This design comes from an exercise in tuning for small area on the open sky130 flow, not from production work.
Where RTL was checked, it was by simulation tests only, not by an equivalence proof against the original.
Not every run is shown, and edits may drop behaviour that the tests do not exercise.
No functional check of the RTL was part of runs 6 and 7.

--- flow/run.sh ---
#!/bin/bash
# Layout flow: the standard flow (standard.sh), with two changes to how the layout is made:
# every port still gets a buffer, but a plain buf_1 instead of the default choice, and the
# clock tree is built from clkbuf_4/clkbuf_8 without dummy loads.
set -euo pipefail
export BUFFER_PORTS_ARGS="-buffer_cell sky130_fd_sc_hd__buf_1"
export CTS_ARGS="-sink_clustering_enable -repair_clock_nets -dont_use_dummy_load -buf_list {sky130_fd_sc_hd__clkbuf_4 sky130_fd_sc_hd__clkbuf_8}"
bash standard.sh synth > synth.log 2>&1
bash standard.sh finish > layout.log 2>&1
--- standard.sh ---
#!/bin/bash
# synth_recipe.tcl (not shown) runs the flow's synth.tcl, then flattens the netlist and writes it again
# the make line also repeats each setting of config.mk as NAME=value (left out here)
make -C /OpenROAD-flow-scripts/flow DESIGN_CONFIG=/design/flow/config.mk WORK_HOME=/design/flow/orfs CLKGATE_MAP_FILE= SYNTH_SCRIPT=/design/flow/synth_recipe.tcl "${@:-finish}"
--- config.mk ---
export PLATFORM = sky130hd
export DESIGN_NAME = CPU
export DESIGN_NICKNAME = CPU
export VERILOG_FILES = /design/flow/design.v
export SDC_FILE = /design/flow/constraint.sdc
export NUM_CORES = 4
export LEC_CHECK = 0
export CAP_MARGIN = 20
export CORE_MARGIN = 2
export CORE_UTILIZATION = 50
export PLACE_DENSITY = 0.6
export SLEW_MARGIN = 20
export SYNTH_HIERARCHICAL = 1
--- constraint.sdc ---
create_clock -name core_clock -period 13.0 [get_ports {Clk}]
set_input_delay 2.6000 -clock core_clock [delete_from_list [all_inputs] [get_ports {Clk}]]
set_output_delay 2.6000 -clock core_clock [all_outputs]
set_load 0.01 [all_outputs]
--- design.v ---
module RegFile(Ra, Rb, D, Wr, We, Clk, Clrn, Qa, Qb);
	input [4:0] Ra, Rb, Wr;
	input [31:0] D;
	input Clk, Clrn, We;
	output [31:0] Qa, Qb;
	reg ph;
	reg [31:1] valid;
	wire [31:1] wsel, wseln, sela, selb;
	wire [31:1] col [0:31];	 
	wire [31:0] dx = D ^ {32{ph}};
	wire [31:0] ra, rb;
	wire [31:0] vx = {valid, 1'b0};
	wire pha = ph & vx[Ra];
	wire phb = ph & vx[Rb];
	genvar i, b;
	generate
		for (i = 1; i < 32; i = i + 1) begin : r
			reg [31:0] q;
			wire [31:0] nx;
			assign wsel[i] = We & (Wr == i);
			assign wseln[i] = ~wsel[i];
			assign sela[i] = valid[i] & (Ra == i);
			assign selb[i] = valid[i] & (Rb == i);
			for (b = 0; b < 32; b = b + 1) begin : w
				c_oai22 m (wsel[i], q[b], wseln[i], dx[b], nx[b]);
				assign col[b][i] = q[b];
			end
			always @(posedge Clk)
				q <= nx;
		end
		for (b = 0; b < 32; b = b + 1) begin : rd
			rf_read pa (sela, col[b], ra[b]);
			rf_read pb (selb, col[b], rb[b]);
			c_xor2 xa (ra[b], pha, Qa[b]);
			c_xor2 xb (rb[b], phb, Qb[b]);
		end
	endgenerate
	always @(posedge Clk or negedge Clrn)
		if (!Clrn) begin
			valid <= 31'b0;
			ph <= 1'b0;
		end else begin
			valid <= valid | wsel;
			ph <= ~ph;
		end
endmodule
module rf_read(s, d, y);
	input [31:1] s, d;
	output y;
	wire [9:0] l;
	genvar k;
	generate
		for (k = 0; k < 10; k = k + 1) begin : g
			c_aoi222 a (s[3*k+1], d[3*k+1], s[3*k+2], d[3*k+2], s[3*k+3], d[3*k+3], l[k]);
		end
	endgenerate
	assign y = ~(&l) | (s[31] & d[31]);
endmodule
module CPU(Clk, Clrn, Inst, Dread, Iaddr, Wmem, DAddr, DWrite, intr, inta);
	input Clk, Clrn, intr;
	input [31:0] Inst, Dread;
	output [31:0] Iaddr, DWrite, DAddr;
	output Wmem, inta;
	wire [5:0] op = Inst[31:26];
	wire [5:0] fn = Inst[5:0];
	wire [4:0] rs = Inst[25:21];
	wire [4:0] rt = Inst[20:16];
	wire [4:0] rd = Inst[15:11];
	wire rtype  = op == 6'b000000;
	wire i_add  = rtype & (fn == 6'b100000);
	wire i_sub  = rtype & (fn == 6'b100010);
	wire i_and  = rtype & (fn == 6'b100100);
	wire i_or   = rtype & (fn == 6'b100101);
	wire i_xor  = rtype & (fn == 6'b100110);
	wire i_sll  = rtype & (fn == 6'b000000);
	wire i_srl  = rtype & (fn == 6'b000010);
	wire i_sra  = rtype & (fn == 6'b000011);
	wire i_jr   = rtype & (fn == 6'b001000);
	wire i_sys  = rtype & (fn == 6'b001100);
	wire i_addi = op == 6'b001000;
	wire i_andi = op == 6'b001100;
	wire i_ori  = op == 6'b001101;
	wire i_xori = op == 6'b001110;
	wire i_lw   = op == 6'b100011;
	wire i_sw   = op == 6'b101011;
	wire i_beq  = op == 6'b000100;
	wire i_bne  = op == 6'b000101;
	wire i_lui  = op == 6'b001111;
	wire i_j    = op == 6'b000010;
	wire i_jal  = op == 6'b000011;
	wire c0     = op == 6'b010000;
	wire i_mfc0 = c0 & (rs == 5'b00000);
	wire i_mtc0 = c0 & (rs == 5'b00100);
	wire i_eret = c0 & (rs == 5'b10000) & (fn == 6'b011000);
	wire unimpl = ~(i_add | i_sub | i_and | i_or | i_xor | i_sll | i_srl | i_sra | i_jr | i_sys |
		i_addi | i_andi | i_ori | i_xori | i_lw | i_sw | i_beq | i_bne | i_lui | i_j | i_jal |
		i_mfc0 | i_mtc0 | i_eret);
	wire rd12 = rd == 5'd12;
	wire rd13 = rd == 5'd13;
	wire rd14 = rd == 5'd14;
	reg [31:0] pc, sta, cau, epc;
	wire [31:0] pc_d, sta_d, cau_d, epc_d;
	always @(posedge Clk or negedge Clrn)
		if (!Clrn) begin
			pc <= 32'b0; sta <= 32'b0; cau <= 32'b0; epc <= 32'b0;
		end else begin
			pc <= pc_d; sta <= sta_d; cau <= cau_d; epc <= epc_d;
		end
	assign Iaddr = pc;
	wire [31:0] ra, rb, res;
	wire wreg = i_add | i_sub | i_and | i_or | i_xor | i_sll | i_srl | i_sra | i_addi | i_andi |
		i_ori | i_xori | i_lw | i_lui | i_jal | i_mfc0;
	wire regrt = i_addi | i_andi | i_ori | i_xori | i_lw | i_lui | i_mfc0;
	wire [4:0] wn = i_jal ? 5'd31 : (regrt ? rt : rd);
	RegFile rf (rs, rt, res, wn, wreg, Clk, Clrn, ra, rb);
	assign DWrite = rb;
	assign Wmem = i_sw;
	wire se = i_addi | i_lw | i_sw;
	wire aluqb = i_addi | i_andi | i_ori | i_xori | i_lw | i_sw;
	wire [31:0] imm = {{16{se & Inst[15]}}, Inst[15:0]};
	wire [31:0] bx = (aluqb ? imm : rb) ^ {32{i_sub}};
	wire [31:0] sum, p, g;
	wire c31, c32;
	alu_add add (ra, bx, i_sub, sum, p, g, c31, c32);
	wire [31:0] ysh;
	alu_shift shf (rb, Inst[10:6], i_sra, ysh);
	wire s_and = i_and | i_andi;
	wire s_or  = i_or | i_ori;
	wire s_xor = i_xor | i_xori;
	wire s_shl = i_sll | i_srl;
	wire s_add = ~(s_and | s_or | s_xor | s_shl | i_sra | i_lui);
	alu_out aout (s_add, s_and | s_or, s_or | s_xor, s_shl, i_sra, i_lui, sum, p, g, ysh,
		Inst[15:0], DAddr);
	wire zero = ~|p;	 
	wire overflow = (c31 ^ c32) & (i_add | i_sub | i_addi);
	assign inta = sta[0] & intr;
	wire exc = inta | sta[1] & i_sys | sta[2] & unimpl | sta[3] & overflow;
	wire [31:2] p4h, adrh;
	pc_inc pinc (pc[31:2], Inst[15:0], p4h, adrh);
	wire [31:0] p4 = {p4h, pc[1:0]};
	wire [31:0] adr = {adrh, pc[1:0]};
	wire [31:0] jpc = {p4[31:28], Inst[25:0], 2'b00};
	wire taken = i_beq & zero | i_bne & ~zero;
	wire jj = i_j | i_jal;
	wire [31:0] u;
	sel3 su (i_jr, ra, jj, jpc, taken, adr, ~(i_jr | jj | taken), p4, u);
	wire pc_u = ~exc & ~i_eret;
	wire pc_e = ~exc & i_eret;
	genvar i;
	generate
		for (i = 0; i < 32; i = i + 1) begin : np
			if (i == 6) begin : b6
				assign pc_d[i] = pc_u & u[i] | pc_e & epc[i] | exc & ~i_eret;
			end else begin : bx_
				c_ao22 m (pc_u, u[i], pc_e, epc[i], pc_d[i]);
			end
		end
	endgenerate
	wire wsta = exc | i_mtc0 & rd12 | i_eret;
	wire wcau = exc | i_mtc0 & rd13;
	wire wepc = exc | i_mtc0 & rd14;
	sel3 se_ (wepc & i_mtc0, rb, wepc & ~i_mtc0 & inta, u, wepc & ~i_mtc0 & ~inta, pc, ~wepc, epc, epc_d);
	sel3 ss_ (wsta & i_mtc0, rb, wsta & ~i_mtc0 & exc, {sta[27:0], 4'b0}, wsta & ~i_mtc0 & ~exc,
		{4'b0, sta[31:4]}, ~wsta, sta, sta_d);
	wire [31:0] cause = {28'b0, unimpl | overflow, i_sys | overflow, 2'b00};
	generate
		for (i = 0; i < 32; i = i + 1) begin : cs
			if (i == 2 || i == 3) begin : code
				assign cau_d[i] = wcau ? (i_mtc0 ? rb[i] : cause[i]) : cau[i];
			end else begin : other
				c_ao22 m (wcau & i_mtc0, rb[i], ~wcau, cau[i], cau_d[i]);
			end
		end
	endgenerate
	wire mf12 = i_mfc0 & rd12;
	wire mf13 = i_mfc0 & rd13;
	wire mf14 = i_mfc0 & rd14;
	wire mf = mf12 | mf13 | mf14;
	sel6 sw_ (i_jal, p4, mf12, sta, mf13, cau, mf14, epc, i_lw, Dread, ~(i_jal | mf | i_lw), DAddr, res);
endmodule
module sel3(s0, d0, s1, d1, s2, d2, s3, d3, y);
	input s0, s1, s2, s3;
	input [31:0] d0, d1, d2, d3;
	output [31:0] y;
	wire [31:0] l0, l1;
	genvar i;
	generate
		for (i = 0; i < 32; i = i + 1) begin : b_
			c_aoi222 a (s0, d0[i], s1, d1[i], s2, d2[i], l0[i]);
			c_nand2 b (s3, d3[i], l1[i]);
			c_nand2 o (l0[i], l1[i], y[i]);
		end
	endgenerate
endmodule
module sel6(s0, d0, s1, d1, s2, d2, s3, d3, s4, d4, s5, d5, y);
	input s0, s1, s2, s3, s4, s5;
	input [31:0] d0, d1, d2, d3, d4, d5;
	output [31:0] y;
	wire [31:0] l0, l1;
	genvar i;
	generate
		for (i = 0; i < 32; i = i + 1) begin : b_
			c_aoi222 a (s0, d0[i], s1, d1[i], s2, d2[i], l0[i]);
			c_aoi222 b (s3, d3[i], s4, d4[i], s5, d5[i], l1[i]);
			c_nand2 o (l0[i], l1[i], y[i]);
		end
	endgenerate
endmodule
module alu_add(a, b, ci, s, p, g, c31, co);
	input [31:0] a, b;
	input ci;
	output [31:0] s, p, g;
	output c31, co;
	wire [32:0] c;	 
	assign c[0] = ci;
	genvar k;
	generate
		for (k = 0; k < 32; k = k + 2) begin : q
			if (k % 4 == 0) begin : pos
				wire g0, t0, g1, t1, G, T;
				c_and2 ug0 (a[k], b[k], g0);
				c_or2 ut0 (a[k], b[k], t0);
				c_and2 ug1 (a[k+1], b[k+1], g1);
				c_or2 ut1 (a[k+1], b[k+1], t1);
				c_xor2 up0 (a[k], b[k], p[k]);
				c_xor2 up1 (a[k+1], b[k+1], p[k+1]);
				c_a21o uG (t1, g0, g1, G);
				c_a21o uT (t1, t0, g1, T);
				c_oai21 cy (G, c[k], T, c[k+2]);
				c_oai21 cm (g0, c[k], t0, c[k+1]);
				c_xor2 us0 (p[k], c[k], s[k]);
				c_xnor2 us1 (p[k+1], c[k+1], s[k+1]);
				assign g[k] = g0;
				assign g[k+1] = g1;
			end else begin : neg
				wire ng0, nt0, ng1, nt1, nG, nT;
				c_nand2 ug0 (a[k], b[k], ng0);
				c_nor2 ut0 (a[k], b[k], nt0);
				c_nand2 ug1 (a[k+1], b[k+1], ng1);
				c_nor2 ut1 (a[k+1], b[k+1], nt1);
				c_xor2 up0 (a[k], b[k], p[k]);
				c_xor2 up1 (a[k+1], b[k+1], p[k+1]);
				c_o21a uG (nt1, ng0, ng1, nG);
				c_o21a uT (nt1, nt0, ng1, nT);
				c_oai21 cy (nT, c[k], nG, c[k+2]);
				c_oai21 cm (nt0, c[k], ng0, c[k+1]);
				c_xnor2 us0 (p[k], c[k], s[k]);
				c_xor2 us1 (p[k+1], c[k+1], s[k+1]);
				c_inv ig0 (ng0, g[k]);
				c_inv ig1 (ng1, g[k+1]);
			end
		end
	endgenerate
	assign c31 = c[31];
	assign co = c[32];
endmodule
module alu_shift(x, sh, right, y);
	input [31:0] x;
	input [4:0] sh;
	input right;
	output [31:0] y;
	wire f = right & x[31];
	wire [31:0] t0, t1, t2, t3, t4;
	genvar i;
	generate
		for (i = 0; i < 32; i = i + 1) begin : rv
			c_oai22 m (~right, x[31-i], right, x[i], t0[i]);	 
		end
	endgenerate
	alu_shst #(1)  s0 (t0, sh[0], ~f, t1);
	alu_shst #(2)  s1 (t1, sh[1], f, t2);
	alu_shst #(4)  s2 (t2, sh[2], ~f, t3);
	alu_shst #(8)  s3 (t3, sh[3], f, t4);
	alu_shst #(16) s4 (t4, sh[4], ~f, y);
endmodule
module alu_shst(x, s, f, y);
	parameter N = 1;
	input [31:0] x;
	input s, f;
	output [31:0] y;
	wire [31:0] xs = {x[31-N:0], {N{f}}};
	genvar i;
	generate
		for (i = 0; i < 32; i = i + 1) begin : b_
			c_oai22 m (~s, xs[i], s, x[i], y[i]);
		end
	endgenerate
endmodule
module alu_out(s_add, kg, kp, s_shl, s_sra, s_lui, sum, p, g, ysh, imm, r);
	input s_add, kg, kp, s_shl, s_sra, s_lui;
	input [31:0] sum, p, g, ysh;
	input [15:0] imm;
	output [31:0] r;
	wire [31:0] l0, l1;
	genvar i;
	generate
		for (i = 0; i < 32; i = i + 1) begin : b_
			c_aoi222 a (s_add, sum[i], kg, g[i], kp, p[i], l0[i]);
			if (i >= 16) begin : h
				c_aoi222 b (s_shl, ysh[i], s_sra, ysh[31-i], s_lui, imm[i-16], l1[i]);
			end else begin : l
				c_aoi222 b (s_shl, ysh[i], s_sra, ysh[31-i], 1'b0, 1'b0, l1[i]);
			end
			c_nand2 o (l0[i], l1[i], r[i]);
		end
	endgenerate
endmodule
module pc_inc(pc, off, p4, adr);
	input [31:2] pc;
	input [15:0] off;
	output [31:2] p4, adr;
	wire [32:2] ci;
	assign ci[2] = 1'b1;
	genvar k;
	generate
		for (k = 2; k < 32; k = k + 1) begin : i_
			assign ci[k+1] = ci[k] & pc[k];
			assign p4[k] = pc[k] ^ ci[k];
		end
	endgenerate
	wire [18:2] c;
	assign c[2] = 1'b1;
	generate
		for (k = 2; k < 18; k = k + 1) begin : l_
			fa1 a (pc[k], off[k-2], c[k], adr[k], c[k+1]);
		end
	endgenerate
	wire up = c[18] & ~off[15];
	wire dn = ~c[18] & off[15];
	wire [32:18] hi, lo;	 
	assign hi[18] = 1'b1;
	assign lo[18] = 1'b1;
	generate
		for (k = 18; k < 32; k = k + 1) begin : h_
			assign hi[k+1] = hi[k] & pc[k];
			assign lo[k+1] = lo[k] & ~pc[k];
			assign adr[k] = pc[k] ^ (up & hi[k] | dn & lo[k]);
		end
	endgenerate
endmodule
module fa1(a, b, ci, s, co);
	input a, b, ci;
	output s, co;
	assign s = a ^ b ^ ci;
	assign co = a & b | a & ci | b & ci;
endmodule
module c_inv(a, y);
	input a;
	output y;
	assign y = ~a;
endmodule
module c_nand2(a, b, y);
	input a, b;
	output y;
	assign y = ~(a & b);
endmodule
module c_nor2(a, b, y);
	input a, b;
	output y;
	assign y = ~(a | b);
endmodule
module c_and2(a, b, y);
	input a, b;
	output y;
	assign y = a & b;
endmodule
module c_or2(a, b, y);
	input a, b;
	output y;
	assign y = a | b;
endmodule
module c_and2b(a_n, b, y);
	input a_n, b;
	output y;
	assign y = ~a_n & b;
endmodule
module c_nor2b(a, b_n, y);
	input a, b_n;
	output y;
	assign y = ~a & b_n;
endmodule
module c_xor2(a, b, y);
	input a, b;
	output y;
	assign y = a ^ b;
endmodule
module c_xnor2(a, b, y);
	input a, b;
	output y;
	assign y = ~(a ^ b);
endmodule
module c_a21o(a1, a2, b1, y);
	input a1, a2, b1;
	output y;
	assign y = (a1 & a2) | b1;
endmodule
module c_o21a(a1, a2, b1, y);
	input a1, a2, b1;
	output y;
	assign y = (a1 | a2) & b1;
endmodule
module c_oai21(a1, a2, b1, y);
	input a1, a2, b1;
	output y;
	assign y = ~((a1 | a2) & b1);
endmodule
module c_oai22(a1, a2, b1, b2, y);
	input a1, a2, b1, b2;
	output y;
	assign y = ~((a1 | a2) & (b1 | b2));
endmodule
module c_ao22(a1, a2, b1, b2, y);
	input a1, a2, b1, b2;
	output y;
	assign y = (a1 & a2) | (b1 & b2);
endmodule
module c_aoi222(a1, a2, b1, b2, c1, c2, y);
	input a1, a2, b1, b2, c1, c2;
	output y;
	assign y = ~((a1 & a2) | (b1 & b2) | (c1 & c2));
endmodule
==> run_1/clk_routes.png <==
Scale bar: 100 um.
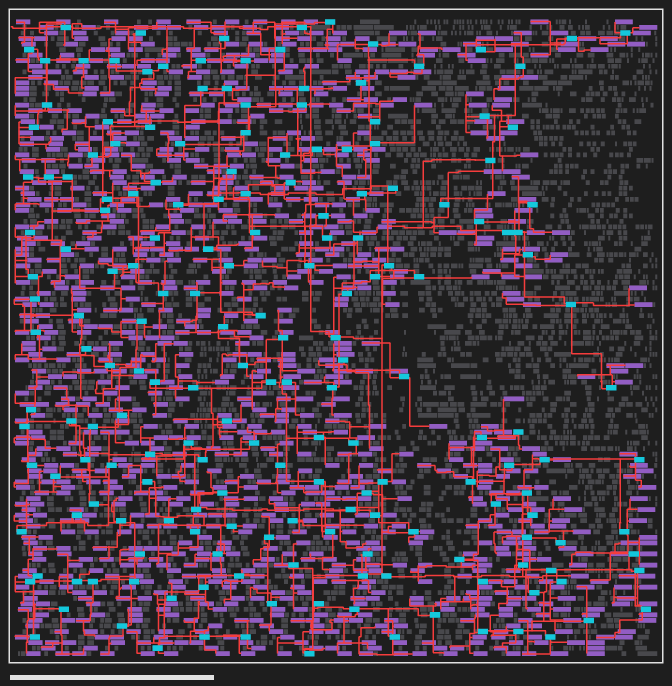
legend:
  red:
    item: clock wires
    length: 14300 um
  cyan:
    item: clock drivers
    count: 189
  purple:
    item: flip-flops
    count: 1152
flops lie: all over the die
routed clock nets: 190

==> run_1/placement.png <==
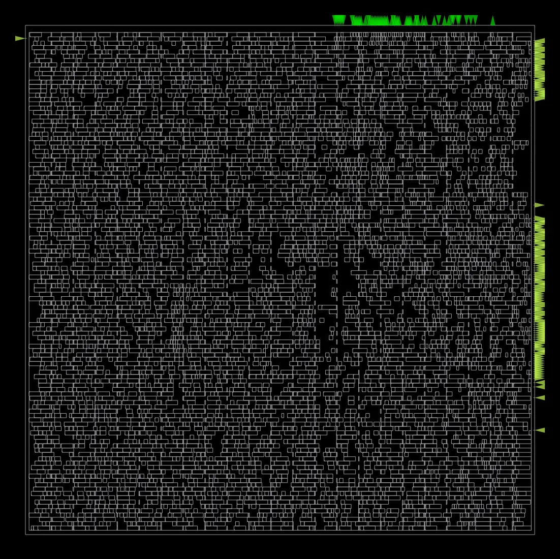
# rows: 115
Finished Core Util: 0.583
fill count: 8632

==> impl_metrics.py, run 1 <==
metrics = {
    "placed_design": {
        "hpwl_mm": 175,
        "globalplace.congestion": 1.05,
        "placed_cells": 6413,
        "dpl_cell_area_um2": 54800,
        "pre_cts_slack_ns": 0.265,
        "port_buffers": 164,
    },
    "grt": {
        "grt_use_total": 0.493,
        "grt_pass1_vias": 50500,
        "antenna_found_initial": 16,
        "grt_max_degree": 69,
        "grt_overflow": 0,
        "grt_pass1_wl_mm": 370,
    },
    "finish": {
        "drive_gt1_frac": 0.114,
        "syn2layout_area_growth_pct": 15.3,
        "num-nets-final": 5437,
        "layout_commonest_cell": "o22ai_1",
        "layout_common_cells": "o22ai_1, dfxtp_1, a222oi_1",
        "stdcell_count": 6618,
        "design_area_um2": 57600,
    },
    "critical_path": {
        "regToRegStartpoint": "pc[2]",
        "required_ns": 10.40,
        "critPathMaxFanout": 19,
        "r2r_setup_slack_ns": 3.20,
        "max_stage_delay_ns": 0.68,
        "cp_slowest_cell": "a2111o_1",
        "path_buf_inv": 3,
        "start_kind": "input pin",
        "ff2ff_path_depth": 26,
        "critical_path_class": "in2out",
        "crit_path_frequent_cell": "o21ai_1",
        "end_kind": "primary output",
        "arrival_ns": 10.17,
        "critPathTopFamily": "compound AO/OA/AOI/OAI gates",
        "r2r_end": "epc[25]",
    },
    "synth": {
        "ys_warn_count": 8,
        "synthAdderAreaFrac": 0.0141,
        "synth_edf_count": 0,
        "yosysSeqAreaShare": 0.478,
        "ys.flop_type": "dfxtp_1",
        "async_flop_share": 0.139,
        "synth.most_common_cell": "o22ai_1",
        "ys_ff_latch": 1152,
        "synth_mux_area_frac": 0.0131,
        "syn-cell-area_um2": 49900,
        "synth.top_cell.area_share": 0.398,
        "synth_top_family_by_area": "compound AO/OA/AOI/OAI gates",
        "ys_types": 79,
        "synth_xor_area_frac": 0.0368,
        "synth_largest_area_cell": "dfxtp_1",
        "netlist_top_cells_count": "o22ai_1, dfxtp_1, a222oi_1",
        "yosys.area_share.simple": 0.0833,
        "synth_compound_area_frac": 0.362,
        "synth.area.top_cells": "dfxtp_1, a222oi_1, o22ai_1, dfrtp_1, nand2_1",
        "avgSynthCellArea_um2": 10.6,
        "netlist_instances": 4703,
    },
    "cts": {
        "cts.sinks": 1152,
        "clkTransAtPathRegs_ns": 0.06,
        "cts_max_path_buffers": 3,
        "ctsHoldBuffers": 0,
        "root_buffer": "clkbuf_8",
        "cts_made_buffers": 189,
        "cts_resized": 0,
        "post_cts_buffers": 0,
        "clk_latency_ns": 0.92,
        "cts_max_level": 4,
        "cts_tree": "built",
    },
    "status": {
        "status": "no timing/DRC/antenna violations",
    },
    "detailed_routing": {
        "dr_total_vias": 55800,
        "via_per_inst": 8.43,
        "drt_iter0_drc": 14200,
        "ant_nets": 0,
        "drc_errors": 0,
        "wl_mm": 265,
        "firstDrtPassIters": 17,
        "routedWlPerCell_um": 40.1,
    },
    "sta": {
        "period_needed_ns": 12.77,
        "tightest_slew_ns": 1.27,
        "finClkSkew_ns": 0.119,
        "post-route-period-util": 0.983,
        "maxSlewViolCount": 0,
        "setup_viol": 0,
        "rsz0062_at_grt": "false",
        "hold_violations": 0,
        "timing.final.ws_setup_ns": 0.227,
        "setup_tns_ns": 0,
        "slew_headroom": 0.150,
        "fmax_ghz": 0.0783,
    },
    "die": {
        "core_area_um2": 98700,
        "io_pins": 165,
        "initial_utilization": 0.506,
        "die_area_um2": 102000,
    },
    "hold_path": {
        "worst_hold_path.endpoint": "rf.r[5].q[22]",
        "min_from": "rf.r[5].q[22]",
        "hold_depth": 1,
        "hp-class": "reg2reg",
    },
    "run": {
        "max_cap_viol_count": 0,
    },
}
==> run_1/io_placement.png <==
Pins as bars across the die edge, other pins in grey.
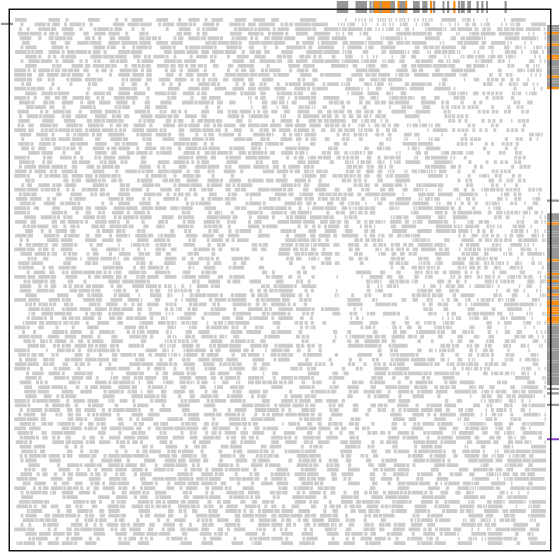
legend:
  purple:
    port: Clrn
    pins: 1
    direction: input
    edge: right
  orange:
    port: DAddr
    pins: 32
    direction: output
    edge: 20 right, 12 top
DIE WIDTH: 320 um
die height: 320 um

## run 1: flip-flops by register name, summed over array words and instances (netlist names)
signal and cells:
rf.ph 1, sta 32, epc 32, rf.r.q 992, pc 32, cau 32
rf.valid 31
## run 1: final cells by class
type	count	area, um2
fill	8632	41100
multi-input combinational	3471	26300
sequential	1152	23900
timing repair buffer	442	2870
clock buffer	189	2600
tap	1287	1610
inverter	68	255
antenna	9	22.5
## run 1: per-module statistics from Yosys (local to each module, per instance), excerpt
module,flops+latches,copies in the design,cells inside
c_nand2,0,272,1
c_a21o,0,16,1
c_oai22,0,1184,1
c_nor2,0,16,1
c_xor2,0,112,1
c_or2,0,16,1
RegFile,1024,1,1322
c_ao22,0,61,1
fa1,0,16,1
c_and2,0,16,1
c_aoi222,0,864,1
c_inv,0,16,1
c_oai21,0,32,1
## run 1: through the flow
step | hold slack (ns)
2_1_floorplan | 0.455
3_3_place_gp | 0.462
3_5_place_dp | 0.470
4_1_cts | 0.480
5_1_grt | 0.493
6_report | 0.481
## run 1: metal layers
layer | share of wire | GRT usage
met5 | 0.00045 | 0.00142
met4 | 0.089 | 0.356
met3 | 0.16 | 0.193
met2 | 0.40 | 0.691
met1 | 0.35 | 0.614
## run 1: worst max path at each step
stage,startpoint,end,depth (start not counted)
2_1_floorplan,Inst[17],DAddr[31],30
3_3_place_gp,Inst[20],DAddr[31],33
3_5_place_dp,Inst[20],DAddr[31],31
4_1_cts,Inst[20],DAddr[31],31
5_1_grt,Inst[17],DAddr[31],30
6_report,Inst[23],DAddr[31],27
## run 1: kinds of logic (layout without fill, tap and decap cells)
kind of cell               count (synthesis)  count (layout)
AOI/OAI and AO/OA                       2293            2293
DFF                                     1152            1152
and+or+nand+nor                          831             831
xor gates and xnor gates                 210             210
buffers and inverters                    120             699
adders and majority gates                 47              47
muxes                                     47              47
other                                      3              52
==> run_1/logic_types.png <==
Scale bar: 100 um.
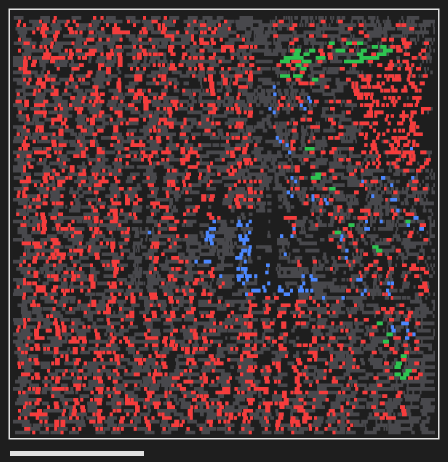

==> run 1 -> run 2 <==
--- a/design.v
+++ b/design.v
@@ -54,7 +54,12 @@
 			c_aoi222 a (s[3*k+1], d[3*k+1], s[3*k+2], d[3*k+2], s[3*k+3], d[3*k+3], l[k]);
 		end
 	endgenerate
-	assign y = ~(&l) | (s[31] & d[31]);
+	wire n0, n1, n2, m;
+	c_nand2 u0 (s[31], d[31], m);
+	c_nand4 u1 (l[0], l[1], l[2], l[3], n0);
+	c_nand4 u2 (l[4], l[5], l[6], l[7], n1);
+	c_nand3 u3 (l[8], l[9], m, n2);
+	c_or3 u4 (n0, n1, n2, y);
 endmodule
 module CPU(Clk, Clrn, Inst, Dread, Iaddr, Wmem, DAddr, DWrite, intr, inta);
 	input Clk, Clrn, intr;
@@ -215,40 +220,39 @@
 	assign c[0] = ci;
 	genvar k;
 	generate
-		for (k = 0; k < 32; k = k + 2) begin : q
-			if (k % 4 == 0) begin : pos
-				wire g0, t0, g1, t1, G, T;
-				c_and2 ug0 (a[k], b[k], g0);
-				c_or2 ut0 (a[k], b[k], t0);
-				c_and2 ug1 (a[k+1], b[k+1], g1);
-				c_or2 ut1 (a[k+1], b[k+1], t1);
-				c_xor2 up0 (a[k], b[k], p[k]);
-				c_xor2 up1 (a[k+1], b[k+1], p[k+1]);
-				c_a21o uG (t1, g0, g1, G);
-				c_a21o uT (t1, t0, g1, T);
-				c_oai21 cy (G, c[k], T, c[k+2]);
-				c_oai21 cm (g0, c[k], t0, c[k+1]);
-				c_xor2 us0 (p[k], c[k], s[k]);
-				c_xnor2 us1 (p[k+1], c[k+1], s[k+1]);
-				assign g[k] = g0;
-				assign g[k+1] = g1;
-			end else begin : neg
-				wire ng0, nt0, ng1, nt1, nG, nT;
-				c_nand2 ug0 (a[k], b[k], ng0);
-				c_nor2 ut0 (a[k], b[k], nt0);
-				c_nand2 ug1 (a[k+1], b[k+1], ng1);
-				c_nor2 ut1 (a[k+1], b[k+1], nt1);
-				c_xor2 up0 (a[k], b[k], p[k]);
-				c_xor2 up1 (a[k+1], b[k+1], p[k+1]);
-				c_o21a uG (nt1, ng0, ng1, nG);
-				c_o21a uT (nt1, nt0, ng1, nT);
-				c_oai21 cy (nT, c[k], nG, c[k+2]);
-				c_oai21 cm (nt0, c[k], ng0, c[k+1]);
-				c_xnor2 us0 (p[k], c[k], s[k]);
-				c_xor2 us1 (p[k+1], c[k+1], s[k+1]);
-				c_inv ig0 (ng0, g[k]);
-				c_inv ig1 (ng1, g[k+1]);
-			end
+		for (k = 0; k < 32; k = k + 4) begin : q
+			wire g0, t0, g1, t1, GA, TA;
+			c_and2 ug0 (a[k], b[k], g0);
+			c_or2 ut0 (a[k], b[k], t0);
+			c_and2 ug1 (a[k+1], b[k+1], g1);
+			c_or2 ut1 (a[k+1], b[k+1], t1);
+			c_xor2 up0 (a[k], b[k], p[k]);
+			c_xor2 up1 (a[k+1], b[k+1], p[k+1]);
+			c_a21o uG (t1, g0, g1, GA);
+			c_a21o uT (t1, t0, g1, TA);
+			c_oai21 cm (g0, c[k], t0, c[k+1]);
+			c_oai21 cy (GA, c[k], TA, c[k+2]);
+			c_xor2 us0 (p[k], c[k], s[k]);
+			c_xnor2 us1 (p[k+1], c[k+1], s[k+1]);
+			assign g[k] = g0;
+			assign g[k+1] = g1;
+			wire ng2, nt2, ng3, nt3, nGB, nTB;
+			c_nand2 ug2 (a[k+2], b[k+2], ng2);
+			c_nor2 ut2 (a[k+2], b[k+2], nt2);
+			c_nand2 ug3 (a[k+3], b[k+3], ng3);
+			c_nor2 ut3 (a[k+3], b[k+3], nt3);
+			c_xor2 up2 (a[k+2], b[k+2], p[k+2]);
+			c_xor2 up3 (a[k+3], b[k+3], p[k+3]);
+			c_o21a uGB (nt3, ng2, ng3, nGB);
+			c_o21a uTB (nt3, nt2, ng3, nTB);
+			c_oai21 cm2 (nt2, c[k+2], ng2, c[k+3]);
+			c_xnor2 us2 (p[k+2], c[k+2], s[k+2]);
+			c_xor2 us3 (p[k+3], c[k+3], s[k+3]);
+			c_inv ig2 (ng2, g[k+2]);
+			c_inv ig3 (ng3, g[k+3]);
+			wire G4 = ~nGB | ~nTB & GA;
+			wire T4 = ~nGB | ~nTB & TA;
+			c_a21o cg (T4, c[k], G4, c[k+4]);
 		end
 	endgenerate
 	assign c31 = c[31];
@@ -399,6 +403,21 @@
 	output y;
 	assign y = (a1 | a2) & b1;
 endmodule
+module c_nand3(a, b, c, y);
+	input a, b, c;
+	output y;
+	assign y = ~(a & b & c);
+endmodule
+module c_nand4(a, b, c, d, y);
+	input a, b, c, d;
+	output y;
+	assign y = ~(a & b & c & d);
+endmodule
+module c_or3(a, b, c, y);
+	input a, b, c;
+	output y;
+	assign y = a | b | c;
+endmodule
 module c_oai21(a1, a2, b1, y);
 	input a1, a2, b1;
 	output y;
==> flow/run.sh (replaced) <==
#!/bin/bash
# Layout flow: the standard flow (standard.sh), with two changes to how the layout is made:
# every port still gets a buffer, but a plain buf_1 instead of the default choice, and the
# clock tree is built from clkbuf_8/clkbuf_16 in larger sink clusters, without dummy loads.
set -euo pipefail
export BUFFER_PORTS_ARGS="-buffer_cell sky130_fd_sc_hd__buf_1"
export CTS_ARGS="-sink_clustering_enable -repair_clock_nets -dont_use_dummy_load -sink_clustering_size 24 -sink_clustering_max_diameter 100 -buf_list {sky130_fd_sc_hd__clkbuf_8 sky130_fd_sc_hd__clkbuf_16}"
bash standard.sh synth > synth.log 2>&1
bash standard.sh finish > layout.log 2>&1
==> config.mk (replaced) <==
export PLATFORM = sky130hd
export DESIGN_NAME = CPU
export DESIGN_NICKNAME = CPU
export VERILOG_FILES = /design/flow/design.v
export SDC_FILE = /design/flow/constraint.sdc
export NUM_CORES = 4
export LEC_CHECK = 0
export CAP_MARGIN = 5
export CORE_MARGIN = 2
export CORE_UTILIZATION = 55
export PLACE_DENSITY = 0.65
export SLEW_MARGIN = 5
export SYNTH_HIERARCHICAL = 1
==> run_2/logic_types.png <==
Scale bar: 100 um.
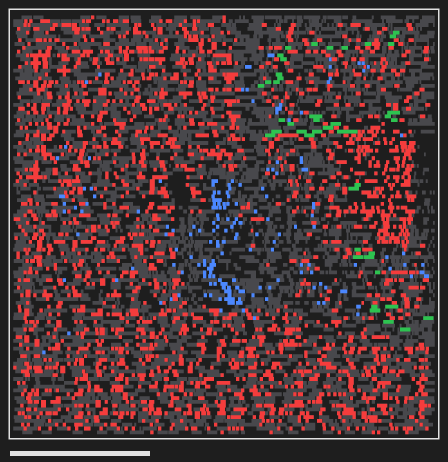
legend:
  green:
    family: adder and majority cells
    cells: 47
  blue:
    family: AND and OR gates
    cells: 188
  red:
    family: inverting AOI/OAI gates
    cells: 2143
    where: all over the die
most common cell after layout, fill and taps aside: o22ai_1
fraction of area in multi-input gates: 0.473
final cell count without fillers: 6445

==> run_2/clk_routes.png <==
Scale bar: 100 um.
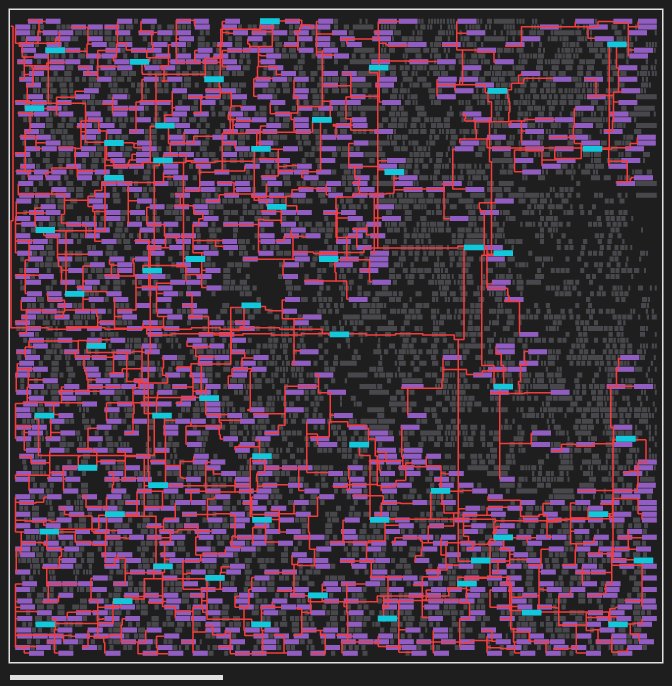
legend:
  cyan:
    item: clock drivers
    count: 55
  red:
    item: clock wires
    length: 12000 um
  purple:
    item: flip-flops
    count: 1152
routed clock nets: 56

==> run 2 against run 1 <==
Compared with the run above: first-iteration DRC count rose by 19%; hold slack improved by 0.0038 ns; clock-buffer cell count decreased by 134; cell count shrank 2.6%.
==> impl_metrics.py, run 2 <==
metrics = {
    "critical_path": {
        "arrival_ns": 9.95,
        "critPathTopFamily": "compound AO/OA/AOI/OAI gates",
    },
    "finish": {
        "multi_input_area_um2": 26500,
        "drive_gt1_frac": 0.0798,
        "fin_util": 0.621,
        "regArea_um2": 23900,
        "syn2layout_area_growth_pct": 11.8,
    },
    "synth": {
        "syn-cell-area_um2": 50100,
        "ys_types": 78,
        "avgSynthCellArea_um2": 10.4,
        "synth.top_cell.area_share": 0.396,
        "synth_largest_area_cell": "dfxtp_1",
        "ys.flop_type": "dfxtp_1",
    },
    "grt": {
        "grt_max_degree": 67,
        "antenna_found_initial": 39,
        "grt_overflow": 0,
        "grt_use_total": 0.535,
    },
    "detailed_routing": {
        "firstDrtPassIters": 19,
        "drt_iter0_drc": 16800,
        "ant_nets": 0,
        "drc_errors": 0,
        "wl_mm": 263,
        "via_per_inst": 8.73,
    },
    "sta": {
        "finClkSkew_ns": 0.129,
        "post-route-period-util": 0.966,
        "setup_viol": 0,
        "setup_tns_ns": 0,
        "rsz0062_at_grt": "false",
        "maxSlewViolCount": 0,
        "hold_violations": 0,
    },
    "die": {
        "std_cell_rows": 110,
        "die_h_um": 306,
        "die_area_um2": 93500,
    },
    "cts": {
        "clkTransAtPathRegs_ns": 0.09,
        "ctsHoldBuffers": 0,
        "root_buffer": "clkbuf_16",
    },
    "placed_design": {
        "hpwl_mm": 172,
        "port_buffers": 164,
    },
    "status": {
        "status": "no timing/DRC/antenna violations",
    },
}
==> run_2/placement_by_type.png <==
Fill, decap, tap and diode cells in grey.
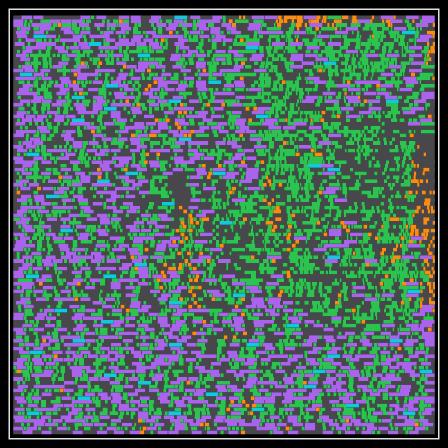
legend:
  green:
    class: combinational and other logic
    cells: 3639
  purple:
    class: flops
    cells: 1152
  cyan:
    class: clock drivers
    cells: 55
  orange:
    class: other buffers and delay cells
    cells: 402

[run 2: changes by cell type in the layout (fill, tap and decap cells not counted), sizes merged, moves of 12 or more]
cell,change
a2111o,-64
buf,-35
clkbuf,-139
diode,+12
inv,+20
nand3,+65
or3,+64
[run 2: final cells by class]
class                   count  area share
repair buffers            402      0.0432
diodes                     21    0.000938
inverters                  86     0.00576
flip-flops and latches   1152       0.426
multi-input cells        3553       0.473
well taps                1176      0.0263
clock buffers              55      0.0246
[run 2: logic make-up after synthesis]
| family | count (synthesis) | share of synthesized area |
|---|---|---|
| AOI/OAI and AO/OA | 2248 | 0.350 |
| DFF | 1152 | 0.476 |
| and+or+nand+nor | 959 | 0.0969 |
| xor gates and xnor gates | 210 | 0.0367 |
| buffers and inverters | 139 | 0.0133 |
| adders and majority gates | 47 | 0.0141 |
| muxes | 46 | 0.0128 |
| other | 3 | 0.000225 |
[run 2: worst paths after layout]
path,slack [ns],cells after the start,end,start
min in group asynchronous,2.00,1,epc[3],Clrn
worst min register to register,0.48,1,rf.r[14].q[15],rf.r[14].q[15]
worst max-delay path,0.45,26,DAddr[31],Inst[18]
worst min-delay path,0.48,1,rf.r[14].q[15],rf.r[14].q[15]
worst max register to register,3.34,26,epc[29],pc[2]
max in group asynchronous,8.80,3,sta[23],Clrn
[run 2: routing by layer]
metal  global-route usage  up-vias  part of all wire
li1                     -    22200                 -
met1                0.657    26800              0.33
met2                0.738     5846              0.39
met3                0.235     1377              0.18
met4                0.393       38             0.096
met5              0.00155        -            0.0011
[run 2: Yosys stat by module (local to each module, per instance), excerpt]
module,flip-flops and latches,cells,cell area [um2],copies in the design
alu_shift,0,3,13.8,1
c_aoi222,0,1,10.0,864
c_and2,0,1,6.26,16
c_or2,0,1,6.26,16
c_oai21,0,1,5.00,24
c_nor2,0,1,3.75,16
alu_out,0,1,3.75,1
==> run_2/placement.png <==
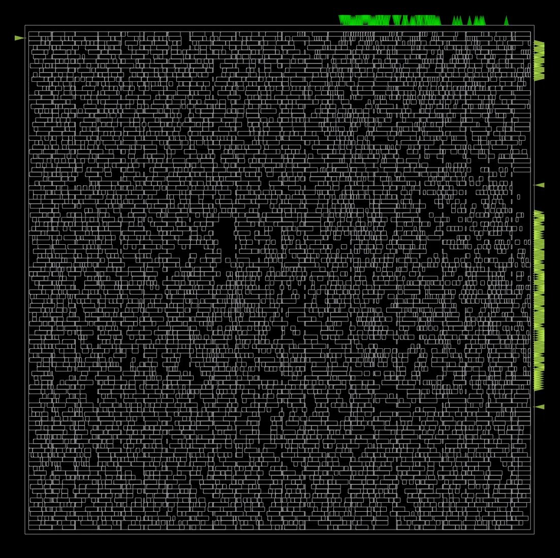

==> run 2 -> run 3 <==
--- a/design.v
+++ b/design.v
@@ -104,13 +104,18 @@
 	wire rd13 = rd == 5'd13;
 	wire rd14 = rd == 5'd14;
 	reg [31:0] pc, sta, cau, epc;
+	reg cv, ev;
 	wire [31:0] pc_d, sta_d, cau_d, epc_d;
+	wire wcau, wepc;
 	always @(posedge Clk or negedge Clrn)
 		if (!Clrn) begin
-			pc <= 32'b0; sta <= 32'b0; cau <= 32'b0; epc <= 32'b0;
+			pc <= 32'b0; sta <= 32'b0; cv <= 1'b0; ev <= 1'b0;
 		end else begin
-			pc <= pc_d; sta <= sta_d; cau <= cau_d; epc <= epc_d;
+			pc <= pc_d; sta <= sta_d; cv <= cv | wcau; ev <= ev | wepc;
 		end
+	always @(posedge Clk) begin
+		cau <= cau_d; epc <= epc_d;
+	end
 	assign Iaddr = pc;
 	wire [31:0] ra, rb, res;
 	wire wreg = i_add | i_sub | i_and | i_or | i_xor | i_sll | i_srl | i_sra | i_addi | i_andi |
@@ -150,7 +155,7 @@
 	wire [31:0] u;
 	sel3 su (i_jr, ra, jj, jpc, taken, adr, ~(i_jr | jj | taken), p4, u);
 	wire pc_u = ~exc & ~i_eret;
-	wire pc_e = ~exc & i_eret;
+	wire pc_e = ~exc & i_eret & ev;
 	genvar i;
 	generate
 		for (i = 0; i < 32; i = i + 1) begin : np
@@ -162,8 +167,8 @@
 		end
 	endgenerate
 	wire wsta = exc | i_mtc0 & rd12 | i_eret;
-	wire wcau = exc | i_mtc0 & rd13;
-	wire wepc = exc | i_mtc0 & rd14;
+	assign wcau = exc | i_mtc0 & rd13;
+	assign wepc = exc | i_mtc0 & rd14;
 	sel3 se_ (wepc & i_mtc0, rb, wepc & ~i_mtc0 & inta, u, wepc & ~i_mtc0 & ~inta, pc, ~wepc, epc, epc_d);
 	sel3 ss_ (wsta & i_mtc0, rb, wsta & ~i_mtc0 & exc, {sta[27:0], 4'b0}, wsta & ~i_mtc0 & ~exc,
 		{4'b0, sta[31:4]}, ~wsta, sta, sta_d);
@@ -181,7 +186,9 @@
 	wire mf13 = i_mfc0 & rd13;
 	wire mf14 = i_mfc0 & rd14;
 	wire mf = mf12 | mf13 | mf14;
-	sel6 sw_ (i_jal, p4, mf12, sta, mf13, cau, mf14, epc, i_lw, Dread, ~(i_jal | mf | i_lw), DAddr, res);
+	wire mf13v = mf13 & cv;
+	wire mf14v = mf14 & ev;
+	sel6 sw_ (i_jal, p4, mf12, sta, mf13v, cau, mf14v, epc, i_lw, Dread, ~(i_jal | mf | i_lw), DAddr, res);
 endmodule
 module sel3(s0, d0, s1, d1, s2, d2, s3, d3, y);
 	input s0, s1, s2, s3;
==> run_3/placement.png <==
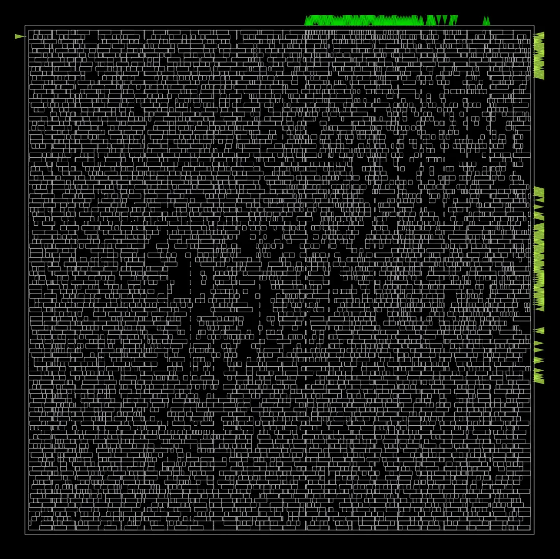
final cell count without fillers: 6485
# rows: 110
Seq area share: 0.422

==> run_3/placement_by_type.png <==
Fill, decap, tap and diode cells in grey.
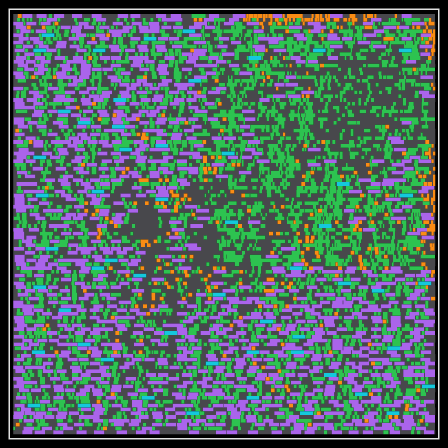
legend:
  orange:
    class: other buffers and delay cells
    cells: 434
  green:
    class: combinational and other logic
    cells: 3641
  purple:
    class: flops
    cells: 1154
  cyan:
    class: clock drivers
    cells: 55
Finished Core Util: 0.623
post-route cell area: 56000 um2

==> run_3/clk_routes.png <==
Scale bar: 100 um.
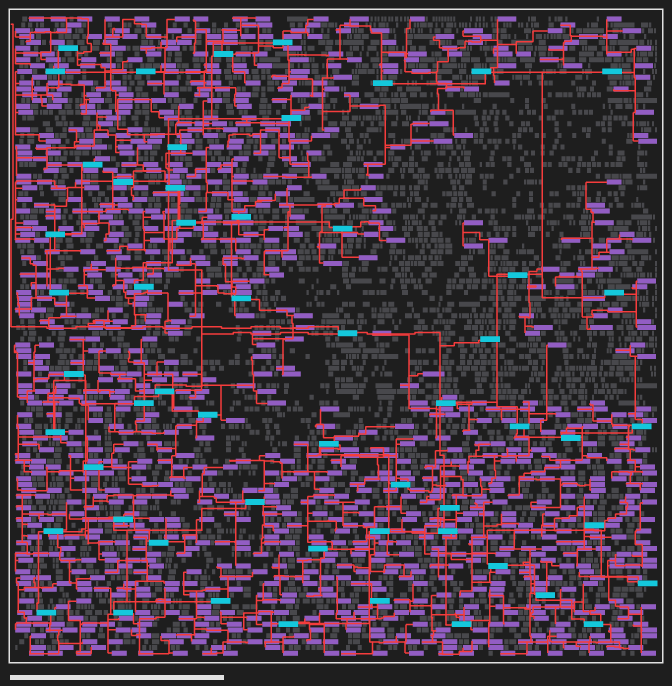
legend:
  purple:
    item: flip-flops
    count: 1154
  cyan:
    item: clock drivers
    count: 55
  red:
    item: clock wires
    length: 11800 um
routed clock nets: 56
flops lie: all over the die
skew final: 0.105 ns
Clock Latency Late Sink: 0.73 ns

==> run 3 against run 2 <==
Compared with the run above: still clean on timing, DRC and antenna; routed wire length up 1.5%; sequential share of layout area down 0.41 points; utilization up 0.14 points.
==> impl_metrics.py, run 3 <==
metrics = {
    "synth": {
        "netlist_instances": 4813,
        "avgSynthCellArea_um2": 10.3,
        "synth_largest_area_cell": "dfxtp_1",
        "synth.top_cell.area_share": 0.424,
        "ys_types": 69,
        "synthAdderAreaFrac": 0.0142,
        "yosys.area_share.simple": 0.0962,
        "synth.most_common_cell": "o22ai_1",
        "synth_mux_area_frac": 0.0124,
        "syn-cell-area_um2": 49800,
        "ys_ff_latch": 1154,
        "synth_compound_area_frac": 0.353,
        "synth.area.top_cells": "dfxtp_1, a222oi_1, o22ai_1, dfrtp_1, xor2_1",
        "yosysSeqAreaShare": 0.474,
        "synth_top_family_by_area": "compound AO/OA/AOI/OAI gates",
        "ys.flop_type": "dfxtp_1",
        "synth_xor_area_frac": 0.0371,
    },
    "cts": {
        "cts_max_level": 2,
        "cts_tree": "built",
        "clkTransAtPathRegs_ns": 0.08,
        "root_buffer": "clkbuf_16",
        "post_cts_buffers": 0,
        "ctsHoldBuffers": 0,
        "cts_resized": 0,
        "cts.sinks": 1154,
    },
    "detailed_routing": {
        "firstDrtPassIters": 14,
        "wl_mm": 267,
        "via_per_inst": 8.71,
        "ant_nets": 0,
        "drc_errors": 0,
        "drt_iter0_drc": 16600,
    },
    "hold_path": {
        "min_from": "epc[7]",
        "worst_hold_path.endpoint": "epc[7]",
        "hold_depth": 2,
    },
    "status": {
        "status": "no timing/DRC/antenna violations",
    },
    "sta": {
        "setup_tns_ns": 0,
        "period_needed_ns": 12.76,
        "post-route-period-util": 0.982,
        "slew_headroom": 0.117,
        "rsz0062_at_grt": "false",
        "maxSlewViolCount": 0,
        "setup_viol": 0,
        "tightest_slew_ns": 1.32,
        "hold_violations": 0,
    },
    "placed_design": {
        "placed_cells": 6404,
        "globalplace.congestion": 1.09,
        "port_buffers": 164,
        "hpwl_mm": 177,
    },
    "critical_path": {
        "path_buf_inv": 3,
        "critPathTopFamily": "compound AO/OA/AOI/OAI gates",
        "crit_path_frequent_cell": "a21o_1",
        "max_stage_delay_ns": 0.69,
        "required_ns": 10.40,
        "r2r_setup_slack_ns": 3.01,
        "end_kind": "primary output",
        "critPathMaxFanout": 17,
        "ff2ff_path_depth": 25,
        "cp_slowest_cell": "and3_1",
        "critical_path_class": "in2out",
        "r2r_end": "epc[21]",
        "regToRegStartpoint": "pc[2]",
        "arrival_ns": 10.16,
    },
    "grt": {
        "grt_use_total": 0.547,
        "grt_max_degree": 67,
        "grt_pass1_wl_mm": 374,
        "antenna_found_initial": 34,
        "grt_overflow": 0,
    },
    "finish": {
        "drive_gt1_frac": 0.0842,
        "num-nets-final": 5399,
        "syn2layout_area_growth_pct": 12.5,
        "layout_common_cells": "o22ai_1, dfxtp_1, a222oi_1",
        "regMostFlops": "rf.r.q",
        "layout_commonest_cell": "o22ai_1",
    },
    "die": {
        "die_h_um": 305,
        "chipWidth_um": 305,
        "io_pins": 165,
        "initial_utilization": 0.554,
        "die_area_um2": 92900,
    },
}
[run 3: cell types whose count changed after synthesis, moves of 4 or more]
cell      change
a21oi_1       +4
or3_1         +4
a21o_1        +5
buf_4         -5
xnor2_1      -31
clkbuf_1     +13
dfxtp_1      +62
xor2_1       +32
dfrtp_1      -62
[run 3: cell families (layout without fill, tap and decap cells)]
| logic type | count (synthesis) | in the layout |
|---|---|---|
| flops | 1154 | 1154 |
| fa+ha+maj | 47 | 47 |
| simple gates | 957 | 957 |
| other cells | 3 | 68 |
| compound gates | 2255 | 2255 |
| mux | 44 | 44 |
| xor+xnor | 211 | 211 |
| buf+inv | 142 | 573 |
[run 3: how the worst max path moves through the flow]
| stage | from | end | slack [ns] | depth (start not counted) |
|---|---|---|---|---|
| floorplan | Inst[30] | DAddr[31] | 0.02 | 13 |
| global placement | Inst[16] | DAddr[31] | 0.65 | 28 |
| detailed placement | Inst[16] | DAddr[31] | 0.57 | 27 |
| CTS | Inst[16] | DAddr[31] | 0.57 | 27 |
| global route | Inst[16] | DAddr[31] | 0.009 | 26 |
| finish | Inst[16] | DAddr[31] | 0.24 | 25 |
[run 3: cell type report]
class / instances / area [um2]
fill: 7712 / 33900
sequential: 1154 / 23600
tap: 1176 / 1470
antenna: 25 / 62.6
inverter: 84 / 315
multi-input combinational: 3557 / 26400
clock buffer: 55 / 1380
timing repair buffer: 434 / 2690
[run 3: per-layer routing]
layer	global-route usage	up-vias	part of all wire
li1	-	22200	-
met1	0.674	27000	0.33
met2	0.754	5882	0.39
met3	0.234	1395	0.18
met4	0.409	26	0.097
met5	0	-	0.00073
[run 3: per-stage QoR]
step	hold slack, ns	utilization	instance area, um2	setup slack [ns]
floorplan	0.430	-	49900	0.0160
global placement	0.441	0.607	54500	0.648
detailed placement	0.448	0.607	54500	0.575
CTS	0.463	0.622	55900	0.570
global route	0.483	0.622	55900	0.00856
finish	0.463	0.623	56000	0.235
==> run_3/logic_types.png <==
Scale bar: 100 um.
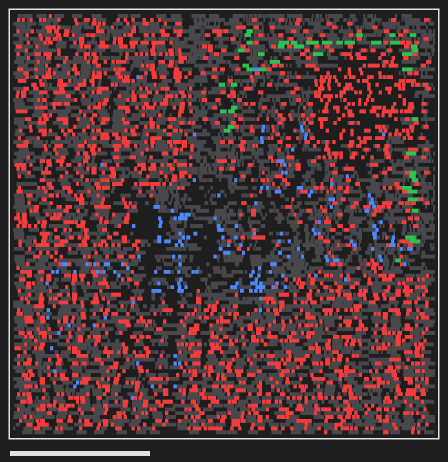

==> run 3 -> run 4 <==
--- a/design.v
+++ b/design.v
@@ -7,7 +7,7 @@
 	reg [31:1] valid;
 	wire [31:1] wsel, wseln, sela, selb;
 	wire [31:1] col [0:31];	 
-	wire [31:0] dx = D ^ {32{ph}};
+	wire [31:0] dx, dxn;
 	wire [31:0] ra, rb;
 	wire [31:0] vx = {valid, 1'b0};
 	wire pha = ph & vx[Ra];
@@ -28,6 +28,10 @@
 			always @(posedge Clk)
 				q <= nx;
 		end
+		for (b = 0; b < 32; b = b + 1) begin : wd
+			c_xnor2 x (D[b], ph, dxn[b]);
+			c_inv n (dxn[b], dx[b]);
+		end
 		for (b = 0; b < 32; b = b + 1) begin : rd
 			rf_read pa (sela, col[b], ra[b]);
 			rf_read pb (selb, col[b], rb[b]);
--- a/config.mk
+++ b/config.mk
@@ -7,7 +7,7 @@
 export LEC_CHECK = 0
 export CAP_MARGIN = 5
 export CORE_MARGIN = 2
-export CORE_UTILIZATION = 55
-export PLACE_DENSITY = 0.65
+export CORE_UTILIZATION = 50
+export PLACE_DENSITY = 0.6
 export SLEW_MARGIN = 5
 export SYNTH_HIERARCHICAL = 1
==> run_4/logic_types.png <==
Scale bar: 100 um.
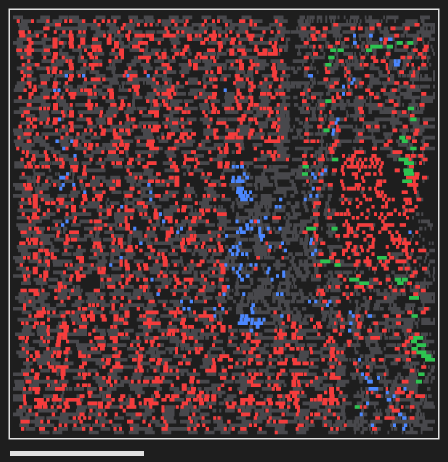
legend:
  blue:
    family: AND and OR gates
    cells: 200
  green:
    family: adder and majority cells
    cells: 47
    where: a column on the right
  red:
    family: inverting AOI/OAI gates
    cells: 2143
    where: all over the die
fraction of area in multi-input gates: 0.466
final cell count without fillers: 6606

==> run_4/placement_by_type.png <==
Fill, decap, tap and diode cells in grey.
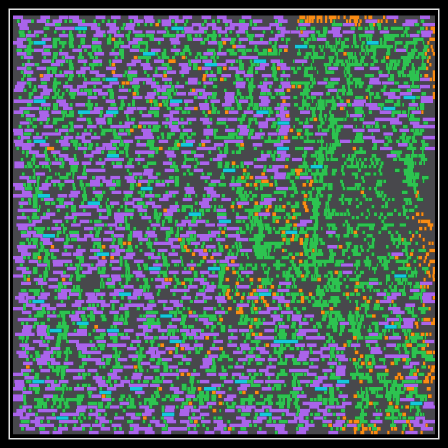
legend:
  purple:
    class: flops
    cells: 1154
  green:
    class: combinational and other logic
    cells: 3673
  orange:
    class: other buffers and delay cells
    cells: 420
  cyan:
    class: clock drivers
    cells: 56

==> run 4 against run 3 <==
Compared with the run above: first-iteration DRC count decreased by 13%; register-to-register slack improved by 0.14 ns; still clean on timing, DRC and antenna; synthesized cell count is 0.54% higher.
==> impl_metrics.py, run 4 <==
metrics = {
    "status": {
        "status": "no timing/DRC/antenna violations",
    },
    "critical_path": {
        "r2r_setup_slack_ns": 3.15,
        "regToRegStartpoint": "pc[2]",
        "end_kind": "primary output",
        "r2r_end": "epc[30]",
        "required_ns": 10.40,
        "ff2ff_path_depth": 26,
        "cp_slowest_cell": "and3_1",
        "arrival_ns": 10.17,
        "max_stage_delay_ns": 1.07,
        "crit_path_frequent_cell": "a21o_1",
        "critical_path_class": "in2out",
        "critPathMaxFanout": 16,
    },
    "grt": {
        "antenna_found_initial": 22,
        "grt_use_total": 0.481,
        "use_met2": 0.695,
        "grt_pass1_wl_mm": 364,
        "met1_usage": 0.604,
        "grt_max_degree": 67,
        "grt_overflow": 0,
        "met3_usage": 0.150,
        "top_usage_layer": "met2",
    },
    "hold_path": {
        "worst_hold_path.endpoint": "epc[15]",
        "min_from": "epc[15]",
        "hold_depth": 2,
        "hp-class": "reg2reg",
    },
    "synth": {
        "async_flop_share": 0.0849,
        "ys_types": 67,
        "synth.top_cell.area_share": 0.423,
        "netlist_top_cells_count": "o22ai_1, dfxtp_1, a222oi_1",
        "yosysSeqAreaShare": 0.474,
        "ys.flop_type": "dfxtp_1",
        "synth.most_common_cell": "o22ai_1",
        "syn-cell-area_um2": 49800,
        "synth.area.top_cells": "dfxtp_1, a222oi_1, o22ai_1, dfrtp_1, nand2_1",
        "avgSynthCellArea_um2": 10.3,
        "netlist_instances": 4839,
        "ys_ff_latch": 1154,
        "synth_largest_area_cell": "dfxtp_1",
    },
    "placed_design": {
        "globalplace.congestion": 1.08,
        "placed_cells": 6533,
        "hpwl_mm": 171,
        "port_buffers": 164,
        "pre_cts_slack_ns": 0.646,
    },
    "cts": {
        "cts_max_level": 2,
        "clk_latency_ns": 0.75,
        "cts_made_buffers": 56,
        "cts_tree": "built",
        "clkTransAtPathRegs_ns": 0.06,
        "root_buffer": "clkbuf_16",
        "cts_resized": 0,
        "post_cts_buffers": 0,
        "cts.sinks": 1154,
        "ctsHoldBuffers": 0,
    },
    "sta": {
        "rsz0062_at_grt": "false",
        "setup_viol": 0,
        "slew_headroom": 0.151,
        "post-route-period-util": 0.983,
        "hold_violations": 0,
        "maxSlewViolCount": 0,
        "period_needed_ns": 12.77,
        "setup_tns_ns": 0,
        "finClkSkew_ns": 0.103,
        "timing.final.ws_setup_ns": 0.226,
        "tightest_slew_ns": 1.27,
    },
    "detailed_routing": {
        "wl_met2_mm": 104,
        "firstDrtPassIters": 14,
        "routedWlPerCell_um": 39.1,
        "ant_nets": 0,
        "wl_met3_mm": 39.6,
        "wl_mm": 258,
        "drc_errors": 0,
        "highest_layer": "met5",
        "drt_iter0_drc": 14500,
        "drt-met1-wl_mm": 89.8,
        "via_per_inst": 8.36,
    },
    "die": {
        "std_cell_rows": 115,
        "die_area_um2": 102000,
        "die_h_um": 320,
        "initial_utilization": 0.506,
        "io_pins": 165,
        "chipWidth_um": 320,
    },
    "run": {
        "max_cap_viol_count": 0,
    },
    "finish": {
        "layout_common_cells": "o22ai_1, dfxtp_1, a222oi_1",
        "syn2layout_area_growth_pct": 11.3,
        "num-nets-final": 5418,
        "layout_commonest_cell": "o22ai_1",
        "drive_gt1_frac": 0.0764,
        "regMostFlops": "rf.r.q",
    },
}
==> run_4/io_placement.png <==
Pins as bars across the die edge, other pins in grey.
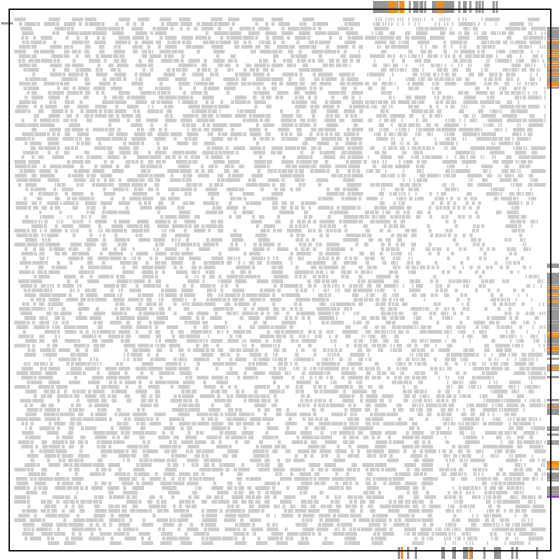
legend:
  orange:
    port: DAddr
    pins: 32
    direction: output
    edge: 20 right, 10 top, 2 bottom
  purple:
    port: Clrn
    pins: 1
    direction: input
    edge: right
all pins by edge: 94 right, 49 top, 21 bottom, 1 left

==> run 4: cell types whose count changed after synthesis, sizes merged, moves of 3 or more <==
cell / before / now
mux2: 2 / 5
nor2: 66 / 62
nand2: 392 / 389
nor3: 19 / 22
xnor2: 33 / 66
inv: 84 / 115
buf: 34 / 30
xor2: 178 / 145
==> run 4: worst max-delay path, delay by kind of cell <==
kind                   cells  cell delay [ns]
AND/OR/NAND/NOR            8             2.66
XOR/XNOR                   2             0.38
buffers and inverters      4             1.20
AO/OA/AOI/OAI             14             3.28
==> run 4: final cells by class <==
type	count	area (um2)
Inverter	116	435
Multi-Input combinational cell	3557	25800
Clock buffer	56	1400
Sequential cell	1154	23600
Fill cell	8839	43100
Tap cell	1287	1610
Antenna cell	16	40.0
Timing Repair Buffer	420	2540
==> run 4: kinds of logic after synthesis <==
kind of cell / Yosys count / share of synthesized area
fa+ha+maj: 47 / 0.0142
mux: 43 / 0.0116
other cells: 3 / 0.000226
buf+inv: 168 / 0.0146
compound gates: 2258 / 0.352
simple gates: 955 / 0.0962
xor+xnor: 211 / 0.0371
flops: 1154 / 0.474
==> run 4: worst max-delay path by stage <==
stage                endpoint  slack, ns  cells past startpoint      from
CTS                 DAddr[31]       0.62                     28  Inst[18]
global route        DAddr[31]       0.10                     28  Inst[18]
global placement    DAddr[31]       0.76                     29  Inst[18]
detailed placement  DAddr[31]       0.65                     28  Inst[18]
finish              DAddr[31]       0.23                     28  Inst[18]
floorplan           DAddr[31]       0.02                     13  Inst[30]
==> run 4: per-stage QoR <==
stage / cell area (um2) / hold slack (ns) / utilization
after CTS: 55400 / 0.455 / 0.562
after floorplan: 50000 / 0.430 / -
after global routing: 55500 / 0.477 / 0.563
after global placement: 54000 / 0.442 / 0.548
final: 55500 / 0.459 / 0.563
after detailed placement: 54000 / 0.447 / 0.548
==> run 4: per-module statistics from Yosys (local to each module, per instance), excerpt <==
module	cells	times used
RegFile	1286	1
c_aoi222	1	864
c_xor2	1	112
c_a21o	1	24
c_o21a	1	16
c_nand4	1	128
c_oai21	1	24
c_inv	1	48
c_nand2	1	336
==> run_4/clk_routes.png <==
Scale bar: 100 um.
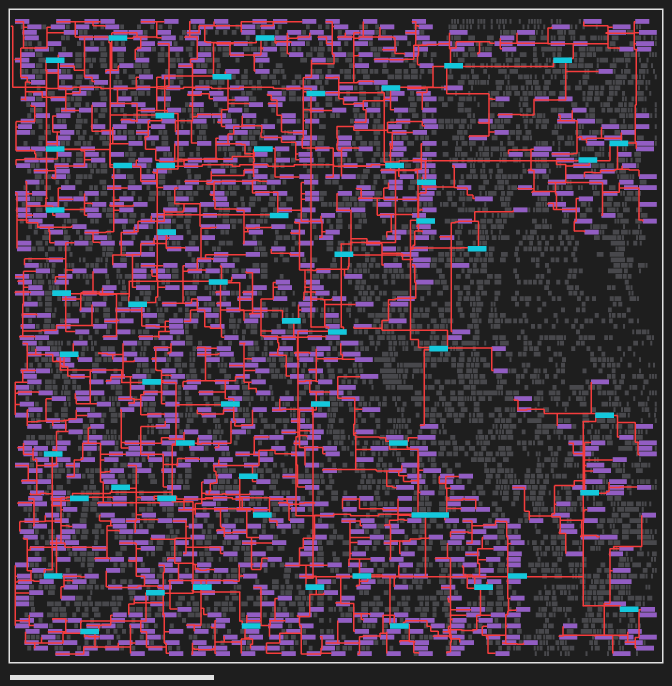

==> run 4 -> run 5 <==
--- a/config.mk
+++ b/config.mk
@@ -9,5 +9,6 @@
 export CORE_MARGIN = 2
 export CORE_UTILIZATION = 50
 export PLACE_DENSITY = 0.6
+export SETUP_SLACK_MARGIN = 0.15
 export SLEW_MARGIN = 5
 export SYNTH_HIERARCHICAL = 1
==> run_5/clk_routes.png <==
Scale bar: 100 um.
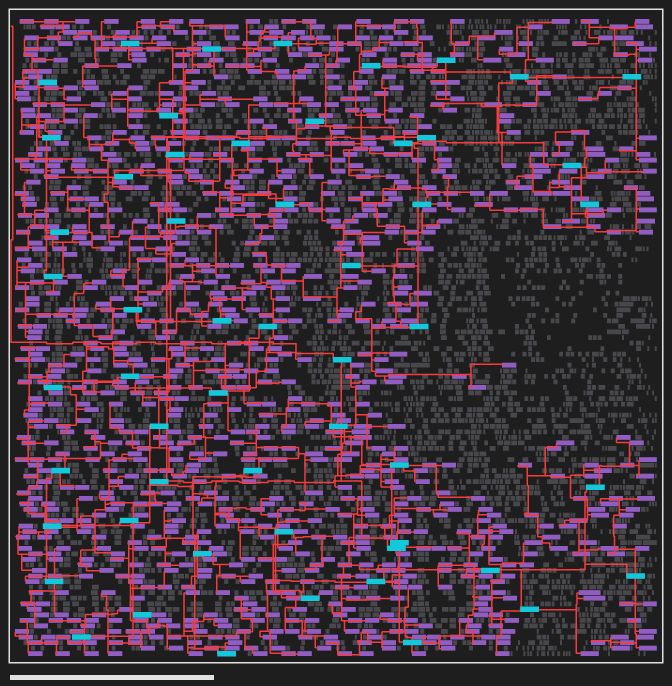
legend:
  red:
    item: clock wires
    length: 12300 um
  purple:
    item: flip-flops
    count: 1154
  cyan:
    item: clock drivers
    count: 55
routed clock nets: 56

==> run_5/placement_by_type.png <==
Fill, decap, tap and diode cells in grey.
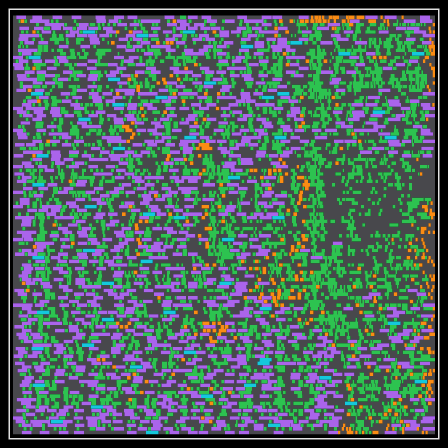
legend:
  purple:
    class: flops
    cells: 1154
  cyan:
    class: clock drivers
    cells: 55
  orange:
    class: other buffers and delay cells
    cells: 458
  green:
    class: combinational and other logic
    cells: 3673

==> run 5 against run 4 <==
Compared with the run above: still clean; flip-flop and latch count stayed put; die area stayed put; first-iteration DRC count is 5.3% higher; cell area is 0.37% higher; hold slack better by 0.0021 ns; routed wire length is 1.3% higher; clock-buffer cell count is 1 lower; via count is 0.83% higher; critical endpoint unchanged; largest cell class unchanged.
==> impl_metrics.py, run 5 <==
metrics = {
    "synth": {
        "ys.flop_type": "dfxtp_1",
        "async_flop_share": 0.0849,
        "synth.top_cell.area_share": 0.423,
        "synth.most_common_cell": "o22ai_1",
        "synth.area.top_cells": "dfxtp_1, a222oi_1, o22ai_1, dfrtp_1, nand2_1",
        "avgSynthCellArea_um2": 10.3,
    },
    "sta": {
        "slew_headroom": 0.0808,
        "hold_violations": 0,
        "finClkSkew_ns": 0.0780,
        "tightest_slew_ns": 1.38,
        "setup_viol": 0,
        "rsz0062_at_grt": "false",
    },
    "critical_path": {
        "arrival_ns": 9.80,
        "end_kind": "primary output",
        "ff2ff_path_depth": 26,
    },
    "detailed_routing": {
        "wl_mm": 262,
        "routedWlPerCell_um": 39.4,
        "via_per_inst": 8.39,
        "firstDrtPassIters": 22,
    },
    "placed_design": {
        "pre_cts_slack_ns": 0.890,
        "hpwl_mm": 172,
        "placed_cells": 6572,
        "globalplace.congestion": 1.05,
    },
    "hold_path": {
        "min_from": "epc[9]",
    },
    "cts": {
        "cts_max_level": 2,
        "clkTransAtPathRegs_ns": 0.07,
        "root_buffer": "clkbuf_16",
        "post_cts_buffers": 0,
    },
    "finish": {
        "syn2layout_area_growth_pct": 11.7,
        "design_area_um2": 55700,
        "layout_common_cells": "o22ai_1, dfxtp_1, a222oi_1",
        "layout_commonest_cell": "o22ai_1",
        "drive_gt1_frac": 0.0764,
        "regMostFlops": "rf.r.q",
    },
    "die": {
        "io_pins": 165,
        "chipWidth_um": 320,
        "std_cell_rows": 115,
        "die_h_um": 320,
    },
    "status": {
        "status": "no timing/DRC/antenna violations",
    },
    "grt": {
        "grt_use_total": 0.488,
    },
}
==> run_5/logic_types.png <==
Scale bar: 100 um.
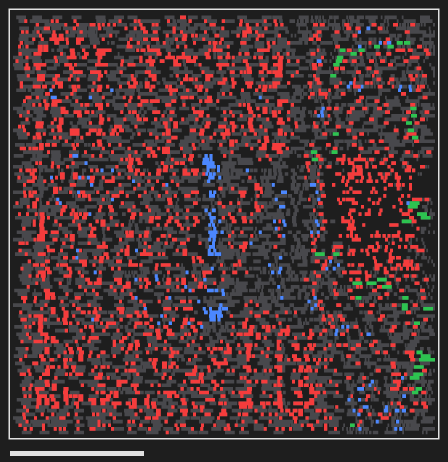
legend:
  green:
    family: adder and majority cells
    cells: 47
    where: a column on the right
  blue:
    family: AND and OR gates
    cells: 200
  red:
    family: inverting AOI/OAI gates
    cells: 2143
    where: all over the die

-- run 5: cell counts after synthesis --
No cell type changed its count.
-- run 5: worst max-delay path, stage by stage --
cell	delay (ns)
buf_1	0.40
nor2b_1	0.83
nor2b_1	0.42
and3_1	0.92
buf_4	0.36
a222oi_1	0.14
nand4_1	0.14
or3_1	0.26
xor2_1	0.40
and2_1	0.25
a21o_1	0.12
inv_1	0.05
o21ai_2	0.12
a21o_1	0.20
a21o_1	0.24
a21o_1	0.21
a21o_1	0.25
a21o_1	0.27
a21o_1	0.25
a21o_1	0.25
o21ai_1	0.13
o21ai_1	0.26
xor2_1	0.11
a222oi_1	0.32
nand2_1	0.13
buf_1	0.15
-- run 5: layout make-up --
cell class | count | share of cell area
timing repair buffer | 458 | 0.0508
clock buffer | 55 | 0.0247
inverter | 116 | 0.00782
multi-input combinational | 3557 | 0.463
antenna | 15 | 0.000674
tap | 1287 | 0.0289
sequential | 1154 | 0.424
-- run 5: cell families after synthesis --
kind of cell,share of synthesized area
AOI/OAI and AO/OA,0.352
xor gates and xnor gates,0.0371
adders and majority gates,0.0142
buffers and inverters,0.0146
DFF,0.474
muxes,0.0116
other,0.000226
and+or+nand+nor,0.0962
-- run 5: per-layer routing --
| layer | routed length [um] | vias up | track usage |
|---|---|---|---|
| li1 | - | 22400 | - |
| met1 | 90600 | 26900 | 0.607 |
| met2 | 107000 | 5297 | 0.709 |
| met3 | 39100 | 1176 | 0.150 |
| met4 | 25000 | 2 | 0.370 |
| met5 | 8 | - | 0.000946 |
-- run 5: worst max-delay path by stage --
stage	depth (start not counted)	end	slack, ns	startpoint
global placement	29	DAddr[31]	0.97	Inst[18]
finish	26	DAddr[31]	0.60	Inst[21]
CTS	29	DAddr[31]	0.92	Inst[18]
floorplan	13	DAddr[31]	2.10	Inst[30]
detailed placement	28	epc[24]	0.89	Inst[0]
global route	29	DAddr[31]	0.54	Inst[18]
-- run 5: per-stage QoR --
stage / hold slack [ns]
finish: 0.461
CTS: 0.456
global route: 0.476
global placement: 0.443
floorplan: 0.430
detailed placement: 0.447
==> run_5/io_placement.png <==
Pins as bars across the die edge, other pins in grey.
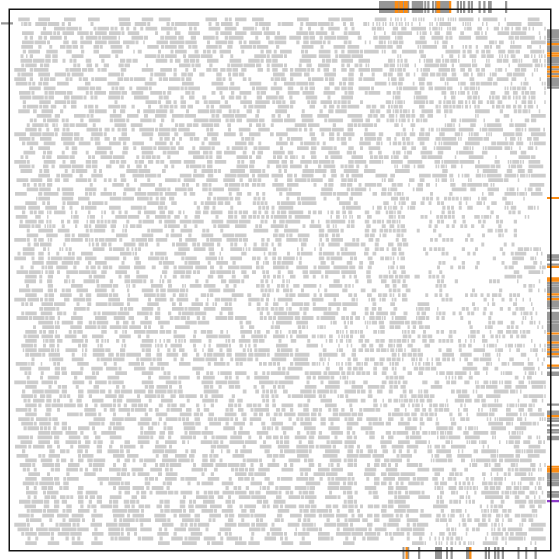

## Run 6: files that changed since run 5, shown whole
removed: flow/run.sh
removed: standard.sh
==> design.v <==
module RegFile(Ra, Rb, D, Wr, We, Clk, Clrn, Qa, Qb);
	input [4:0] Ra, Rb, Wr;
	input [31:0] D;
	input Clk, Clrn, We;
	output [31:0] Qa, Qb;
	reg [31:1] valid;
	wire [31:1] wsel, wseln, sela, selb;
	wire [31:1] col [0:31];	 
	genvar i, b;
	generate
		for (i = 1; i < 32; i = i + 1) begin : r
			reg [31:0] q;
			wire [31:0] nx;
			assign wsel[i] = We & (Wr == i);
			assign wseln[i] = ~wsel[i];
			assign sela[i] = valid[i] & (Ra == i);
			assign selb[i] = valid[i] & (Rb == i);
			for (b = 0; b < 32; b = b + 1) begin : w
				rf_wmux m (wsel[i], wseln[i], D[b], q[b], nx[b]);
				assign col[b][i] = q[b];
			end
			always @(posedge Clk)
				q <= nx;
		end
		for (b = 0; b < 32; b = b + 1) begin : rd
			rf_read pa (sela, col[b], Qa[b]);
			rf_read pb (selb, col[b], Qb[b]);
		end
	endgenerate
	always @(posedge Clk or negedge Clrn)
		if (!Clrn) valid <= 31'b0;
		else valid <= valid | wsel;
endmodule
module rf_wmux(w, wn, d, q, y);
	input w, wn, d, q;
	output y;
	assign y = (w & d) | (wn & q);
endmodule
module rf_read(s, d, y);
	input [31:1] s, d;
	output y;
	wire [9:0] l;
	genvar k;
	generate
		for (k = 0; k < 10; k = k + 1) begin : g
			rf_aoi222 a (s[3*k+1], d[3*k+1], s[3*k+2], d[3*k+2], s[3*k+3], d[3*k+3], l[k]);
		end
	endgenerate
	assign y = ~(&l) | (s[31] & d[31]);
endmodule
module rf_aoi222(a1, a2, b1, b2, c1, c2, y);
	input a1, a2, b1, b2, c1, c2;
	output y;
	assign y = ~((a1 & a2) | (b1 & b2) | (c1 & c2));
endmodule
module CPU(Clk, Clrn, Inst, Dread, Iaddr, Wmem, DAddr, DWrite, intr, inta);
	input Clk, Clrn, intr;
	input [31:0] Inst, Dread;
	output [31:0] Iaddr, DWrite, DAddr;
	output Wmem, inta;
	wire [5:0] op = Inst[31:26];
	wire [5:0] fn = Inst[5:0];
	wire [4:0] rs = Inst[25:21];
	wire [4:0] rt = Inst[20:16];
	wire [4:0] rd = Inst[15:11];
	wire rtype  = op == 6'b000000;
	wire i_add  = rtype & (fn == 6'b100000);
	wire i_sub  = rtype & (fn == 6'b100010);
	wire i_and  = rtype & (fn == 6'b100100);
	wire i_or   = rtype & (fn == 6'b100101);
	wire i_xor  = rtype & (fn == 6'b100110);
	wire i_sll  = rtype & (fn == 6'b000000);
	wire i_srl  = rtype & (fn == 6'b000010);
	wire i_sra  = rtype & (fn == 6'b000011);
	wire i_jr   = rtype & (fn == 6'b001000);
	wire i_sys  = rtype & (fn == 6'b001100);
	wire i_addi = op == 6'b001000;
	wire i_andi = op == 6'b001100;
	wire i_ori  = op == 6'b001101;
	wire i_xori = op == 6'b001110;
	wire i_lw   = op == 6'b100011;
	wire i_sw   = op == 6'b101011;
	wire i_beq  = op == 6'b000100;
	wire i_bne  = op == 6'b000101;
	wire i_lui  = op == 6'b001111;
	wire i_j    = op == 6'b000010;
	wire i_jal  = op == 6'b000011;
	wire c0     = op == 6'b010000;
	wire i_mfc0 = c0 & (rs == 5'b00000);
	wire i_mtc0 = c0 & (rs == 5'b00100);
	wire i_eret = c0 & (rs == 5'b10000) & (fn == 6'b011000);
	wire unimpl = ~(i_add | i_sub | i_and | i_or | i_xor | i_sll | i_srl | i_sra | i_jr | i_sys |
		i_addi | i_andi | i_ori | i_xori | i_lw | i_sw | i_beq | i_bne | i_lui | i_j | i_jal |
		i_mfc0 | i_mtc0 | i_eret);
	wire rd12 = rd == 5'd12;
	wire rd13 = rd == 5'd13;
	wire rd14 = rd == 5'd14;
	reg [31:0] pc, sta, cau, epc;
	assign Iaddr = pc;
	wire [31:0] ra, rb;
	wire [31:0] res;
	wire wreg = i_add | i_sub | i_and | i_or | i_xor | i_sll | i_srl | i_sra | i_addi | i_andi |
		i_ori | i_xori | i_lw | i_lui | i_jal | i_mfc0;
	wire regrt = i_addi | i_andi | i_ori | i_xori | i_lw | i_lui | i_mfc0;
	wire [4:0] wn = i_jal ? 5'd31 : (regrt ? rt : rd);
	RegFile rf (rs, rt, res, wn, wreg, Clk, Clrn, ra, rb);
	assign DWrite = rb;
	assign Wmem = i_sw;
	wire se = i_addi | i_lw | i_sw;
	wire aluqb = i_addi | i_andi | i_ori | i_xori | i_lw | i_sw;
	wire [31:0] imm = {{16{se & Inst[15]}}, Inst[15:0]};
	wire [31:0] b = aluqb ? imm : rb;
	wire [31:0] bx = b ^ {32{i_sub}};
	wire [31:0] sum = ra + bx + {31'b0, i_sub};
	wire [31:0] x_and = ra & b;
	wire [31:0] x_or  = ra | b;
	wire [31:0] x_xor = ra ^ b;
	wire [4:0] sh = Inst[10:6];
	wire [31:0] x_shl = rb << sh;
	wire [31:0] x_sra = $signed(rb) >>> sh;
	wire [31:0] x_lui = {Inst[15:0], 16'b0};
	wire s_and = i_and | i_andi;
	wire s_or  = i_or | i_ori;
	wire s_xor = i_xor | i_xori;
	wire s_shl = i_sll | i_srl;
	wire s_sra = i_sra;
	wire s_lui = i_lui;
	wire s_add = ~(s_and | s_or | s_xor | s_shl | s_sra | s_lui);
	wire [31:0] alu = ({32{s_add}} & sum) | ({32{s_and}} & x_and) | ({32{s_or}} & x_or) |
		({32{s_xor}} & x_xor) | ({32{s_shl}} & x_shl) | ({32{s_sra}} & x_sra) | ({32{s_lui}} & x_lui);
	assign DAddr = alu;
	wire zero = ~|x_xor;
	wire ov = (ra[31] == bx[31]) & (sum[31] != ra[31]);
	wire overflow = ov & (i_add | i_sub | i_addi);
	wire [31:0] p4 = {pc[31:2] + 30'd1, pc[1:0]};
	wire [31:0] adr = {pc[31:2] + {{14{Inst[15]}}, Inst[15:0]} + 30'd1, pc[1:0]};
	wire [31:0] jpc = {p4[31:28], Inst[25:0], 2'b00};
	wire taken = i_beq & zero | i_bne & ~zero;
	wire [31:0] npc = i_jr ? ra : (i_j | i_jal) ? jpc : taken ? adr : p4;
	assign inta = sta[0] & intr;
	wire exc = inta | sta[1] & i_sys | sta[2] & unimpl | sta[3] & overflow;
	wire [31:0] cause = {28'b0, unimpl | overflow, i_sys | overflow, 2'b00};
	wire wsta = exc | i_mtc0 & rd12 | i_eret;
	wire wcau = exc | i_mtc0 & rd13;
	wire wepc = exc | i_mtc0 & rd14;
	wire [31:0] sta_in = i_mtc0 ? rb : exc ? {sta[27:0], 4'b0} : {4'b0, sta[31:4]};
	wire [31:0] cau_in = i_mtc0 ? rb : cause;
	wire [31:0] epc_in = i_mtc0 ? rb : inta ? npc : pc;
	wire [31:0] next_pc = exc ? (i_eret ? 32'h0 : 32'h40) : i_eret ? epc : npc;
	always @(posedge Clk or negedge Clrn)
		if (!Clrn) begin
			pc <= 32'b0; sta <= 32'b0; cau <= 32'b0; epc <= 32'b0;
		end else begin
			pc <= next_pc;
			if (wsta) sta <= sta_in;
			if (wcau) cau <= cau_in;
			if (wepc) epc <= epc_in;
		end
	wire [31:0] c0r = ({32{rd12}} & sta) | ({32{rd13}} & cau) | ({32{rd14}} & epc);
	wire mf = i_mfc0 & (rd12 | rd13 | rd14);
	assign res = i_jal ? p4 : mf ? c0r : i_lw ? Dread : alu;
endmodule
==> run.sh <==
#!/bin/bash
# synth_recipe.tcl (not shown) runs the flow's synth.tcl, then flattens the netlist and writes it again
# the make line also repeats each setting of config.mk as NAME=value (left out here)
make -C /OpenROAD-flow-scripts/flow DESIGN_CONFIG=/design/flow/config.mk WORK_HOME=/design/flow/orfs CLKGATE_MAP_FILE= SYNTH_SCRIPT=/design/flow/synth_recipe.tcl finish
==> config.mk <==
export PLATFORM = sky130hd
export DESIGN_NAME = CPU
export DESIGN_NICKNAME = CPU
export VERILOG_FILES = /design/flow/design.v
export SDC_FILE = /design/flow/constraint.sdc
export NUM_CORES = 4
export LEC_CHECK = 0
export CAP_MARGIN = 20
export CORE_MARGIN = 2
export CORE_UTILIZATION = 55
export PLACE_DENSITY = 0.65
export SLEW_MARGIN = 20
export SYNTH_HIERARCHICAL = 1
==> run_6/io_placement.png <==
Pins as bars across the die edge, other pins in grey.
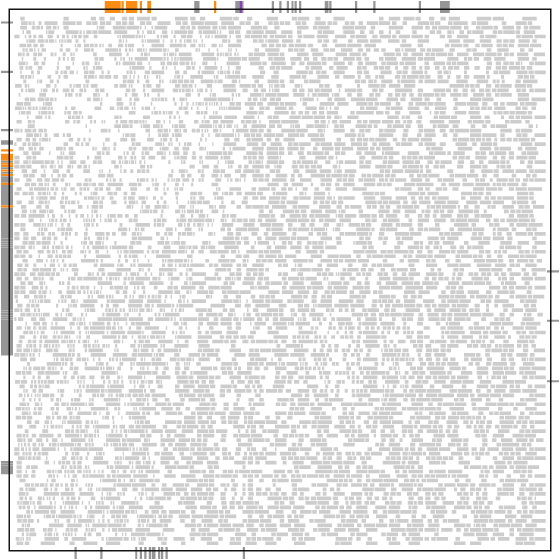
legend:
  purple:
    port: Clrn
    pins: 1
    direction: input
    edge: top
  orange:
    port: DAddr
    pins: 32
    direction: output
    edge: 22 top, 10 left
all pins by edge: 102 left, 48 top, 12 bottom, 3 right
PortBufs: 164
die height: 328 um
DIE WIDTH: 328 um

==> run_6/placement.png <==
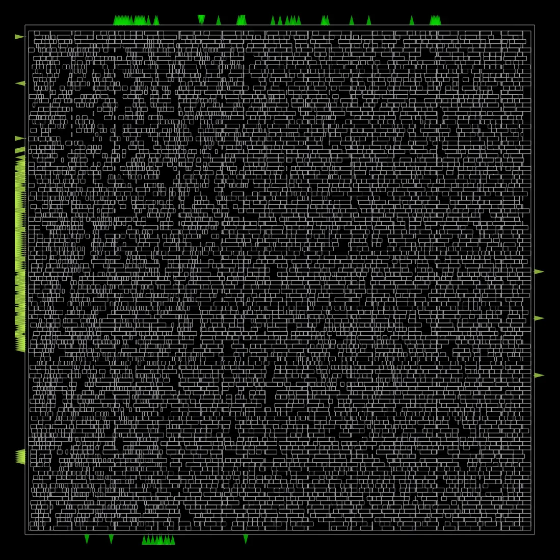
core box area: 104000 um2
num sequential: 1151

==> run 6 against run 5 <==
Compared with the run above: first-iteration DRC count is 2.2% higher; routed wire length grew 14%; still clean; highest routed layer unchanged; critical endpoint is now DAddr[27]; cell count grew 12%; global-route usage increased by 4.2 points; sequential share of layout area fell by 6.5 points; clock skew shrank 0.015 ns; flip-flop and latch count shrank 3.
==> impl_metrics.py, run 6 <==
metrics = {
    "cts": {
        "root_buffer": "clkbuf_16",
        "ctsHoldBuffers": 0,
        "clkTransAtPathRegs_ns": 0.06,
        "post_cts_buffers": 0,
        "cts_tree": "built",
        "cts_resized": 0,
        "cts_max_level": 3,
        "cts_max_path_buffers": 3,
        "cts.sinks": 1151,
    },
    "finish": {
        "drive_gt1_frac": 0.107,
        "layout_commonest_cell": "a22o_1",
        "regMostFlops": "rf.r.q",
        "syn2layout_area_growth_pct": 15.4,
        "stdcell_count": 7418,
        "layout_common_cells": "a22o_1, dfxtp_1, a222oi_1",
        "largest_reg_flops": 992,
    },
    "detailed_routing": {
        "drc_errors": 0,
        "drt-met1-wl_mm": 99.6,
        "wl_mm": 298,
        "via_per_inst": 8.34,
        "routedWlPerCell_um": 40.2,
        "highest_layer": "met5",
        "firstDrtPassIters": 20,
        "ant_nets": 0,
        "wl_met2_mm": 117,
        "wl_met3_mm": 49.6,
        "drt_iter0_drc": 15600,
        "dr_total_vias": 61900,
    },
    "synth": {
        "netlist_top_cells_count": "a22o_1, dfxtp_1, a222oi_1",
        "ys_ff_latch": 1151,
        "synth.most_common_cell": "a22o_1",
        "synth.top_cell.area_share": 0.345,
        "netlist_instances": 5648,
        "synth_largest_area_cell": "dfxtp_1",
        "syn-cell-area_um2": 57600,
        "ys_types": 90,
        "avgSynthCellArea_um2": 10.2,
        "synth.area.top_cells": "dfxtp_1, a22o_1, a222oi_1, dfrtp_1, ha_1",
        "ys.flop_type": "dfxtp_1",
        "async_flop_share": 0.138,
        "synth_edf_count": 0,
        "ys_warn_count": 8,
    },
    "critical_path": {
        "path_cells": "clkdlybuf4s50_1 -> and3b_1 -> and3_1 -> buf_4 -> a222oi_1 -> nand4_1 -> a2111o_1 -> a21oi_1 -> xor2_1 -> ha_1 -> a21oi_1 -> o21bai_1 -> a21oi_1 -> o21ai_0 -> a21oi_1 -> nand2_1 -> a21oi_1 -> o21ai_0 -> mux2_2 -> or2_2 -> clkdlybuf4s50_1",
        "arrival_ns": 10.09,
        "critPathTopFamily": "compound AO/OA/AOI/OAI gates",
        "crit_path_frequent_cell": "a21oi_1",
        "required_ns": 10.40,
        "critical_path_class": "in2out",
        "max_stage_delay_ns": 0.85,
        "critPathMaxFanout": 20,
        "path_buf_inv": 3,
        "cp_slowest_cell": "clkdlybuf4s50_1",
        "end_kind": "primary output",
    },
    "die": {
        "die_area_um2": 107000,
        "std_cell_rows": 118,
        "io_pins": 165,
        "initial_utilization": 0.555,
    },
    "sta": {
        "rsz0062_at_grt": "false",
        "setup_tns_ns": 0,
        "setup_viol": 0,
        "hold_violations": 0,
        "finClkSkew_ns": 0.0631,
        "post-route-period-util": 0.976,
        "maxSlewViolCount": 0,
        "tightest_slew_ns": 1.31,
        "period_needed_ns": 12.69,
        "slew_headroom": 0.125,
    },
    "grt": {
        "grt_pass1_vias": 56700,
        "grt_pass1_wl_mm": 417,
        "grt_overflow": 0,
        "grt_use_total": 0.531,
        "antenna_found_initial": 24,
        "grt_max_degree": 73,
    },
    "run": {
        "max_cap_viol_count": 0,
    },
    "status": {
        "status": "no timing/DRC/antenna violations",
    },
    "placed_design": {
        "hpwl_mm": 195,
        "placed_cells": 7189,
        "globalplace.congestion": 1.10,
    },
    "hold_path": {
        "hp-class": "reg2reg",
    },
}
==> run_6/clk_routes.png <==
Scale bar: 100 um.
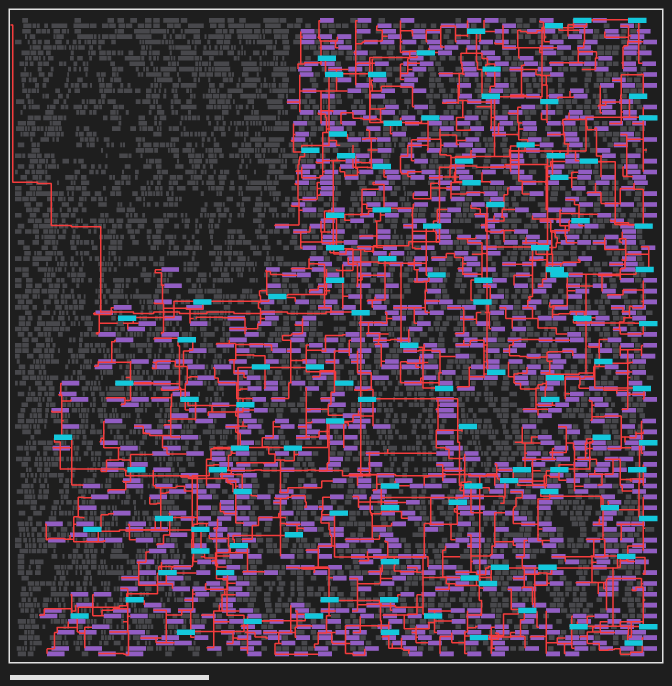
legend:
  cyan:
    item: clock drivers
    count: 112
  red:
    item: clock wires
    length: 13500 um
  purple:
    item: flip-flops
    count: 1151
routed clock nets: 113

run 6: modules after synthesis (local to each module, per instance):
module / times used / flops+latches
RegFile: 1 / 1023
CPU: 1 / 128
rf_read: 64 / 0
rf_aoi222: 640 / 0
rf_wmux: 992 / 0
run 6: metrics by stage:
stage / hold WS [ns] / utilization / worst slack [ns] / cell area, um2
3_5_place_dp: 0.456 / 0.602 / 0.830 / 62400
3_3_place_gp: 0.457 / 0.601 / 0.950 / 62300
4_1_cts: 0.469 / 0.640 / 0.819 / 66300
6_report: 0.475 / 0.641 / 0.314 / 66500
5_1_grt: 0.480 / 0.641 / 0.342 / 66400
2_1_floorplan: 0.433 / - / 2.21 / 57600
run 6: logic make-up (layout without fill, tap and decap cells):
logic type      count (synthesis)  in the layout  synth area share
compound gates               2521           2521             0.369
xor+xnor                       94             94            0.0143
simple gates                 1209           1209             0.101
mux                           219            219            0.0515
buf+inv                       328            703            0.0225
other cells                     0             15                 0
flops                        1151           1151             0.414
fa+ha+maj                     126            126            0.0276
run 6: final timing paths:
| check | from | endpoint | slack, ns | cells past startpoint |
|---|---|---|---|---|
| worst min register to register | rf.valid[7] | rf.valid[7] | 0.48 | 1 |
| min in group asynchronous | Clrn | epc[1] | 1.76 | 1 |
| worst max register to register | rf.valid[13] | sta[15] | 5.23 | 19 |
| max in group asynchronous | Clrn | pc[22] | 9.15 | 3 |
| worst max-delay path | Inst[19] | DAddr[27] | 0.31 | 21 |
| worst min-delay path | rf.valid[7] | rf.valid[7] | 0.48 | 1 |
run 6: metal layers:
metal,vias to the layer above,global-route usage
met1,29500,0.638
met4,16,0.435
met3,1552,0.217
met5,-,0.00399
met2,6222,0.740
li1,24600,-
run 6: cell type report:
cell class / count / area (um2)
fillers: 8598 / 37200
multi-input cells: 4169 / 33000
flip-flops and latches: 1151 / 23800
repair buffers: 394 / 3550
clock buffers: 163 / 3350
well taps: 1380 / 1730
clock inverters: 46 / 533
inverters: 100 / 375
diodes: 15 / 37.5
==> run_6/placement_by_type.png <==
Fill, decap, tap and diode cells in grey.
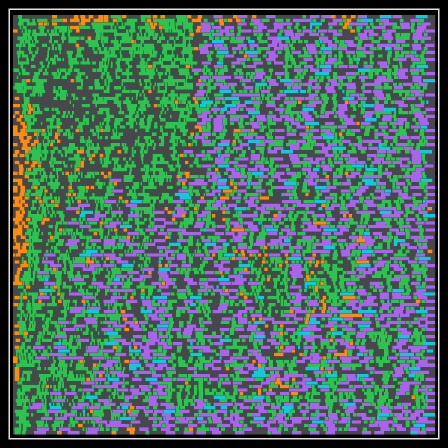

==> run 7: a larger rewrite; changed files in full <==
==> design.v <==
module MUX2X32(A0, A1, S, Y);
	input [31:0] A0;
	input [31:0] A1;
	input S;
	output [31:0] Y;
	assign Y = S? A1 : A0; 
endmodule
module MUX2X5(A0, A1, S, Y);
	input [4:0] A0;
	input [4:0] A1;
	input S;
	output [4:0] Y;
	assign Y = S? A1 : A0; 
endmodule
module MUX4X32(A0 , A1, A2, A3, S, Y);
    input [31:0] A0, A1, A2, A3;
    input [1:0] S;
    output [31:0] Y;
    assign Y = (S == 2'b00)? A0 : (S == 2'b01)? A1 :
	             (S == 2'b10)? A2 : A3; 
endmodule
module addsub32(A, B, sub, Result);
	input [31:0] A, B;
	input sub;
	output[31:0] Result;
	cla32 as32(A , B^{32{sub}} , sub , Result); 
endmodule
module cla32(a, b, c, s);
	input [31:0] a, b;
	input c;
	output[31:0] s;
	assign s = a + b + c; 
endmodule
module SHIFTER_32(X,Sa,Arith,Right,Sh);
    input[31:0]X;
    input[4:0]Sa;
    input Arith,Right;
    output [31:0]Sh;
    wire [31:0]T4,S4,T3,S3,T2,S2,T1,S1,T0;
    wire a = X[31] & Arith;
    wire [15:0]e={16{a}};
    parameter z=16'b0;
    wire [31:0]L1u,L1d,L2u,L2d,L3u,L3d,L4u,L4d,L5u,L5d;
    assign L1u={X[15:0],z};
    assign L1d={e,X[31:16]};
    MUX2X32 M1l(L1u,L1d,Right,T4);
    MUX2X32 M1r(X,T4,Sa[4],S4);
    assign L2u={S4[23:0],z[7:0]};
    assign L2d={e[7:0],S4[31:8]};
    MUX2X32 M2l(L2u,L2d,Right,T3);
    MUX2X32 M2r(S4,T3,Sa[3],S3);
    assign L3u={S3[27:0],z[3:0]};
    assign L3d={e[3:0],S3[31:4]};
    MUX2X32 M3l(L3u,L3d,Right,T2);
    MUX2X32 M3r(S3,T2,Sa[2],S2);
    assign L4u={S2[29:0],z[1:0]};
    assign L4d={e[1:0],S2[31:2]};
    MUX2X32 M4l(L4u,L4d,Right,T1);
    MUX2X32 M4r(S2,T1,Sa[1],S1);
    assign L5u={S1[30:0],z[0]};
    assign L5d={e[0],S1[31:1]};
    MUX2X32 M5l(L5u,L5d,Right,T0);
    MUX2X32 M5r(S1,T0,Sa[0],Sh);
endmodule
module ALU(X, Y, Aluc, R, Z, V);
	input [31:0] X, Y;
	input [3:0] Aluc;
	output wire [31:0] R;
	output wire  Z, V;
	wire [31:0] d_and = X & Y;
	wire [31:0] d_or  = X | Y;
	wire [31:0] d_xor = X ^ Y;
	wire [31:0] d_lui = {Y[15:0],16'h0};
	wire [31:0] d_and_or = Aluc[2]? d_or:d_and;
	wire [31:0] d_xor_lui = Aluc[2]? d_lui:d_xor;
	wire [31:0] d_as, d_sh;
	addsub32 as32 (X, Y, Aluc[2], d_as);
	SHIFTER_32 shift_1 (Y, X[4:0], Aluc[2], Aluc[3], d_sh);
	MUX4X32 sel(d_as, d_and_or, d_xor_lui, d_sh, Aluc[1:0], R);
	assign Z = ~|R;
	assign V = ~Aluc[2] & ~X[31] & ~Y[31] &  R[31] & ~Aluc[1] & ~Aluc[0] |
	           ~Aluc[2] &  X[31] &  Y[31] & ~R[31] & ~Aluc[1] & ~Aluc[0] |
	           Aluc[2] & ~X[31] &  Y[31] &  R[31] & ~Aluc[1] & ~Aluc[0] |
	           Aluc[2] &  X[31] & ~Y[31] & ~R[31] & ~Aluc[1] & ~Aluc[0];
endmodule
module RegFile(Ra, Rb, D, Wr, We, Clk, Clrn, Qa, Qb);
	input [4:0] Ra, Rb, Wr;
	input [31:0] D;
	input Clk, Clrn, We;
	output [31:0] Qa, Qb;
    reg [31:0] Register[1:31];
	 assign Qa = (Ra == 0)? 0 : Register[Ra];
	 assign Qb = (Rb == 0)? 0 : Register[Rb];
	 integer i;
	 always @ (posedge Clk or negedge Clrn) begin
		if (Clrn == 0) begin				
			for (i=1 ; i <=31 ; i = i+1) Register[i] <= 0;
		end else  if (( We ) && ( Wr != 0)) 	
			Register[Wr] <= D;
	end
endmodule
module dffe32(D, Clock, Reset,We, Q);	 
	input Clock, Reset,We;
	input [31:0] D;
	output reg [31:0] Q;
	always @(posedge Clock or negedge Reset) 
		if (Reset == 0) begin
			Q <= 0;
		end else begin
			if (We) Q <= D;
		end
endmodule
module dff32(D, Clock, Reset, Q);	 
	input Clock, Reset;
	input [31:0] D;
	output reg [31:0] Q;
	always @(posedge Clock or negedge Reset) begin
		if(Reset == 0) Q <= 0;
		else     Q <= D;
	end
endmodule
module ControlUnit(Op, Func, Z,Op1,rd, Wmem, Wreg, Regrt, Reg2reg, Aluc, Shift, Aluqb, Pcsrc, jal, Se,
intr,inta,ov,sta,cause,exc,wsta,wcau,wepc,mtc0,mfc0,selpc);
	input [5:0] Op, Func;
	input [4:0] Op1, rd;
	input Z;
	output [3:0] Aluc;
	output [1:0] Pcsrc;
	output Wmem, Wreg, Regrt, Se, Shift, Aluqb, Reg2reg, jal;
	input intr, ov;
	input [31:0]sta;
	output inta, exc,wsta, wcau, wepc, mtc0;
	output [1:0]mfc0,selpc;
	output [31:0] cause;
        wire i_add = (Op == 6'b000000 & Func == 6'b100000)?1:0;
        wire i_sub = (Op == 6'b000000 & Func == 6'b100010)?1:0;
        wire i_and = (Op == 6'b000000 & Func == 6'b100100)?1:0;
        wire i_or  = (Op == 6'b000000 & Func == 6'b100101)?1:0;
        wire i_xor = (Op == 6'b000000 & Func == 6'b100110)?1:0;
        wire i_sll = (Op == 6'b000000 & Func == 6'b000000)?1:0;
        wire i_srl = (Op == 6'b000000 & Func == 6'b000010)?1:0;
        wire i_sra = (Op == 6'b000000 & Func == 6'b000011)?1:0;
        wire i_jr  = (Op == 6'b000000 & Func == 6'b001000)?1:0;
        wire i_addi = (Op == 6'b001000)?1:0;
        wire i_andi = (Op == 6'b001100)?1:0; 
        wire i_ori  = (Op == 6'b001101)?1:0;
        wire i_xori = (Op == 6'b001110)?1:0;
        wire i_lw   = (Op == 6'b100011)?1:0;
        wire i_sw   = (Op == 6'b101011)?1:0;
        wire i_beq  = (Op == 6'b000100)?1:0;
        wire i_bne  = (Op == 6'b000101)?1:0;
        wire i_lui  = (Op == 6'b001111)?1:0;
        wire i_j    = (Op == 6'b000010)?1:0;
        wire i_jal  = (Op == 6'b000011)?1:0; 
    wire r_type = ~|Op;
	wire i_syscall = (r_type &(Func == 6'b001100))?1:0;
	wire overflow = ov & (i_add | i_sub | i_addi);
	wire unimplemented_inst = ~(i_mfc0 | i_mtc0 | i_eret | i_syscall | i_add | i_sub | i_and | i_or| 
	i_xor| i_sll | i_srl | i_sra | i_jr | i_addi | i_andi | i_ori | i_xori | i_lw | i_sw | i_beq | i_bne |
	i_lui | i_j | i_jal);
	wire int_int = sta[0] & intr;
	assign inta = int_int;
	wire exc_sys = sta[1] & i_syscall;
	wire exc_uni = sta[2] & unimplemented_inst;
	wire exc_ovr = sta[3] & overflow;
	assign exc = int_int | exc_sys | exc_uni | exc_ovr;
	wire ExcCode0 = i_syscall | overflow;
	wire ExcCode1 = unimplemented_inst | overflow;
	assign cause = {28'h0,ExcCode1, ExcCode0,2'b00};
	wire c0_type = (Op == 6'b010000)?1:0;
	wire i_mfc0 = (c0_type &(Op1 == 5'b00000))?1:0;
	wire i_mtc0 = (c0_type &(Op1 == 5'b00100))?1:0; 
	wire i_eret = (c0_type &(Op1 == 5'b10000) & (Func == 6'b011000))?1:0;
	wire rd_is_status = (rd == 5'd12);
	wire rd_is_cause = (rd == 5'd13);
	wire rd_is_epc = (rd == 5'd14);
    assign mtc0 = i_mtc0;
    assign wsta = exc | mtc0 & rd_is_status | i_eret;
    assign wcau = exc | mtc0 & rd_is_cause;
    assign wepc = exc | mtc0 & rd_is_epc;
    assign mfc0[0] = i_mfc0 & rd_is_status | i_mfc0 & rd_is_epc;
    assign mfc0[1] = i_mfc0 & rd_is_cause | i_mfc0 & rd_is_epc;
    assign selpc[0] = i_eret;
    assign selpc[1] = exc;	
	assign Wreg  = i_add  | i_sub  | i_and | i_or | i_xor  | 
	i_sll | i_srl |i_sra |	i_addi | i_andi | 
	i_ori | i_or | i_xori | i_lw  | i_lui |i_jal | i_mfc0;
	assign Regrt  = i_addi | i_andi | i_ori | i_xori |i_lw |i_lui | i_mfc0; 
	assign jal = i_jal;
	assign Reg2reg  = i_lw;
	assign Shift  = i_sll | i_srl |i_sra;
	assign Aluqb = i_addi | i_andi | i_ori | i_xori | i_lw | i_lui |i_sw;
	assign Se = i_addi | i_lw | i_sw | i_beq | i_bne;
	assign Aluc[3] = i_sra;
	assign Aluc[2] = i_sub |i_or | i_srl | i_sra | i_ori |i_lui;
	assign Aluc[1] = i_xor | i_sll | i_srl | i_sra | i_xori |
	 i_beq | i_bne | i_lui;
	assign Aluc[0] = i_and | i_or | i_sll | i_srl |i_sra |
	 i_andi  | i_ori;
	assign Wmem  = i_sw;
	assign Pcsrc[1] = i_jr | i_j | i_jal;
	assign Pcsrc[0] = i_beq & Z | i_bne&~Z | i_j | i_jal;
endmodule
module CPU(Clk, Clrn, Inst, Dread, Iaddr, Wmem, DAddr, DWrite, intr, inta);
	input Clk, Clrn, intr;
	input [31:0] Inst, Dread;
	output [31:0] Iaddr, DWrite, DAddr;
	output Wmem, inta;
    parameter EXC_BASE = 32'h00000040;
    wire [31:0] p4, adr, npc, res, ra, alu_mem, alua, alub;
    wire [4:0] reg_dest, wn;
    wire [3:0] aluc;
    wire [1:0] Pcsrc;
    wire zero, wreg, regrt, reg2reg, shift, aluqb, jal, se, overflow;
	wire [31:0] sa = {27'b0 , Inst[10:6]};  
	wire e = se & Inst[15];
	wire [15:0] sign = {16{e}};
	wire [31:0] offset = {sign[13:0], Inst[15:0], 2'b00}; 
    wire [31:0] immdiate = {sign , Inst[15:0]}; 
    wire exc, wsta, wcau, wepc, mtc0;
    wire [31:0] sta, cau, epc, sta_in, cau_in, epc_in, sta_l1_a0, epc_l1_a0, cause, alu_mem_c0,next_pc;
    wire [1:0] mfc0, selpc;
    wire [31:0] jpc = {p4[31:28] , Inst[25:0],2'b00}; 
    dffe32 c0_Status (sta_in, Clk, Clrn, wsta, sta);
	dffe32 c0_Cause (cau_in, Clk, Clrn, wcau, cau);
	dffe32 c0_EPC (epc_in,Clk,Clrn, wepc, epc);
    ControlUnit CU (Inst[31:26], Inst[5:0], zero,Inst[25:21],Inst[15:11],  Wmem, wreg, regrt, reg2reg, aluc,shift, aluqb, Pcsrc, jal, se,
        intr,inta,overflow,sta,cause,exc,wsta,wcau,wepc,mtc0,mfc0,selpc);
	dff32 ip (next_pc , Clk , Clrn , Iaddr); 
	cla32 pcplus4(Iaddr , 32'h4 , 1'b0 , p4);
	cla32 br_adr(p4, offset, 1'b0, adr);
	assign wn = reg_dest | {5{jal}}; 
	RegFile rf (Inst[25:21], Inst[20:16], res, wn,
	                wreg, Clk, Clrn, ra, DWrite);               
	MUX2X32 alu_a (ra , sa , shift , alua);
	MUX2X32 alu_b (DWrite, immdiate, aluqb, alub);
	ALU alu(alua, alub, aluc, DAddr, zero, overflow);
	MUX2X5 reg_wn (Inst[15:11], Inst[20:16], regrt, reg_dest);
	MUX2X32 res_mem(DAddr, Dread, reg2reg , alu_mem);
	MUX4X32 nextpc( p4 , adr , ra , jpc , Pcsrc , npc);		
	MUX2X32 sta_l1 (sta_l1_a0, DWrite,mtc0,sta_in);
	MUX2X32 sta_l2 ({4'h0,sta[31:4]}, {sta[27:0],4'h0}, exc, sta_l1_a0);
	MUX2X32 cau_l1 (cause, DWrite, mtc0,cau_in);
	MUX2X32 epc_l1 (epc_l1_a0, DWrite, mtc0, epc_in);
	MUX2X32 epc_l2 (Iaddr, npc, inta, epc_l1_a0);
	MUX4X32 irq_pc (npc, epc,EXC_BASE, 32'h0, selpc, next_pc);
	MUX4X32 fromc0 (alu_mem, sta, cau, epc, mfc0,alu_mem_c0);
    MUX2X32 link(alu_mem_c0,  p4 , jal , res);
endmodule
==> config.mk <==
export PLATFORM = sky130hd
export DESIGN_NAME = CPU
export DESIGN_NICKNAME = CPU
export VERILOG_FILES = /design/flow/design.v
export SDC_FILE = /design/flow/constraint.sdc
export NUM_CORES = 4
export LEC_CHECK = 0
export CAP_MARGIN = 20
export CORE_MARGIN = 2
export CORE_UTILIZATION = 30
export PLACE_DENSITY = 0.45
export SLEW_MARGIN = 20
==> run_7/placement_by_type.png <==
Fill, decap, tap and diode cells in grey.
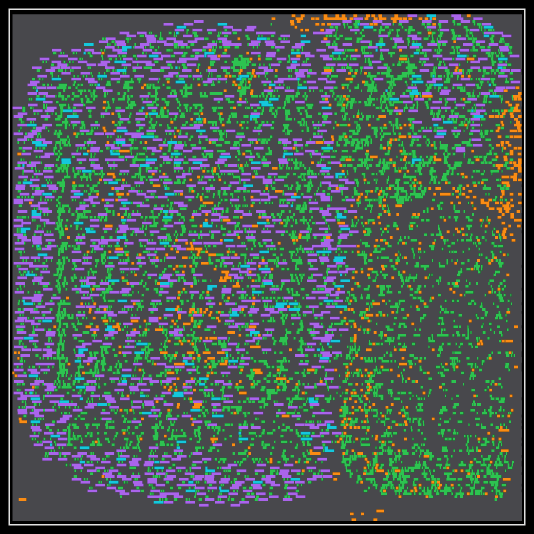
legend:
  green:
    class: combinational and other logic
    cells: 6535
  orange:
    class: other buffers and delay cells
    cells: 881
  cyan:
    class: clock drivers and dummy loads
    cells: 236
  purple:
    class: flops
    cells: 1120
Seq area share: 0.334
post-route cell area: 84000 um2

==> run_7/io_placement.png <==
Pins as bars across the die edge, other pins in grey.
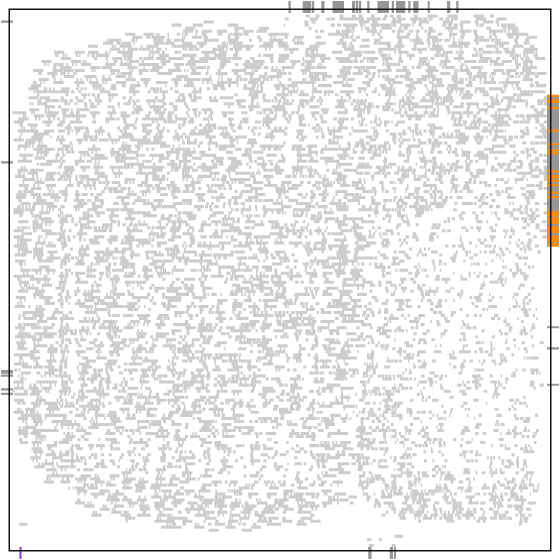
legend:
  orange:
    port: DAddr
    pins: 32
    direction: output
    edge: right
  purple:
    port: Clrn
    pins: 1
    direction: input
    edge: bottom

==> run 7 against run 6 <==
Compared with the run above: still clean on timing, DRC and antenna; fmax down 1.2%; register-to-register slack worse by 1.7 ns; utilization down 28 points; hold slack better by 0.0024 ns; first-iteration DRC count down 21%; via count up 27%; die area up 120%; cell count up 60%; non-clock buffer count up 487; routed wire length up 73%; critical path type unchanged.
==> impl_metrics.py, run 7 <==
metrics = {
    "critical_path": {
        "max_stage_delay_ns": 0.74,
        "cp_slowest_cell": "o21ai_1",
        "arrival_ns": 10.25,
        "required_ns": 10.40,
        "critPathMaxFanout": 29,
        "critical_path_class": "in2out",
        "crit_path_frequent_cell": "buf_4",
    },
    "detailed_routing": {
        "routedWlPerCell_um": 43.7,
        "ant_nets": 0,
        "firstDrtPassIters": 13,
        "via_per_inst": 6.63,
        "wl_mm": 517,
        "drt_iter0_drc": 12300,
        "highest_layer": "met5",
        "wl_met3_mm": 54.7,
        "drc_errors": 0,
    },
    "synth": {
        "synth.most_common_cell": "nand2_1",
        "async_flop_share": 1.00,
        "ys_types": 106,
        "syn-cell-area_um2": 69600,
        "synth.area.top_cells": "dfrtp_1, nand2_1, o21ai_0, a22oi_1, and3_1",
        "netlist_instances": 8429,
        "synth.top_cell.area_share": 0.403,
        "ys.flop_type": "dfrtp_1",
        "synth_edf_count": 0,
        "avgSynthCellArea_um2": 8.25,
        "netlist_top_cells_count": "nand2_1, dfrtp_1, o21ai_0",
        "ys_warn_count": 4,
    },
    "die": {
        "std_cell_rows": 176,
        "chipWidth_um": 486,
        "die_area_um2": 236000,
        "io_pins": 165,
        "die_h_um": 486,
        "core_area_um2": 230000,
        "initial_utilization": 0.302,
    },
    "grt": {
        "grt_max_degree": 173,
        "grt_pass1_vias": 73700,
        "grt_overflow": 0,
        "grt_use_total": 0.426,
    },
    "sta": {
        "hold_violations": 0,
        "maxSlewViolCount": 0,
        "finClkSkew_ns": 0.0655,
        "post-route-period-util": 0.988,
        "setup_tns_ns": 0,
        "period_needed_ns": 12.85,
        "slew_headroom": 0.0958,
        "tightest_slew_ns": 1.35,
    },
    "cts": {
        "cts_tree": "built",
        "cts_resized": 0,
        "ctsHoldBuffers": 0,
        "cts.sinks": 1120,
        "cts_max_path_buffers": 3,
        "cts_max_level": 4,
    },
    "status": {
        "status": "no timing/DRC/antenna violations",
    },
    "finish": {
        "regMostFlops": "rf.Register",
        "syn2layout_area_growth_pct": 20.8,
        "drive_gt1_frac": 0.153,
        "layout_common_cells": "nand2_1, dfrtp_1, o21ai_0",
    },
    "placed_design": {
        "hpwl_mm": 365,
        "port_buffers": 164,
    },
    "run": {
        "max_cap_viol_count": 0,
    },
    "hold_path": {
        "hp-class": "reg2reg",
    },
}
==> run_7/placement.png <==
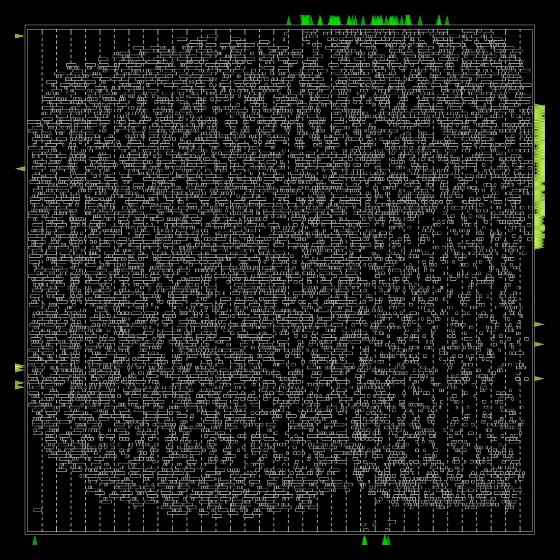
fill count: 23900
num sequential: 1120
final cell count without fillers: 11800

-- run 7: cell type report --
type,count,area (um2)
inverters,123,462
diodes,42,105
repair buffers,881,7860
flip-flops and latches,1120,28000
clock inverters,49,793
well taps,3026,3790
clock buffers,187,3950
fillers,23900,146000
multi-input cells,6412,39000
-- run 7: metrics by stage --
step	setup WS, ns	hold WS [ns]	std cells
6_report	0.153	0.477	11800
5_1_grt	0.0210	0.505	11800
4_1_cts	0.0921	0.478	11800
3_5_place_dp	0.146	0.466	11600
3_3_place_gp	0.0448	0.462	11600
2_1_floorplan	1.72	0.445	8429
-- run 7: cells by family (layout without fill, tap and decap cells) --
logic type               count (synthesis)  in the layout  share of synthesized area
flip-flops                            1120           1120                      0.403
other                                    0             42                          0
buffers and inverters                  897           1240                     0.0510
multiplexers                           237            237                     0.0366
adder cells (fa/ha/maj)                127            127                     0.0231
AND/OR/NAND/NOR                       3152           3152                      0.215
XOR/XNOR                               102            102                     0.0128
AO/OA/AOI/OAI                         2794           2794                      0.258
-- run 7: metal layers --
layer / vias up / global-route usage
met5: - / 0
met4: 14 / 0.343
met3: 1848 / 0.120
met2: 5888 / 0.626
met1: 39200 / 0.521
li1: 31500 / -
-- run 7: critical path: cells and delay by family --
family          cells  cell delay [ns]
buf+inv             7             2.36
simple gates        7             1.15
compound gates     12             3.49
xor+xnor            2             0.22
fa+ha+maj           1             0.31
-- run 7: path summary, 6_finish.rpt --
kind                                    start                  to  cells after the start
setup / recovery                     Inst[17]           DAddr[30]                     29
hold / removal                  c0_Cause.Q[2]       c0_Cause.Q[2]                      1
setup reg to reg           rf.Register[18][0]             ip.Q[8]                     31
hold reg to reg                 c0_Cause.Q[2]       c0_Cause.Q[2]                      1
max in group asynchronous                Clrn       c0_Cause.Q[7]                      3
min in group asynchronous                Clrn  rf.Register[6][18]                      1

static timing again, ports no longer ideal:
Ports are ideal in the flow. The routed layouts listed here were re-timed in OpenROAD.
Step 1 (the two cells are an assumption about what drives the block):
set clk [get_ports {Clk}]
set_driving_cell -lib_cell sky130_fd_sc_hd__clkbuf_16 $clk
set_driving_cell -lib_cell sky130_fd_sc_hd__buf_2 [delete_from_list [all_inputs] $clk]
Step 2 also shifts input and output timing later by t, the mid clock arrival at the registers, as if the neighbouring blocks saw the same clock.
Three values: ideal ports, drivers, drivers and shift; two values: the first two.
run	t, ns	slack for setup (ns)	worst register clock-pin slew, ns
run 1	0.936	0.227 / 0.194 / 0.194	0.07 / 0.07
run 2	0.752	0.447 / 0.314 / 0.314	0.11 / 0.11
run 3	0.756	0.235 / 0.207 / 0.207	0.12 / 0.12
run 4	0.778	0.226 / 0.195 / 0.195	0.11 / 0.11
run 5	0.769	0.601 / 0.574 / 0.562	0.11 / 0.11
run 6	0.791	0.314 / 0.276 / 0.276	0.07 / 0.07
run 7	0.892	0.153 / 0.131 / 0.131	0.07 / 0.07
After both steps setup and hold are still met in every run listed. The setup slack of run 2, which loses most, moves by -0.133 ns with the drivers and by -0.133 ns with both steps.
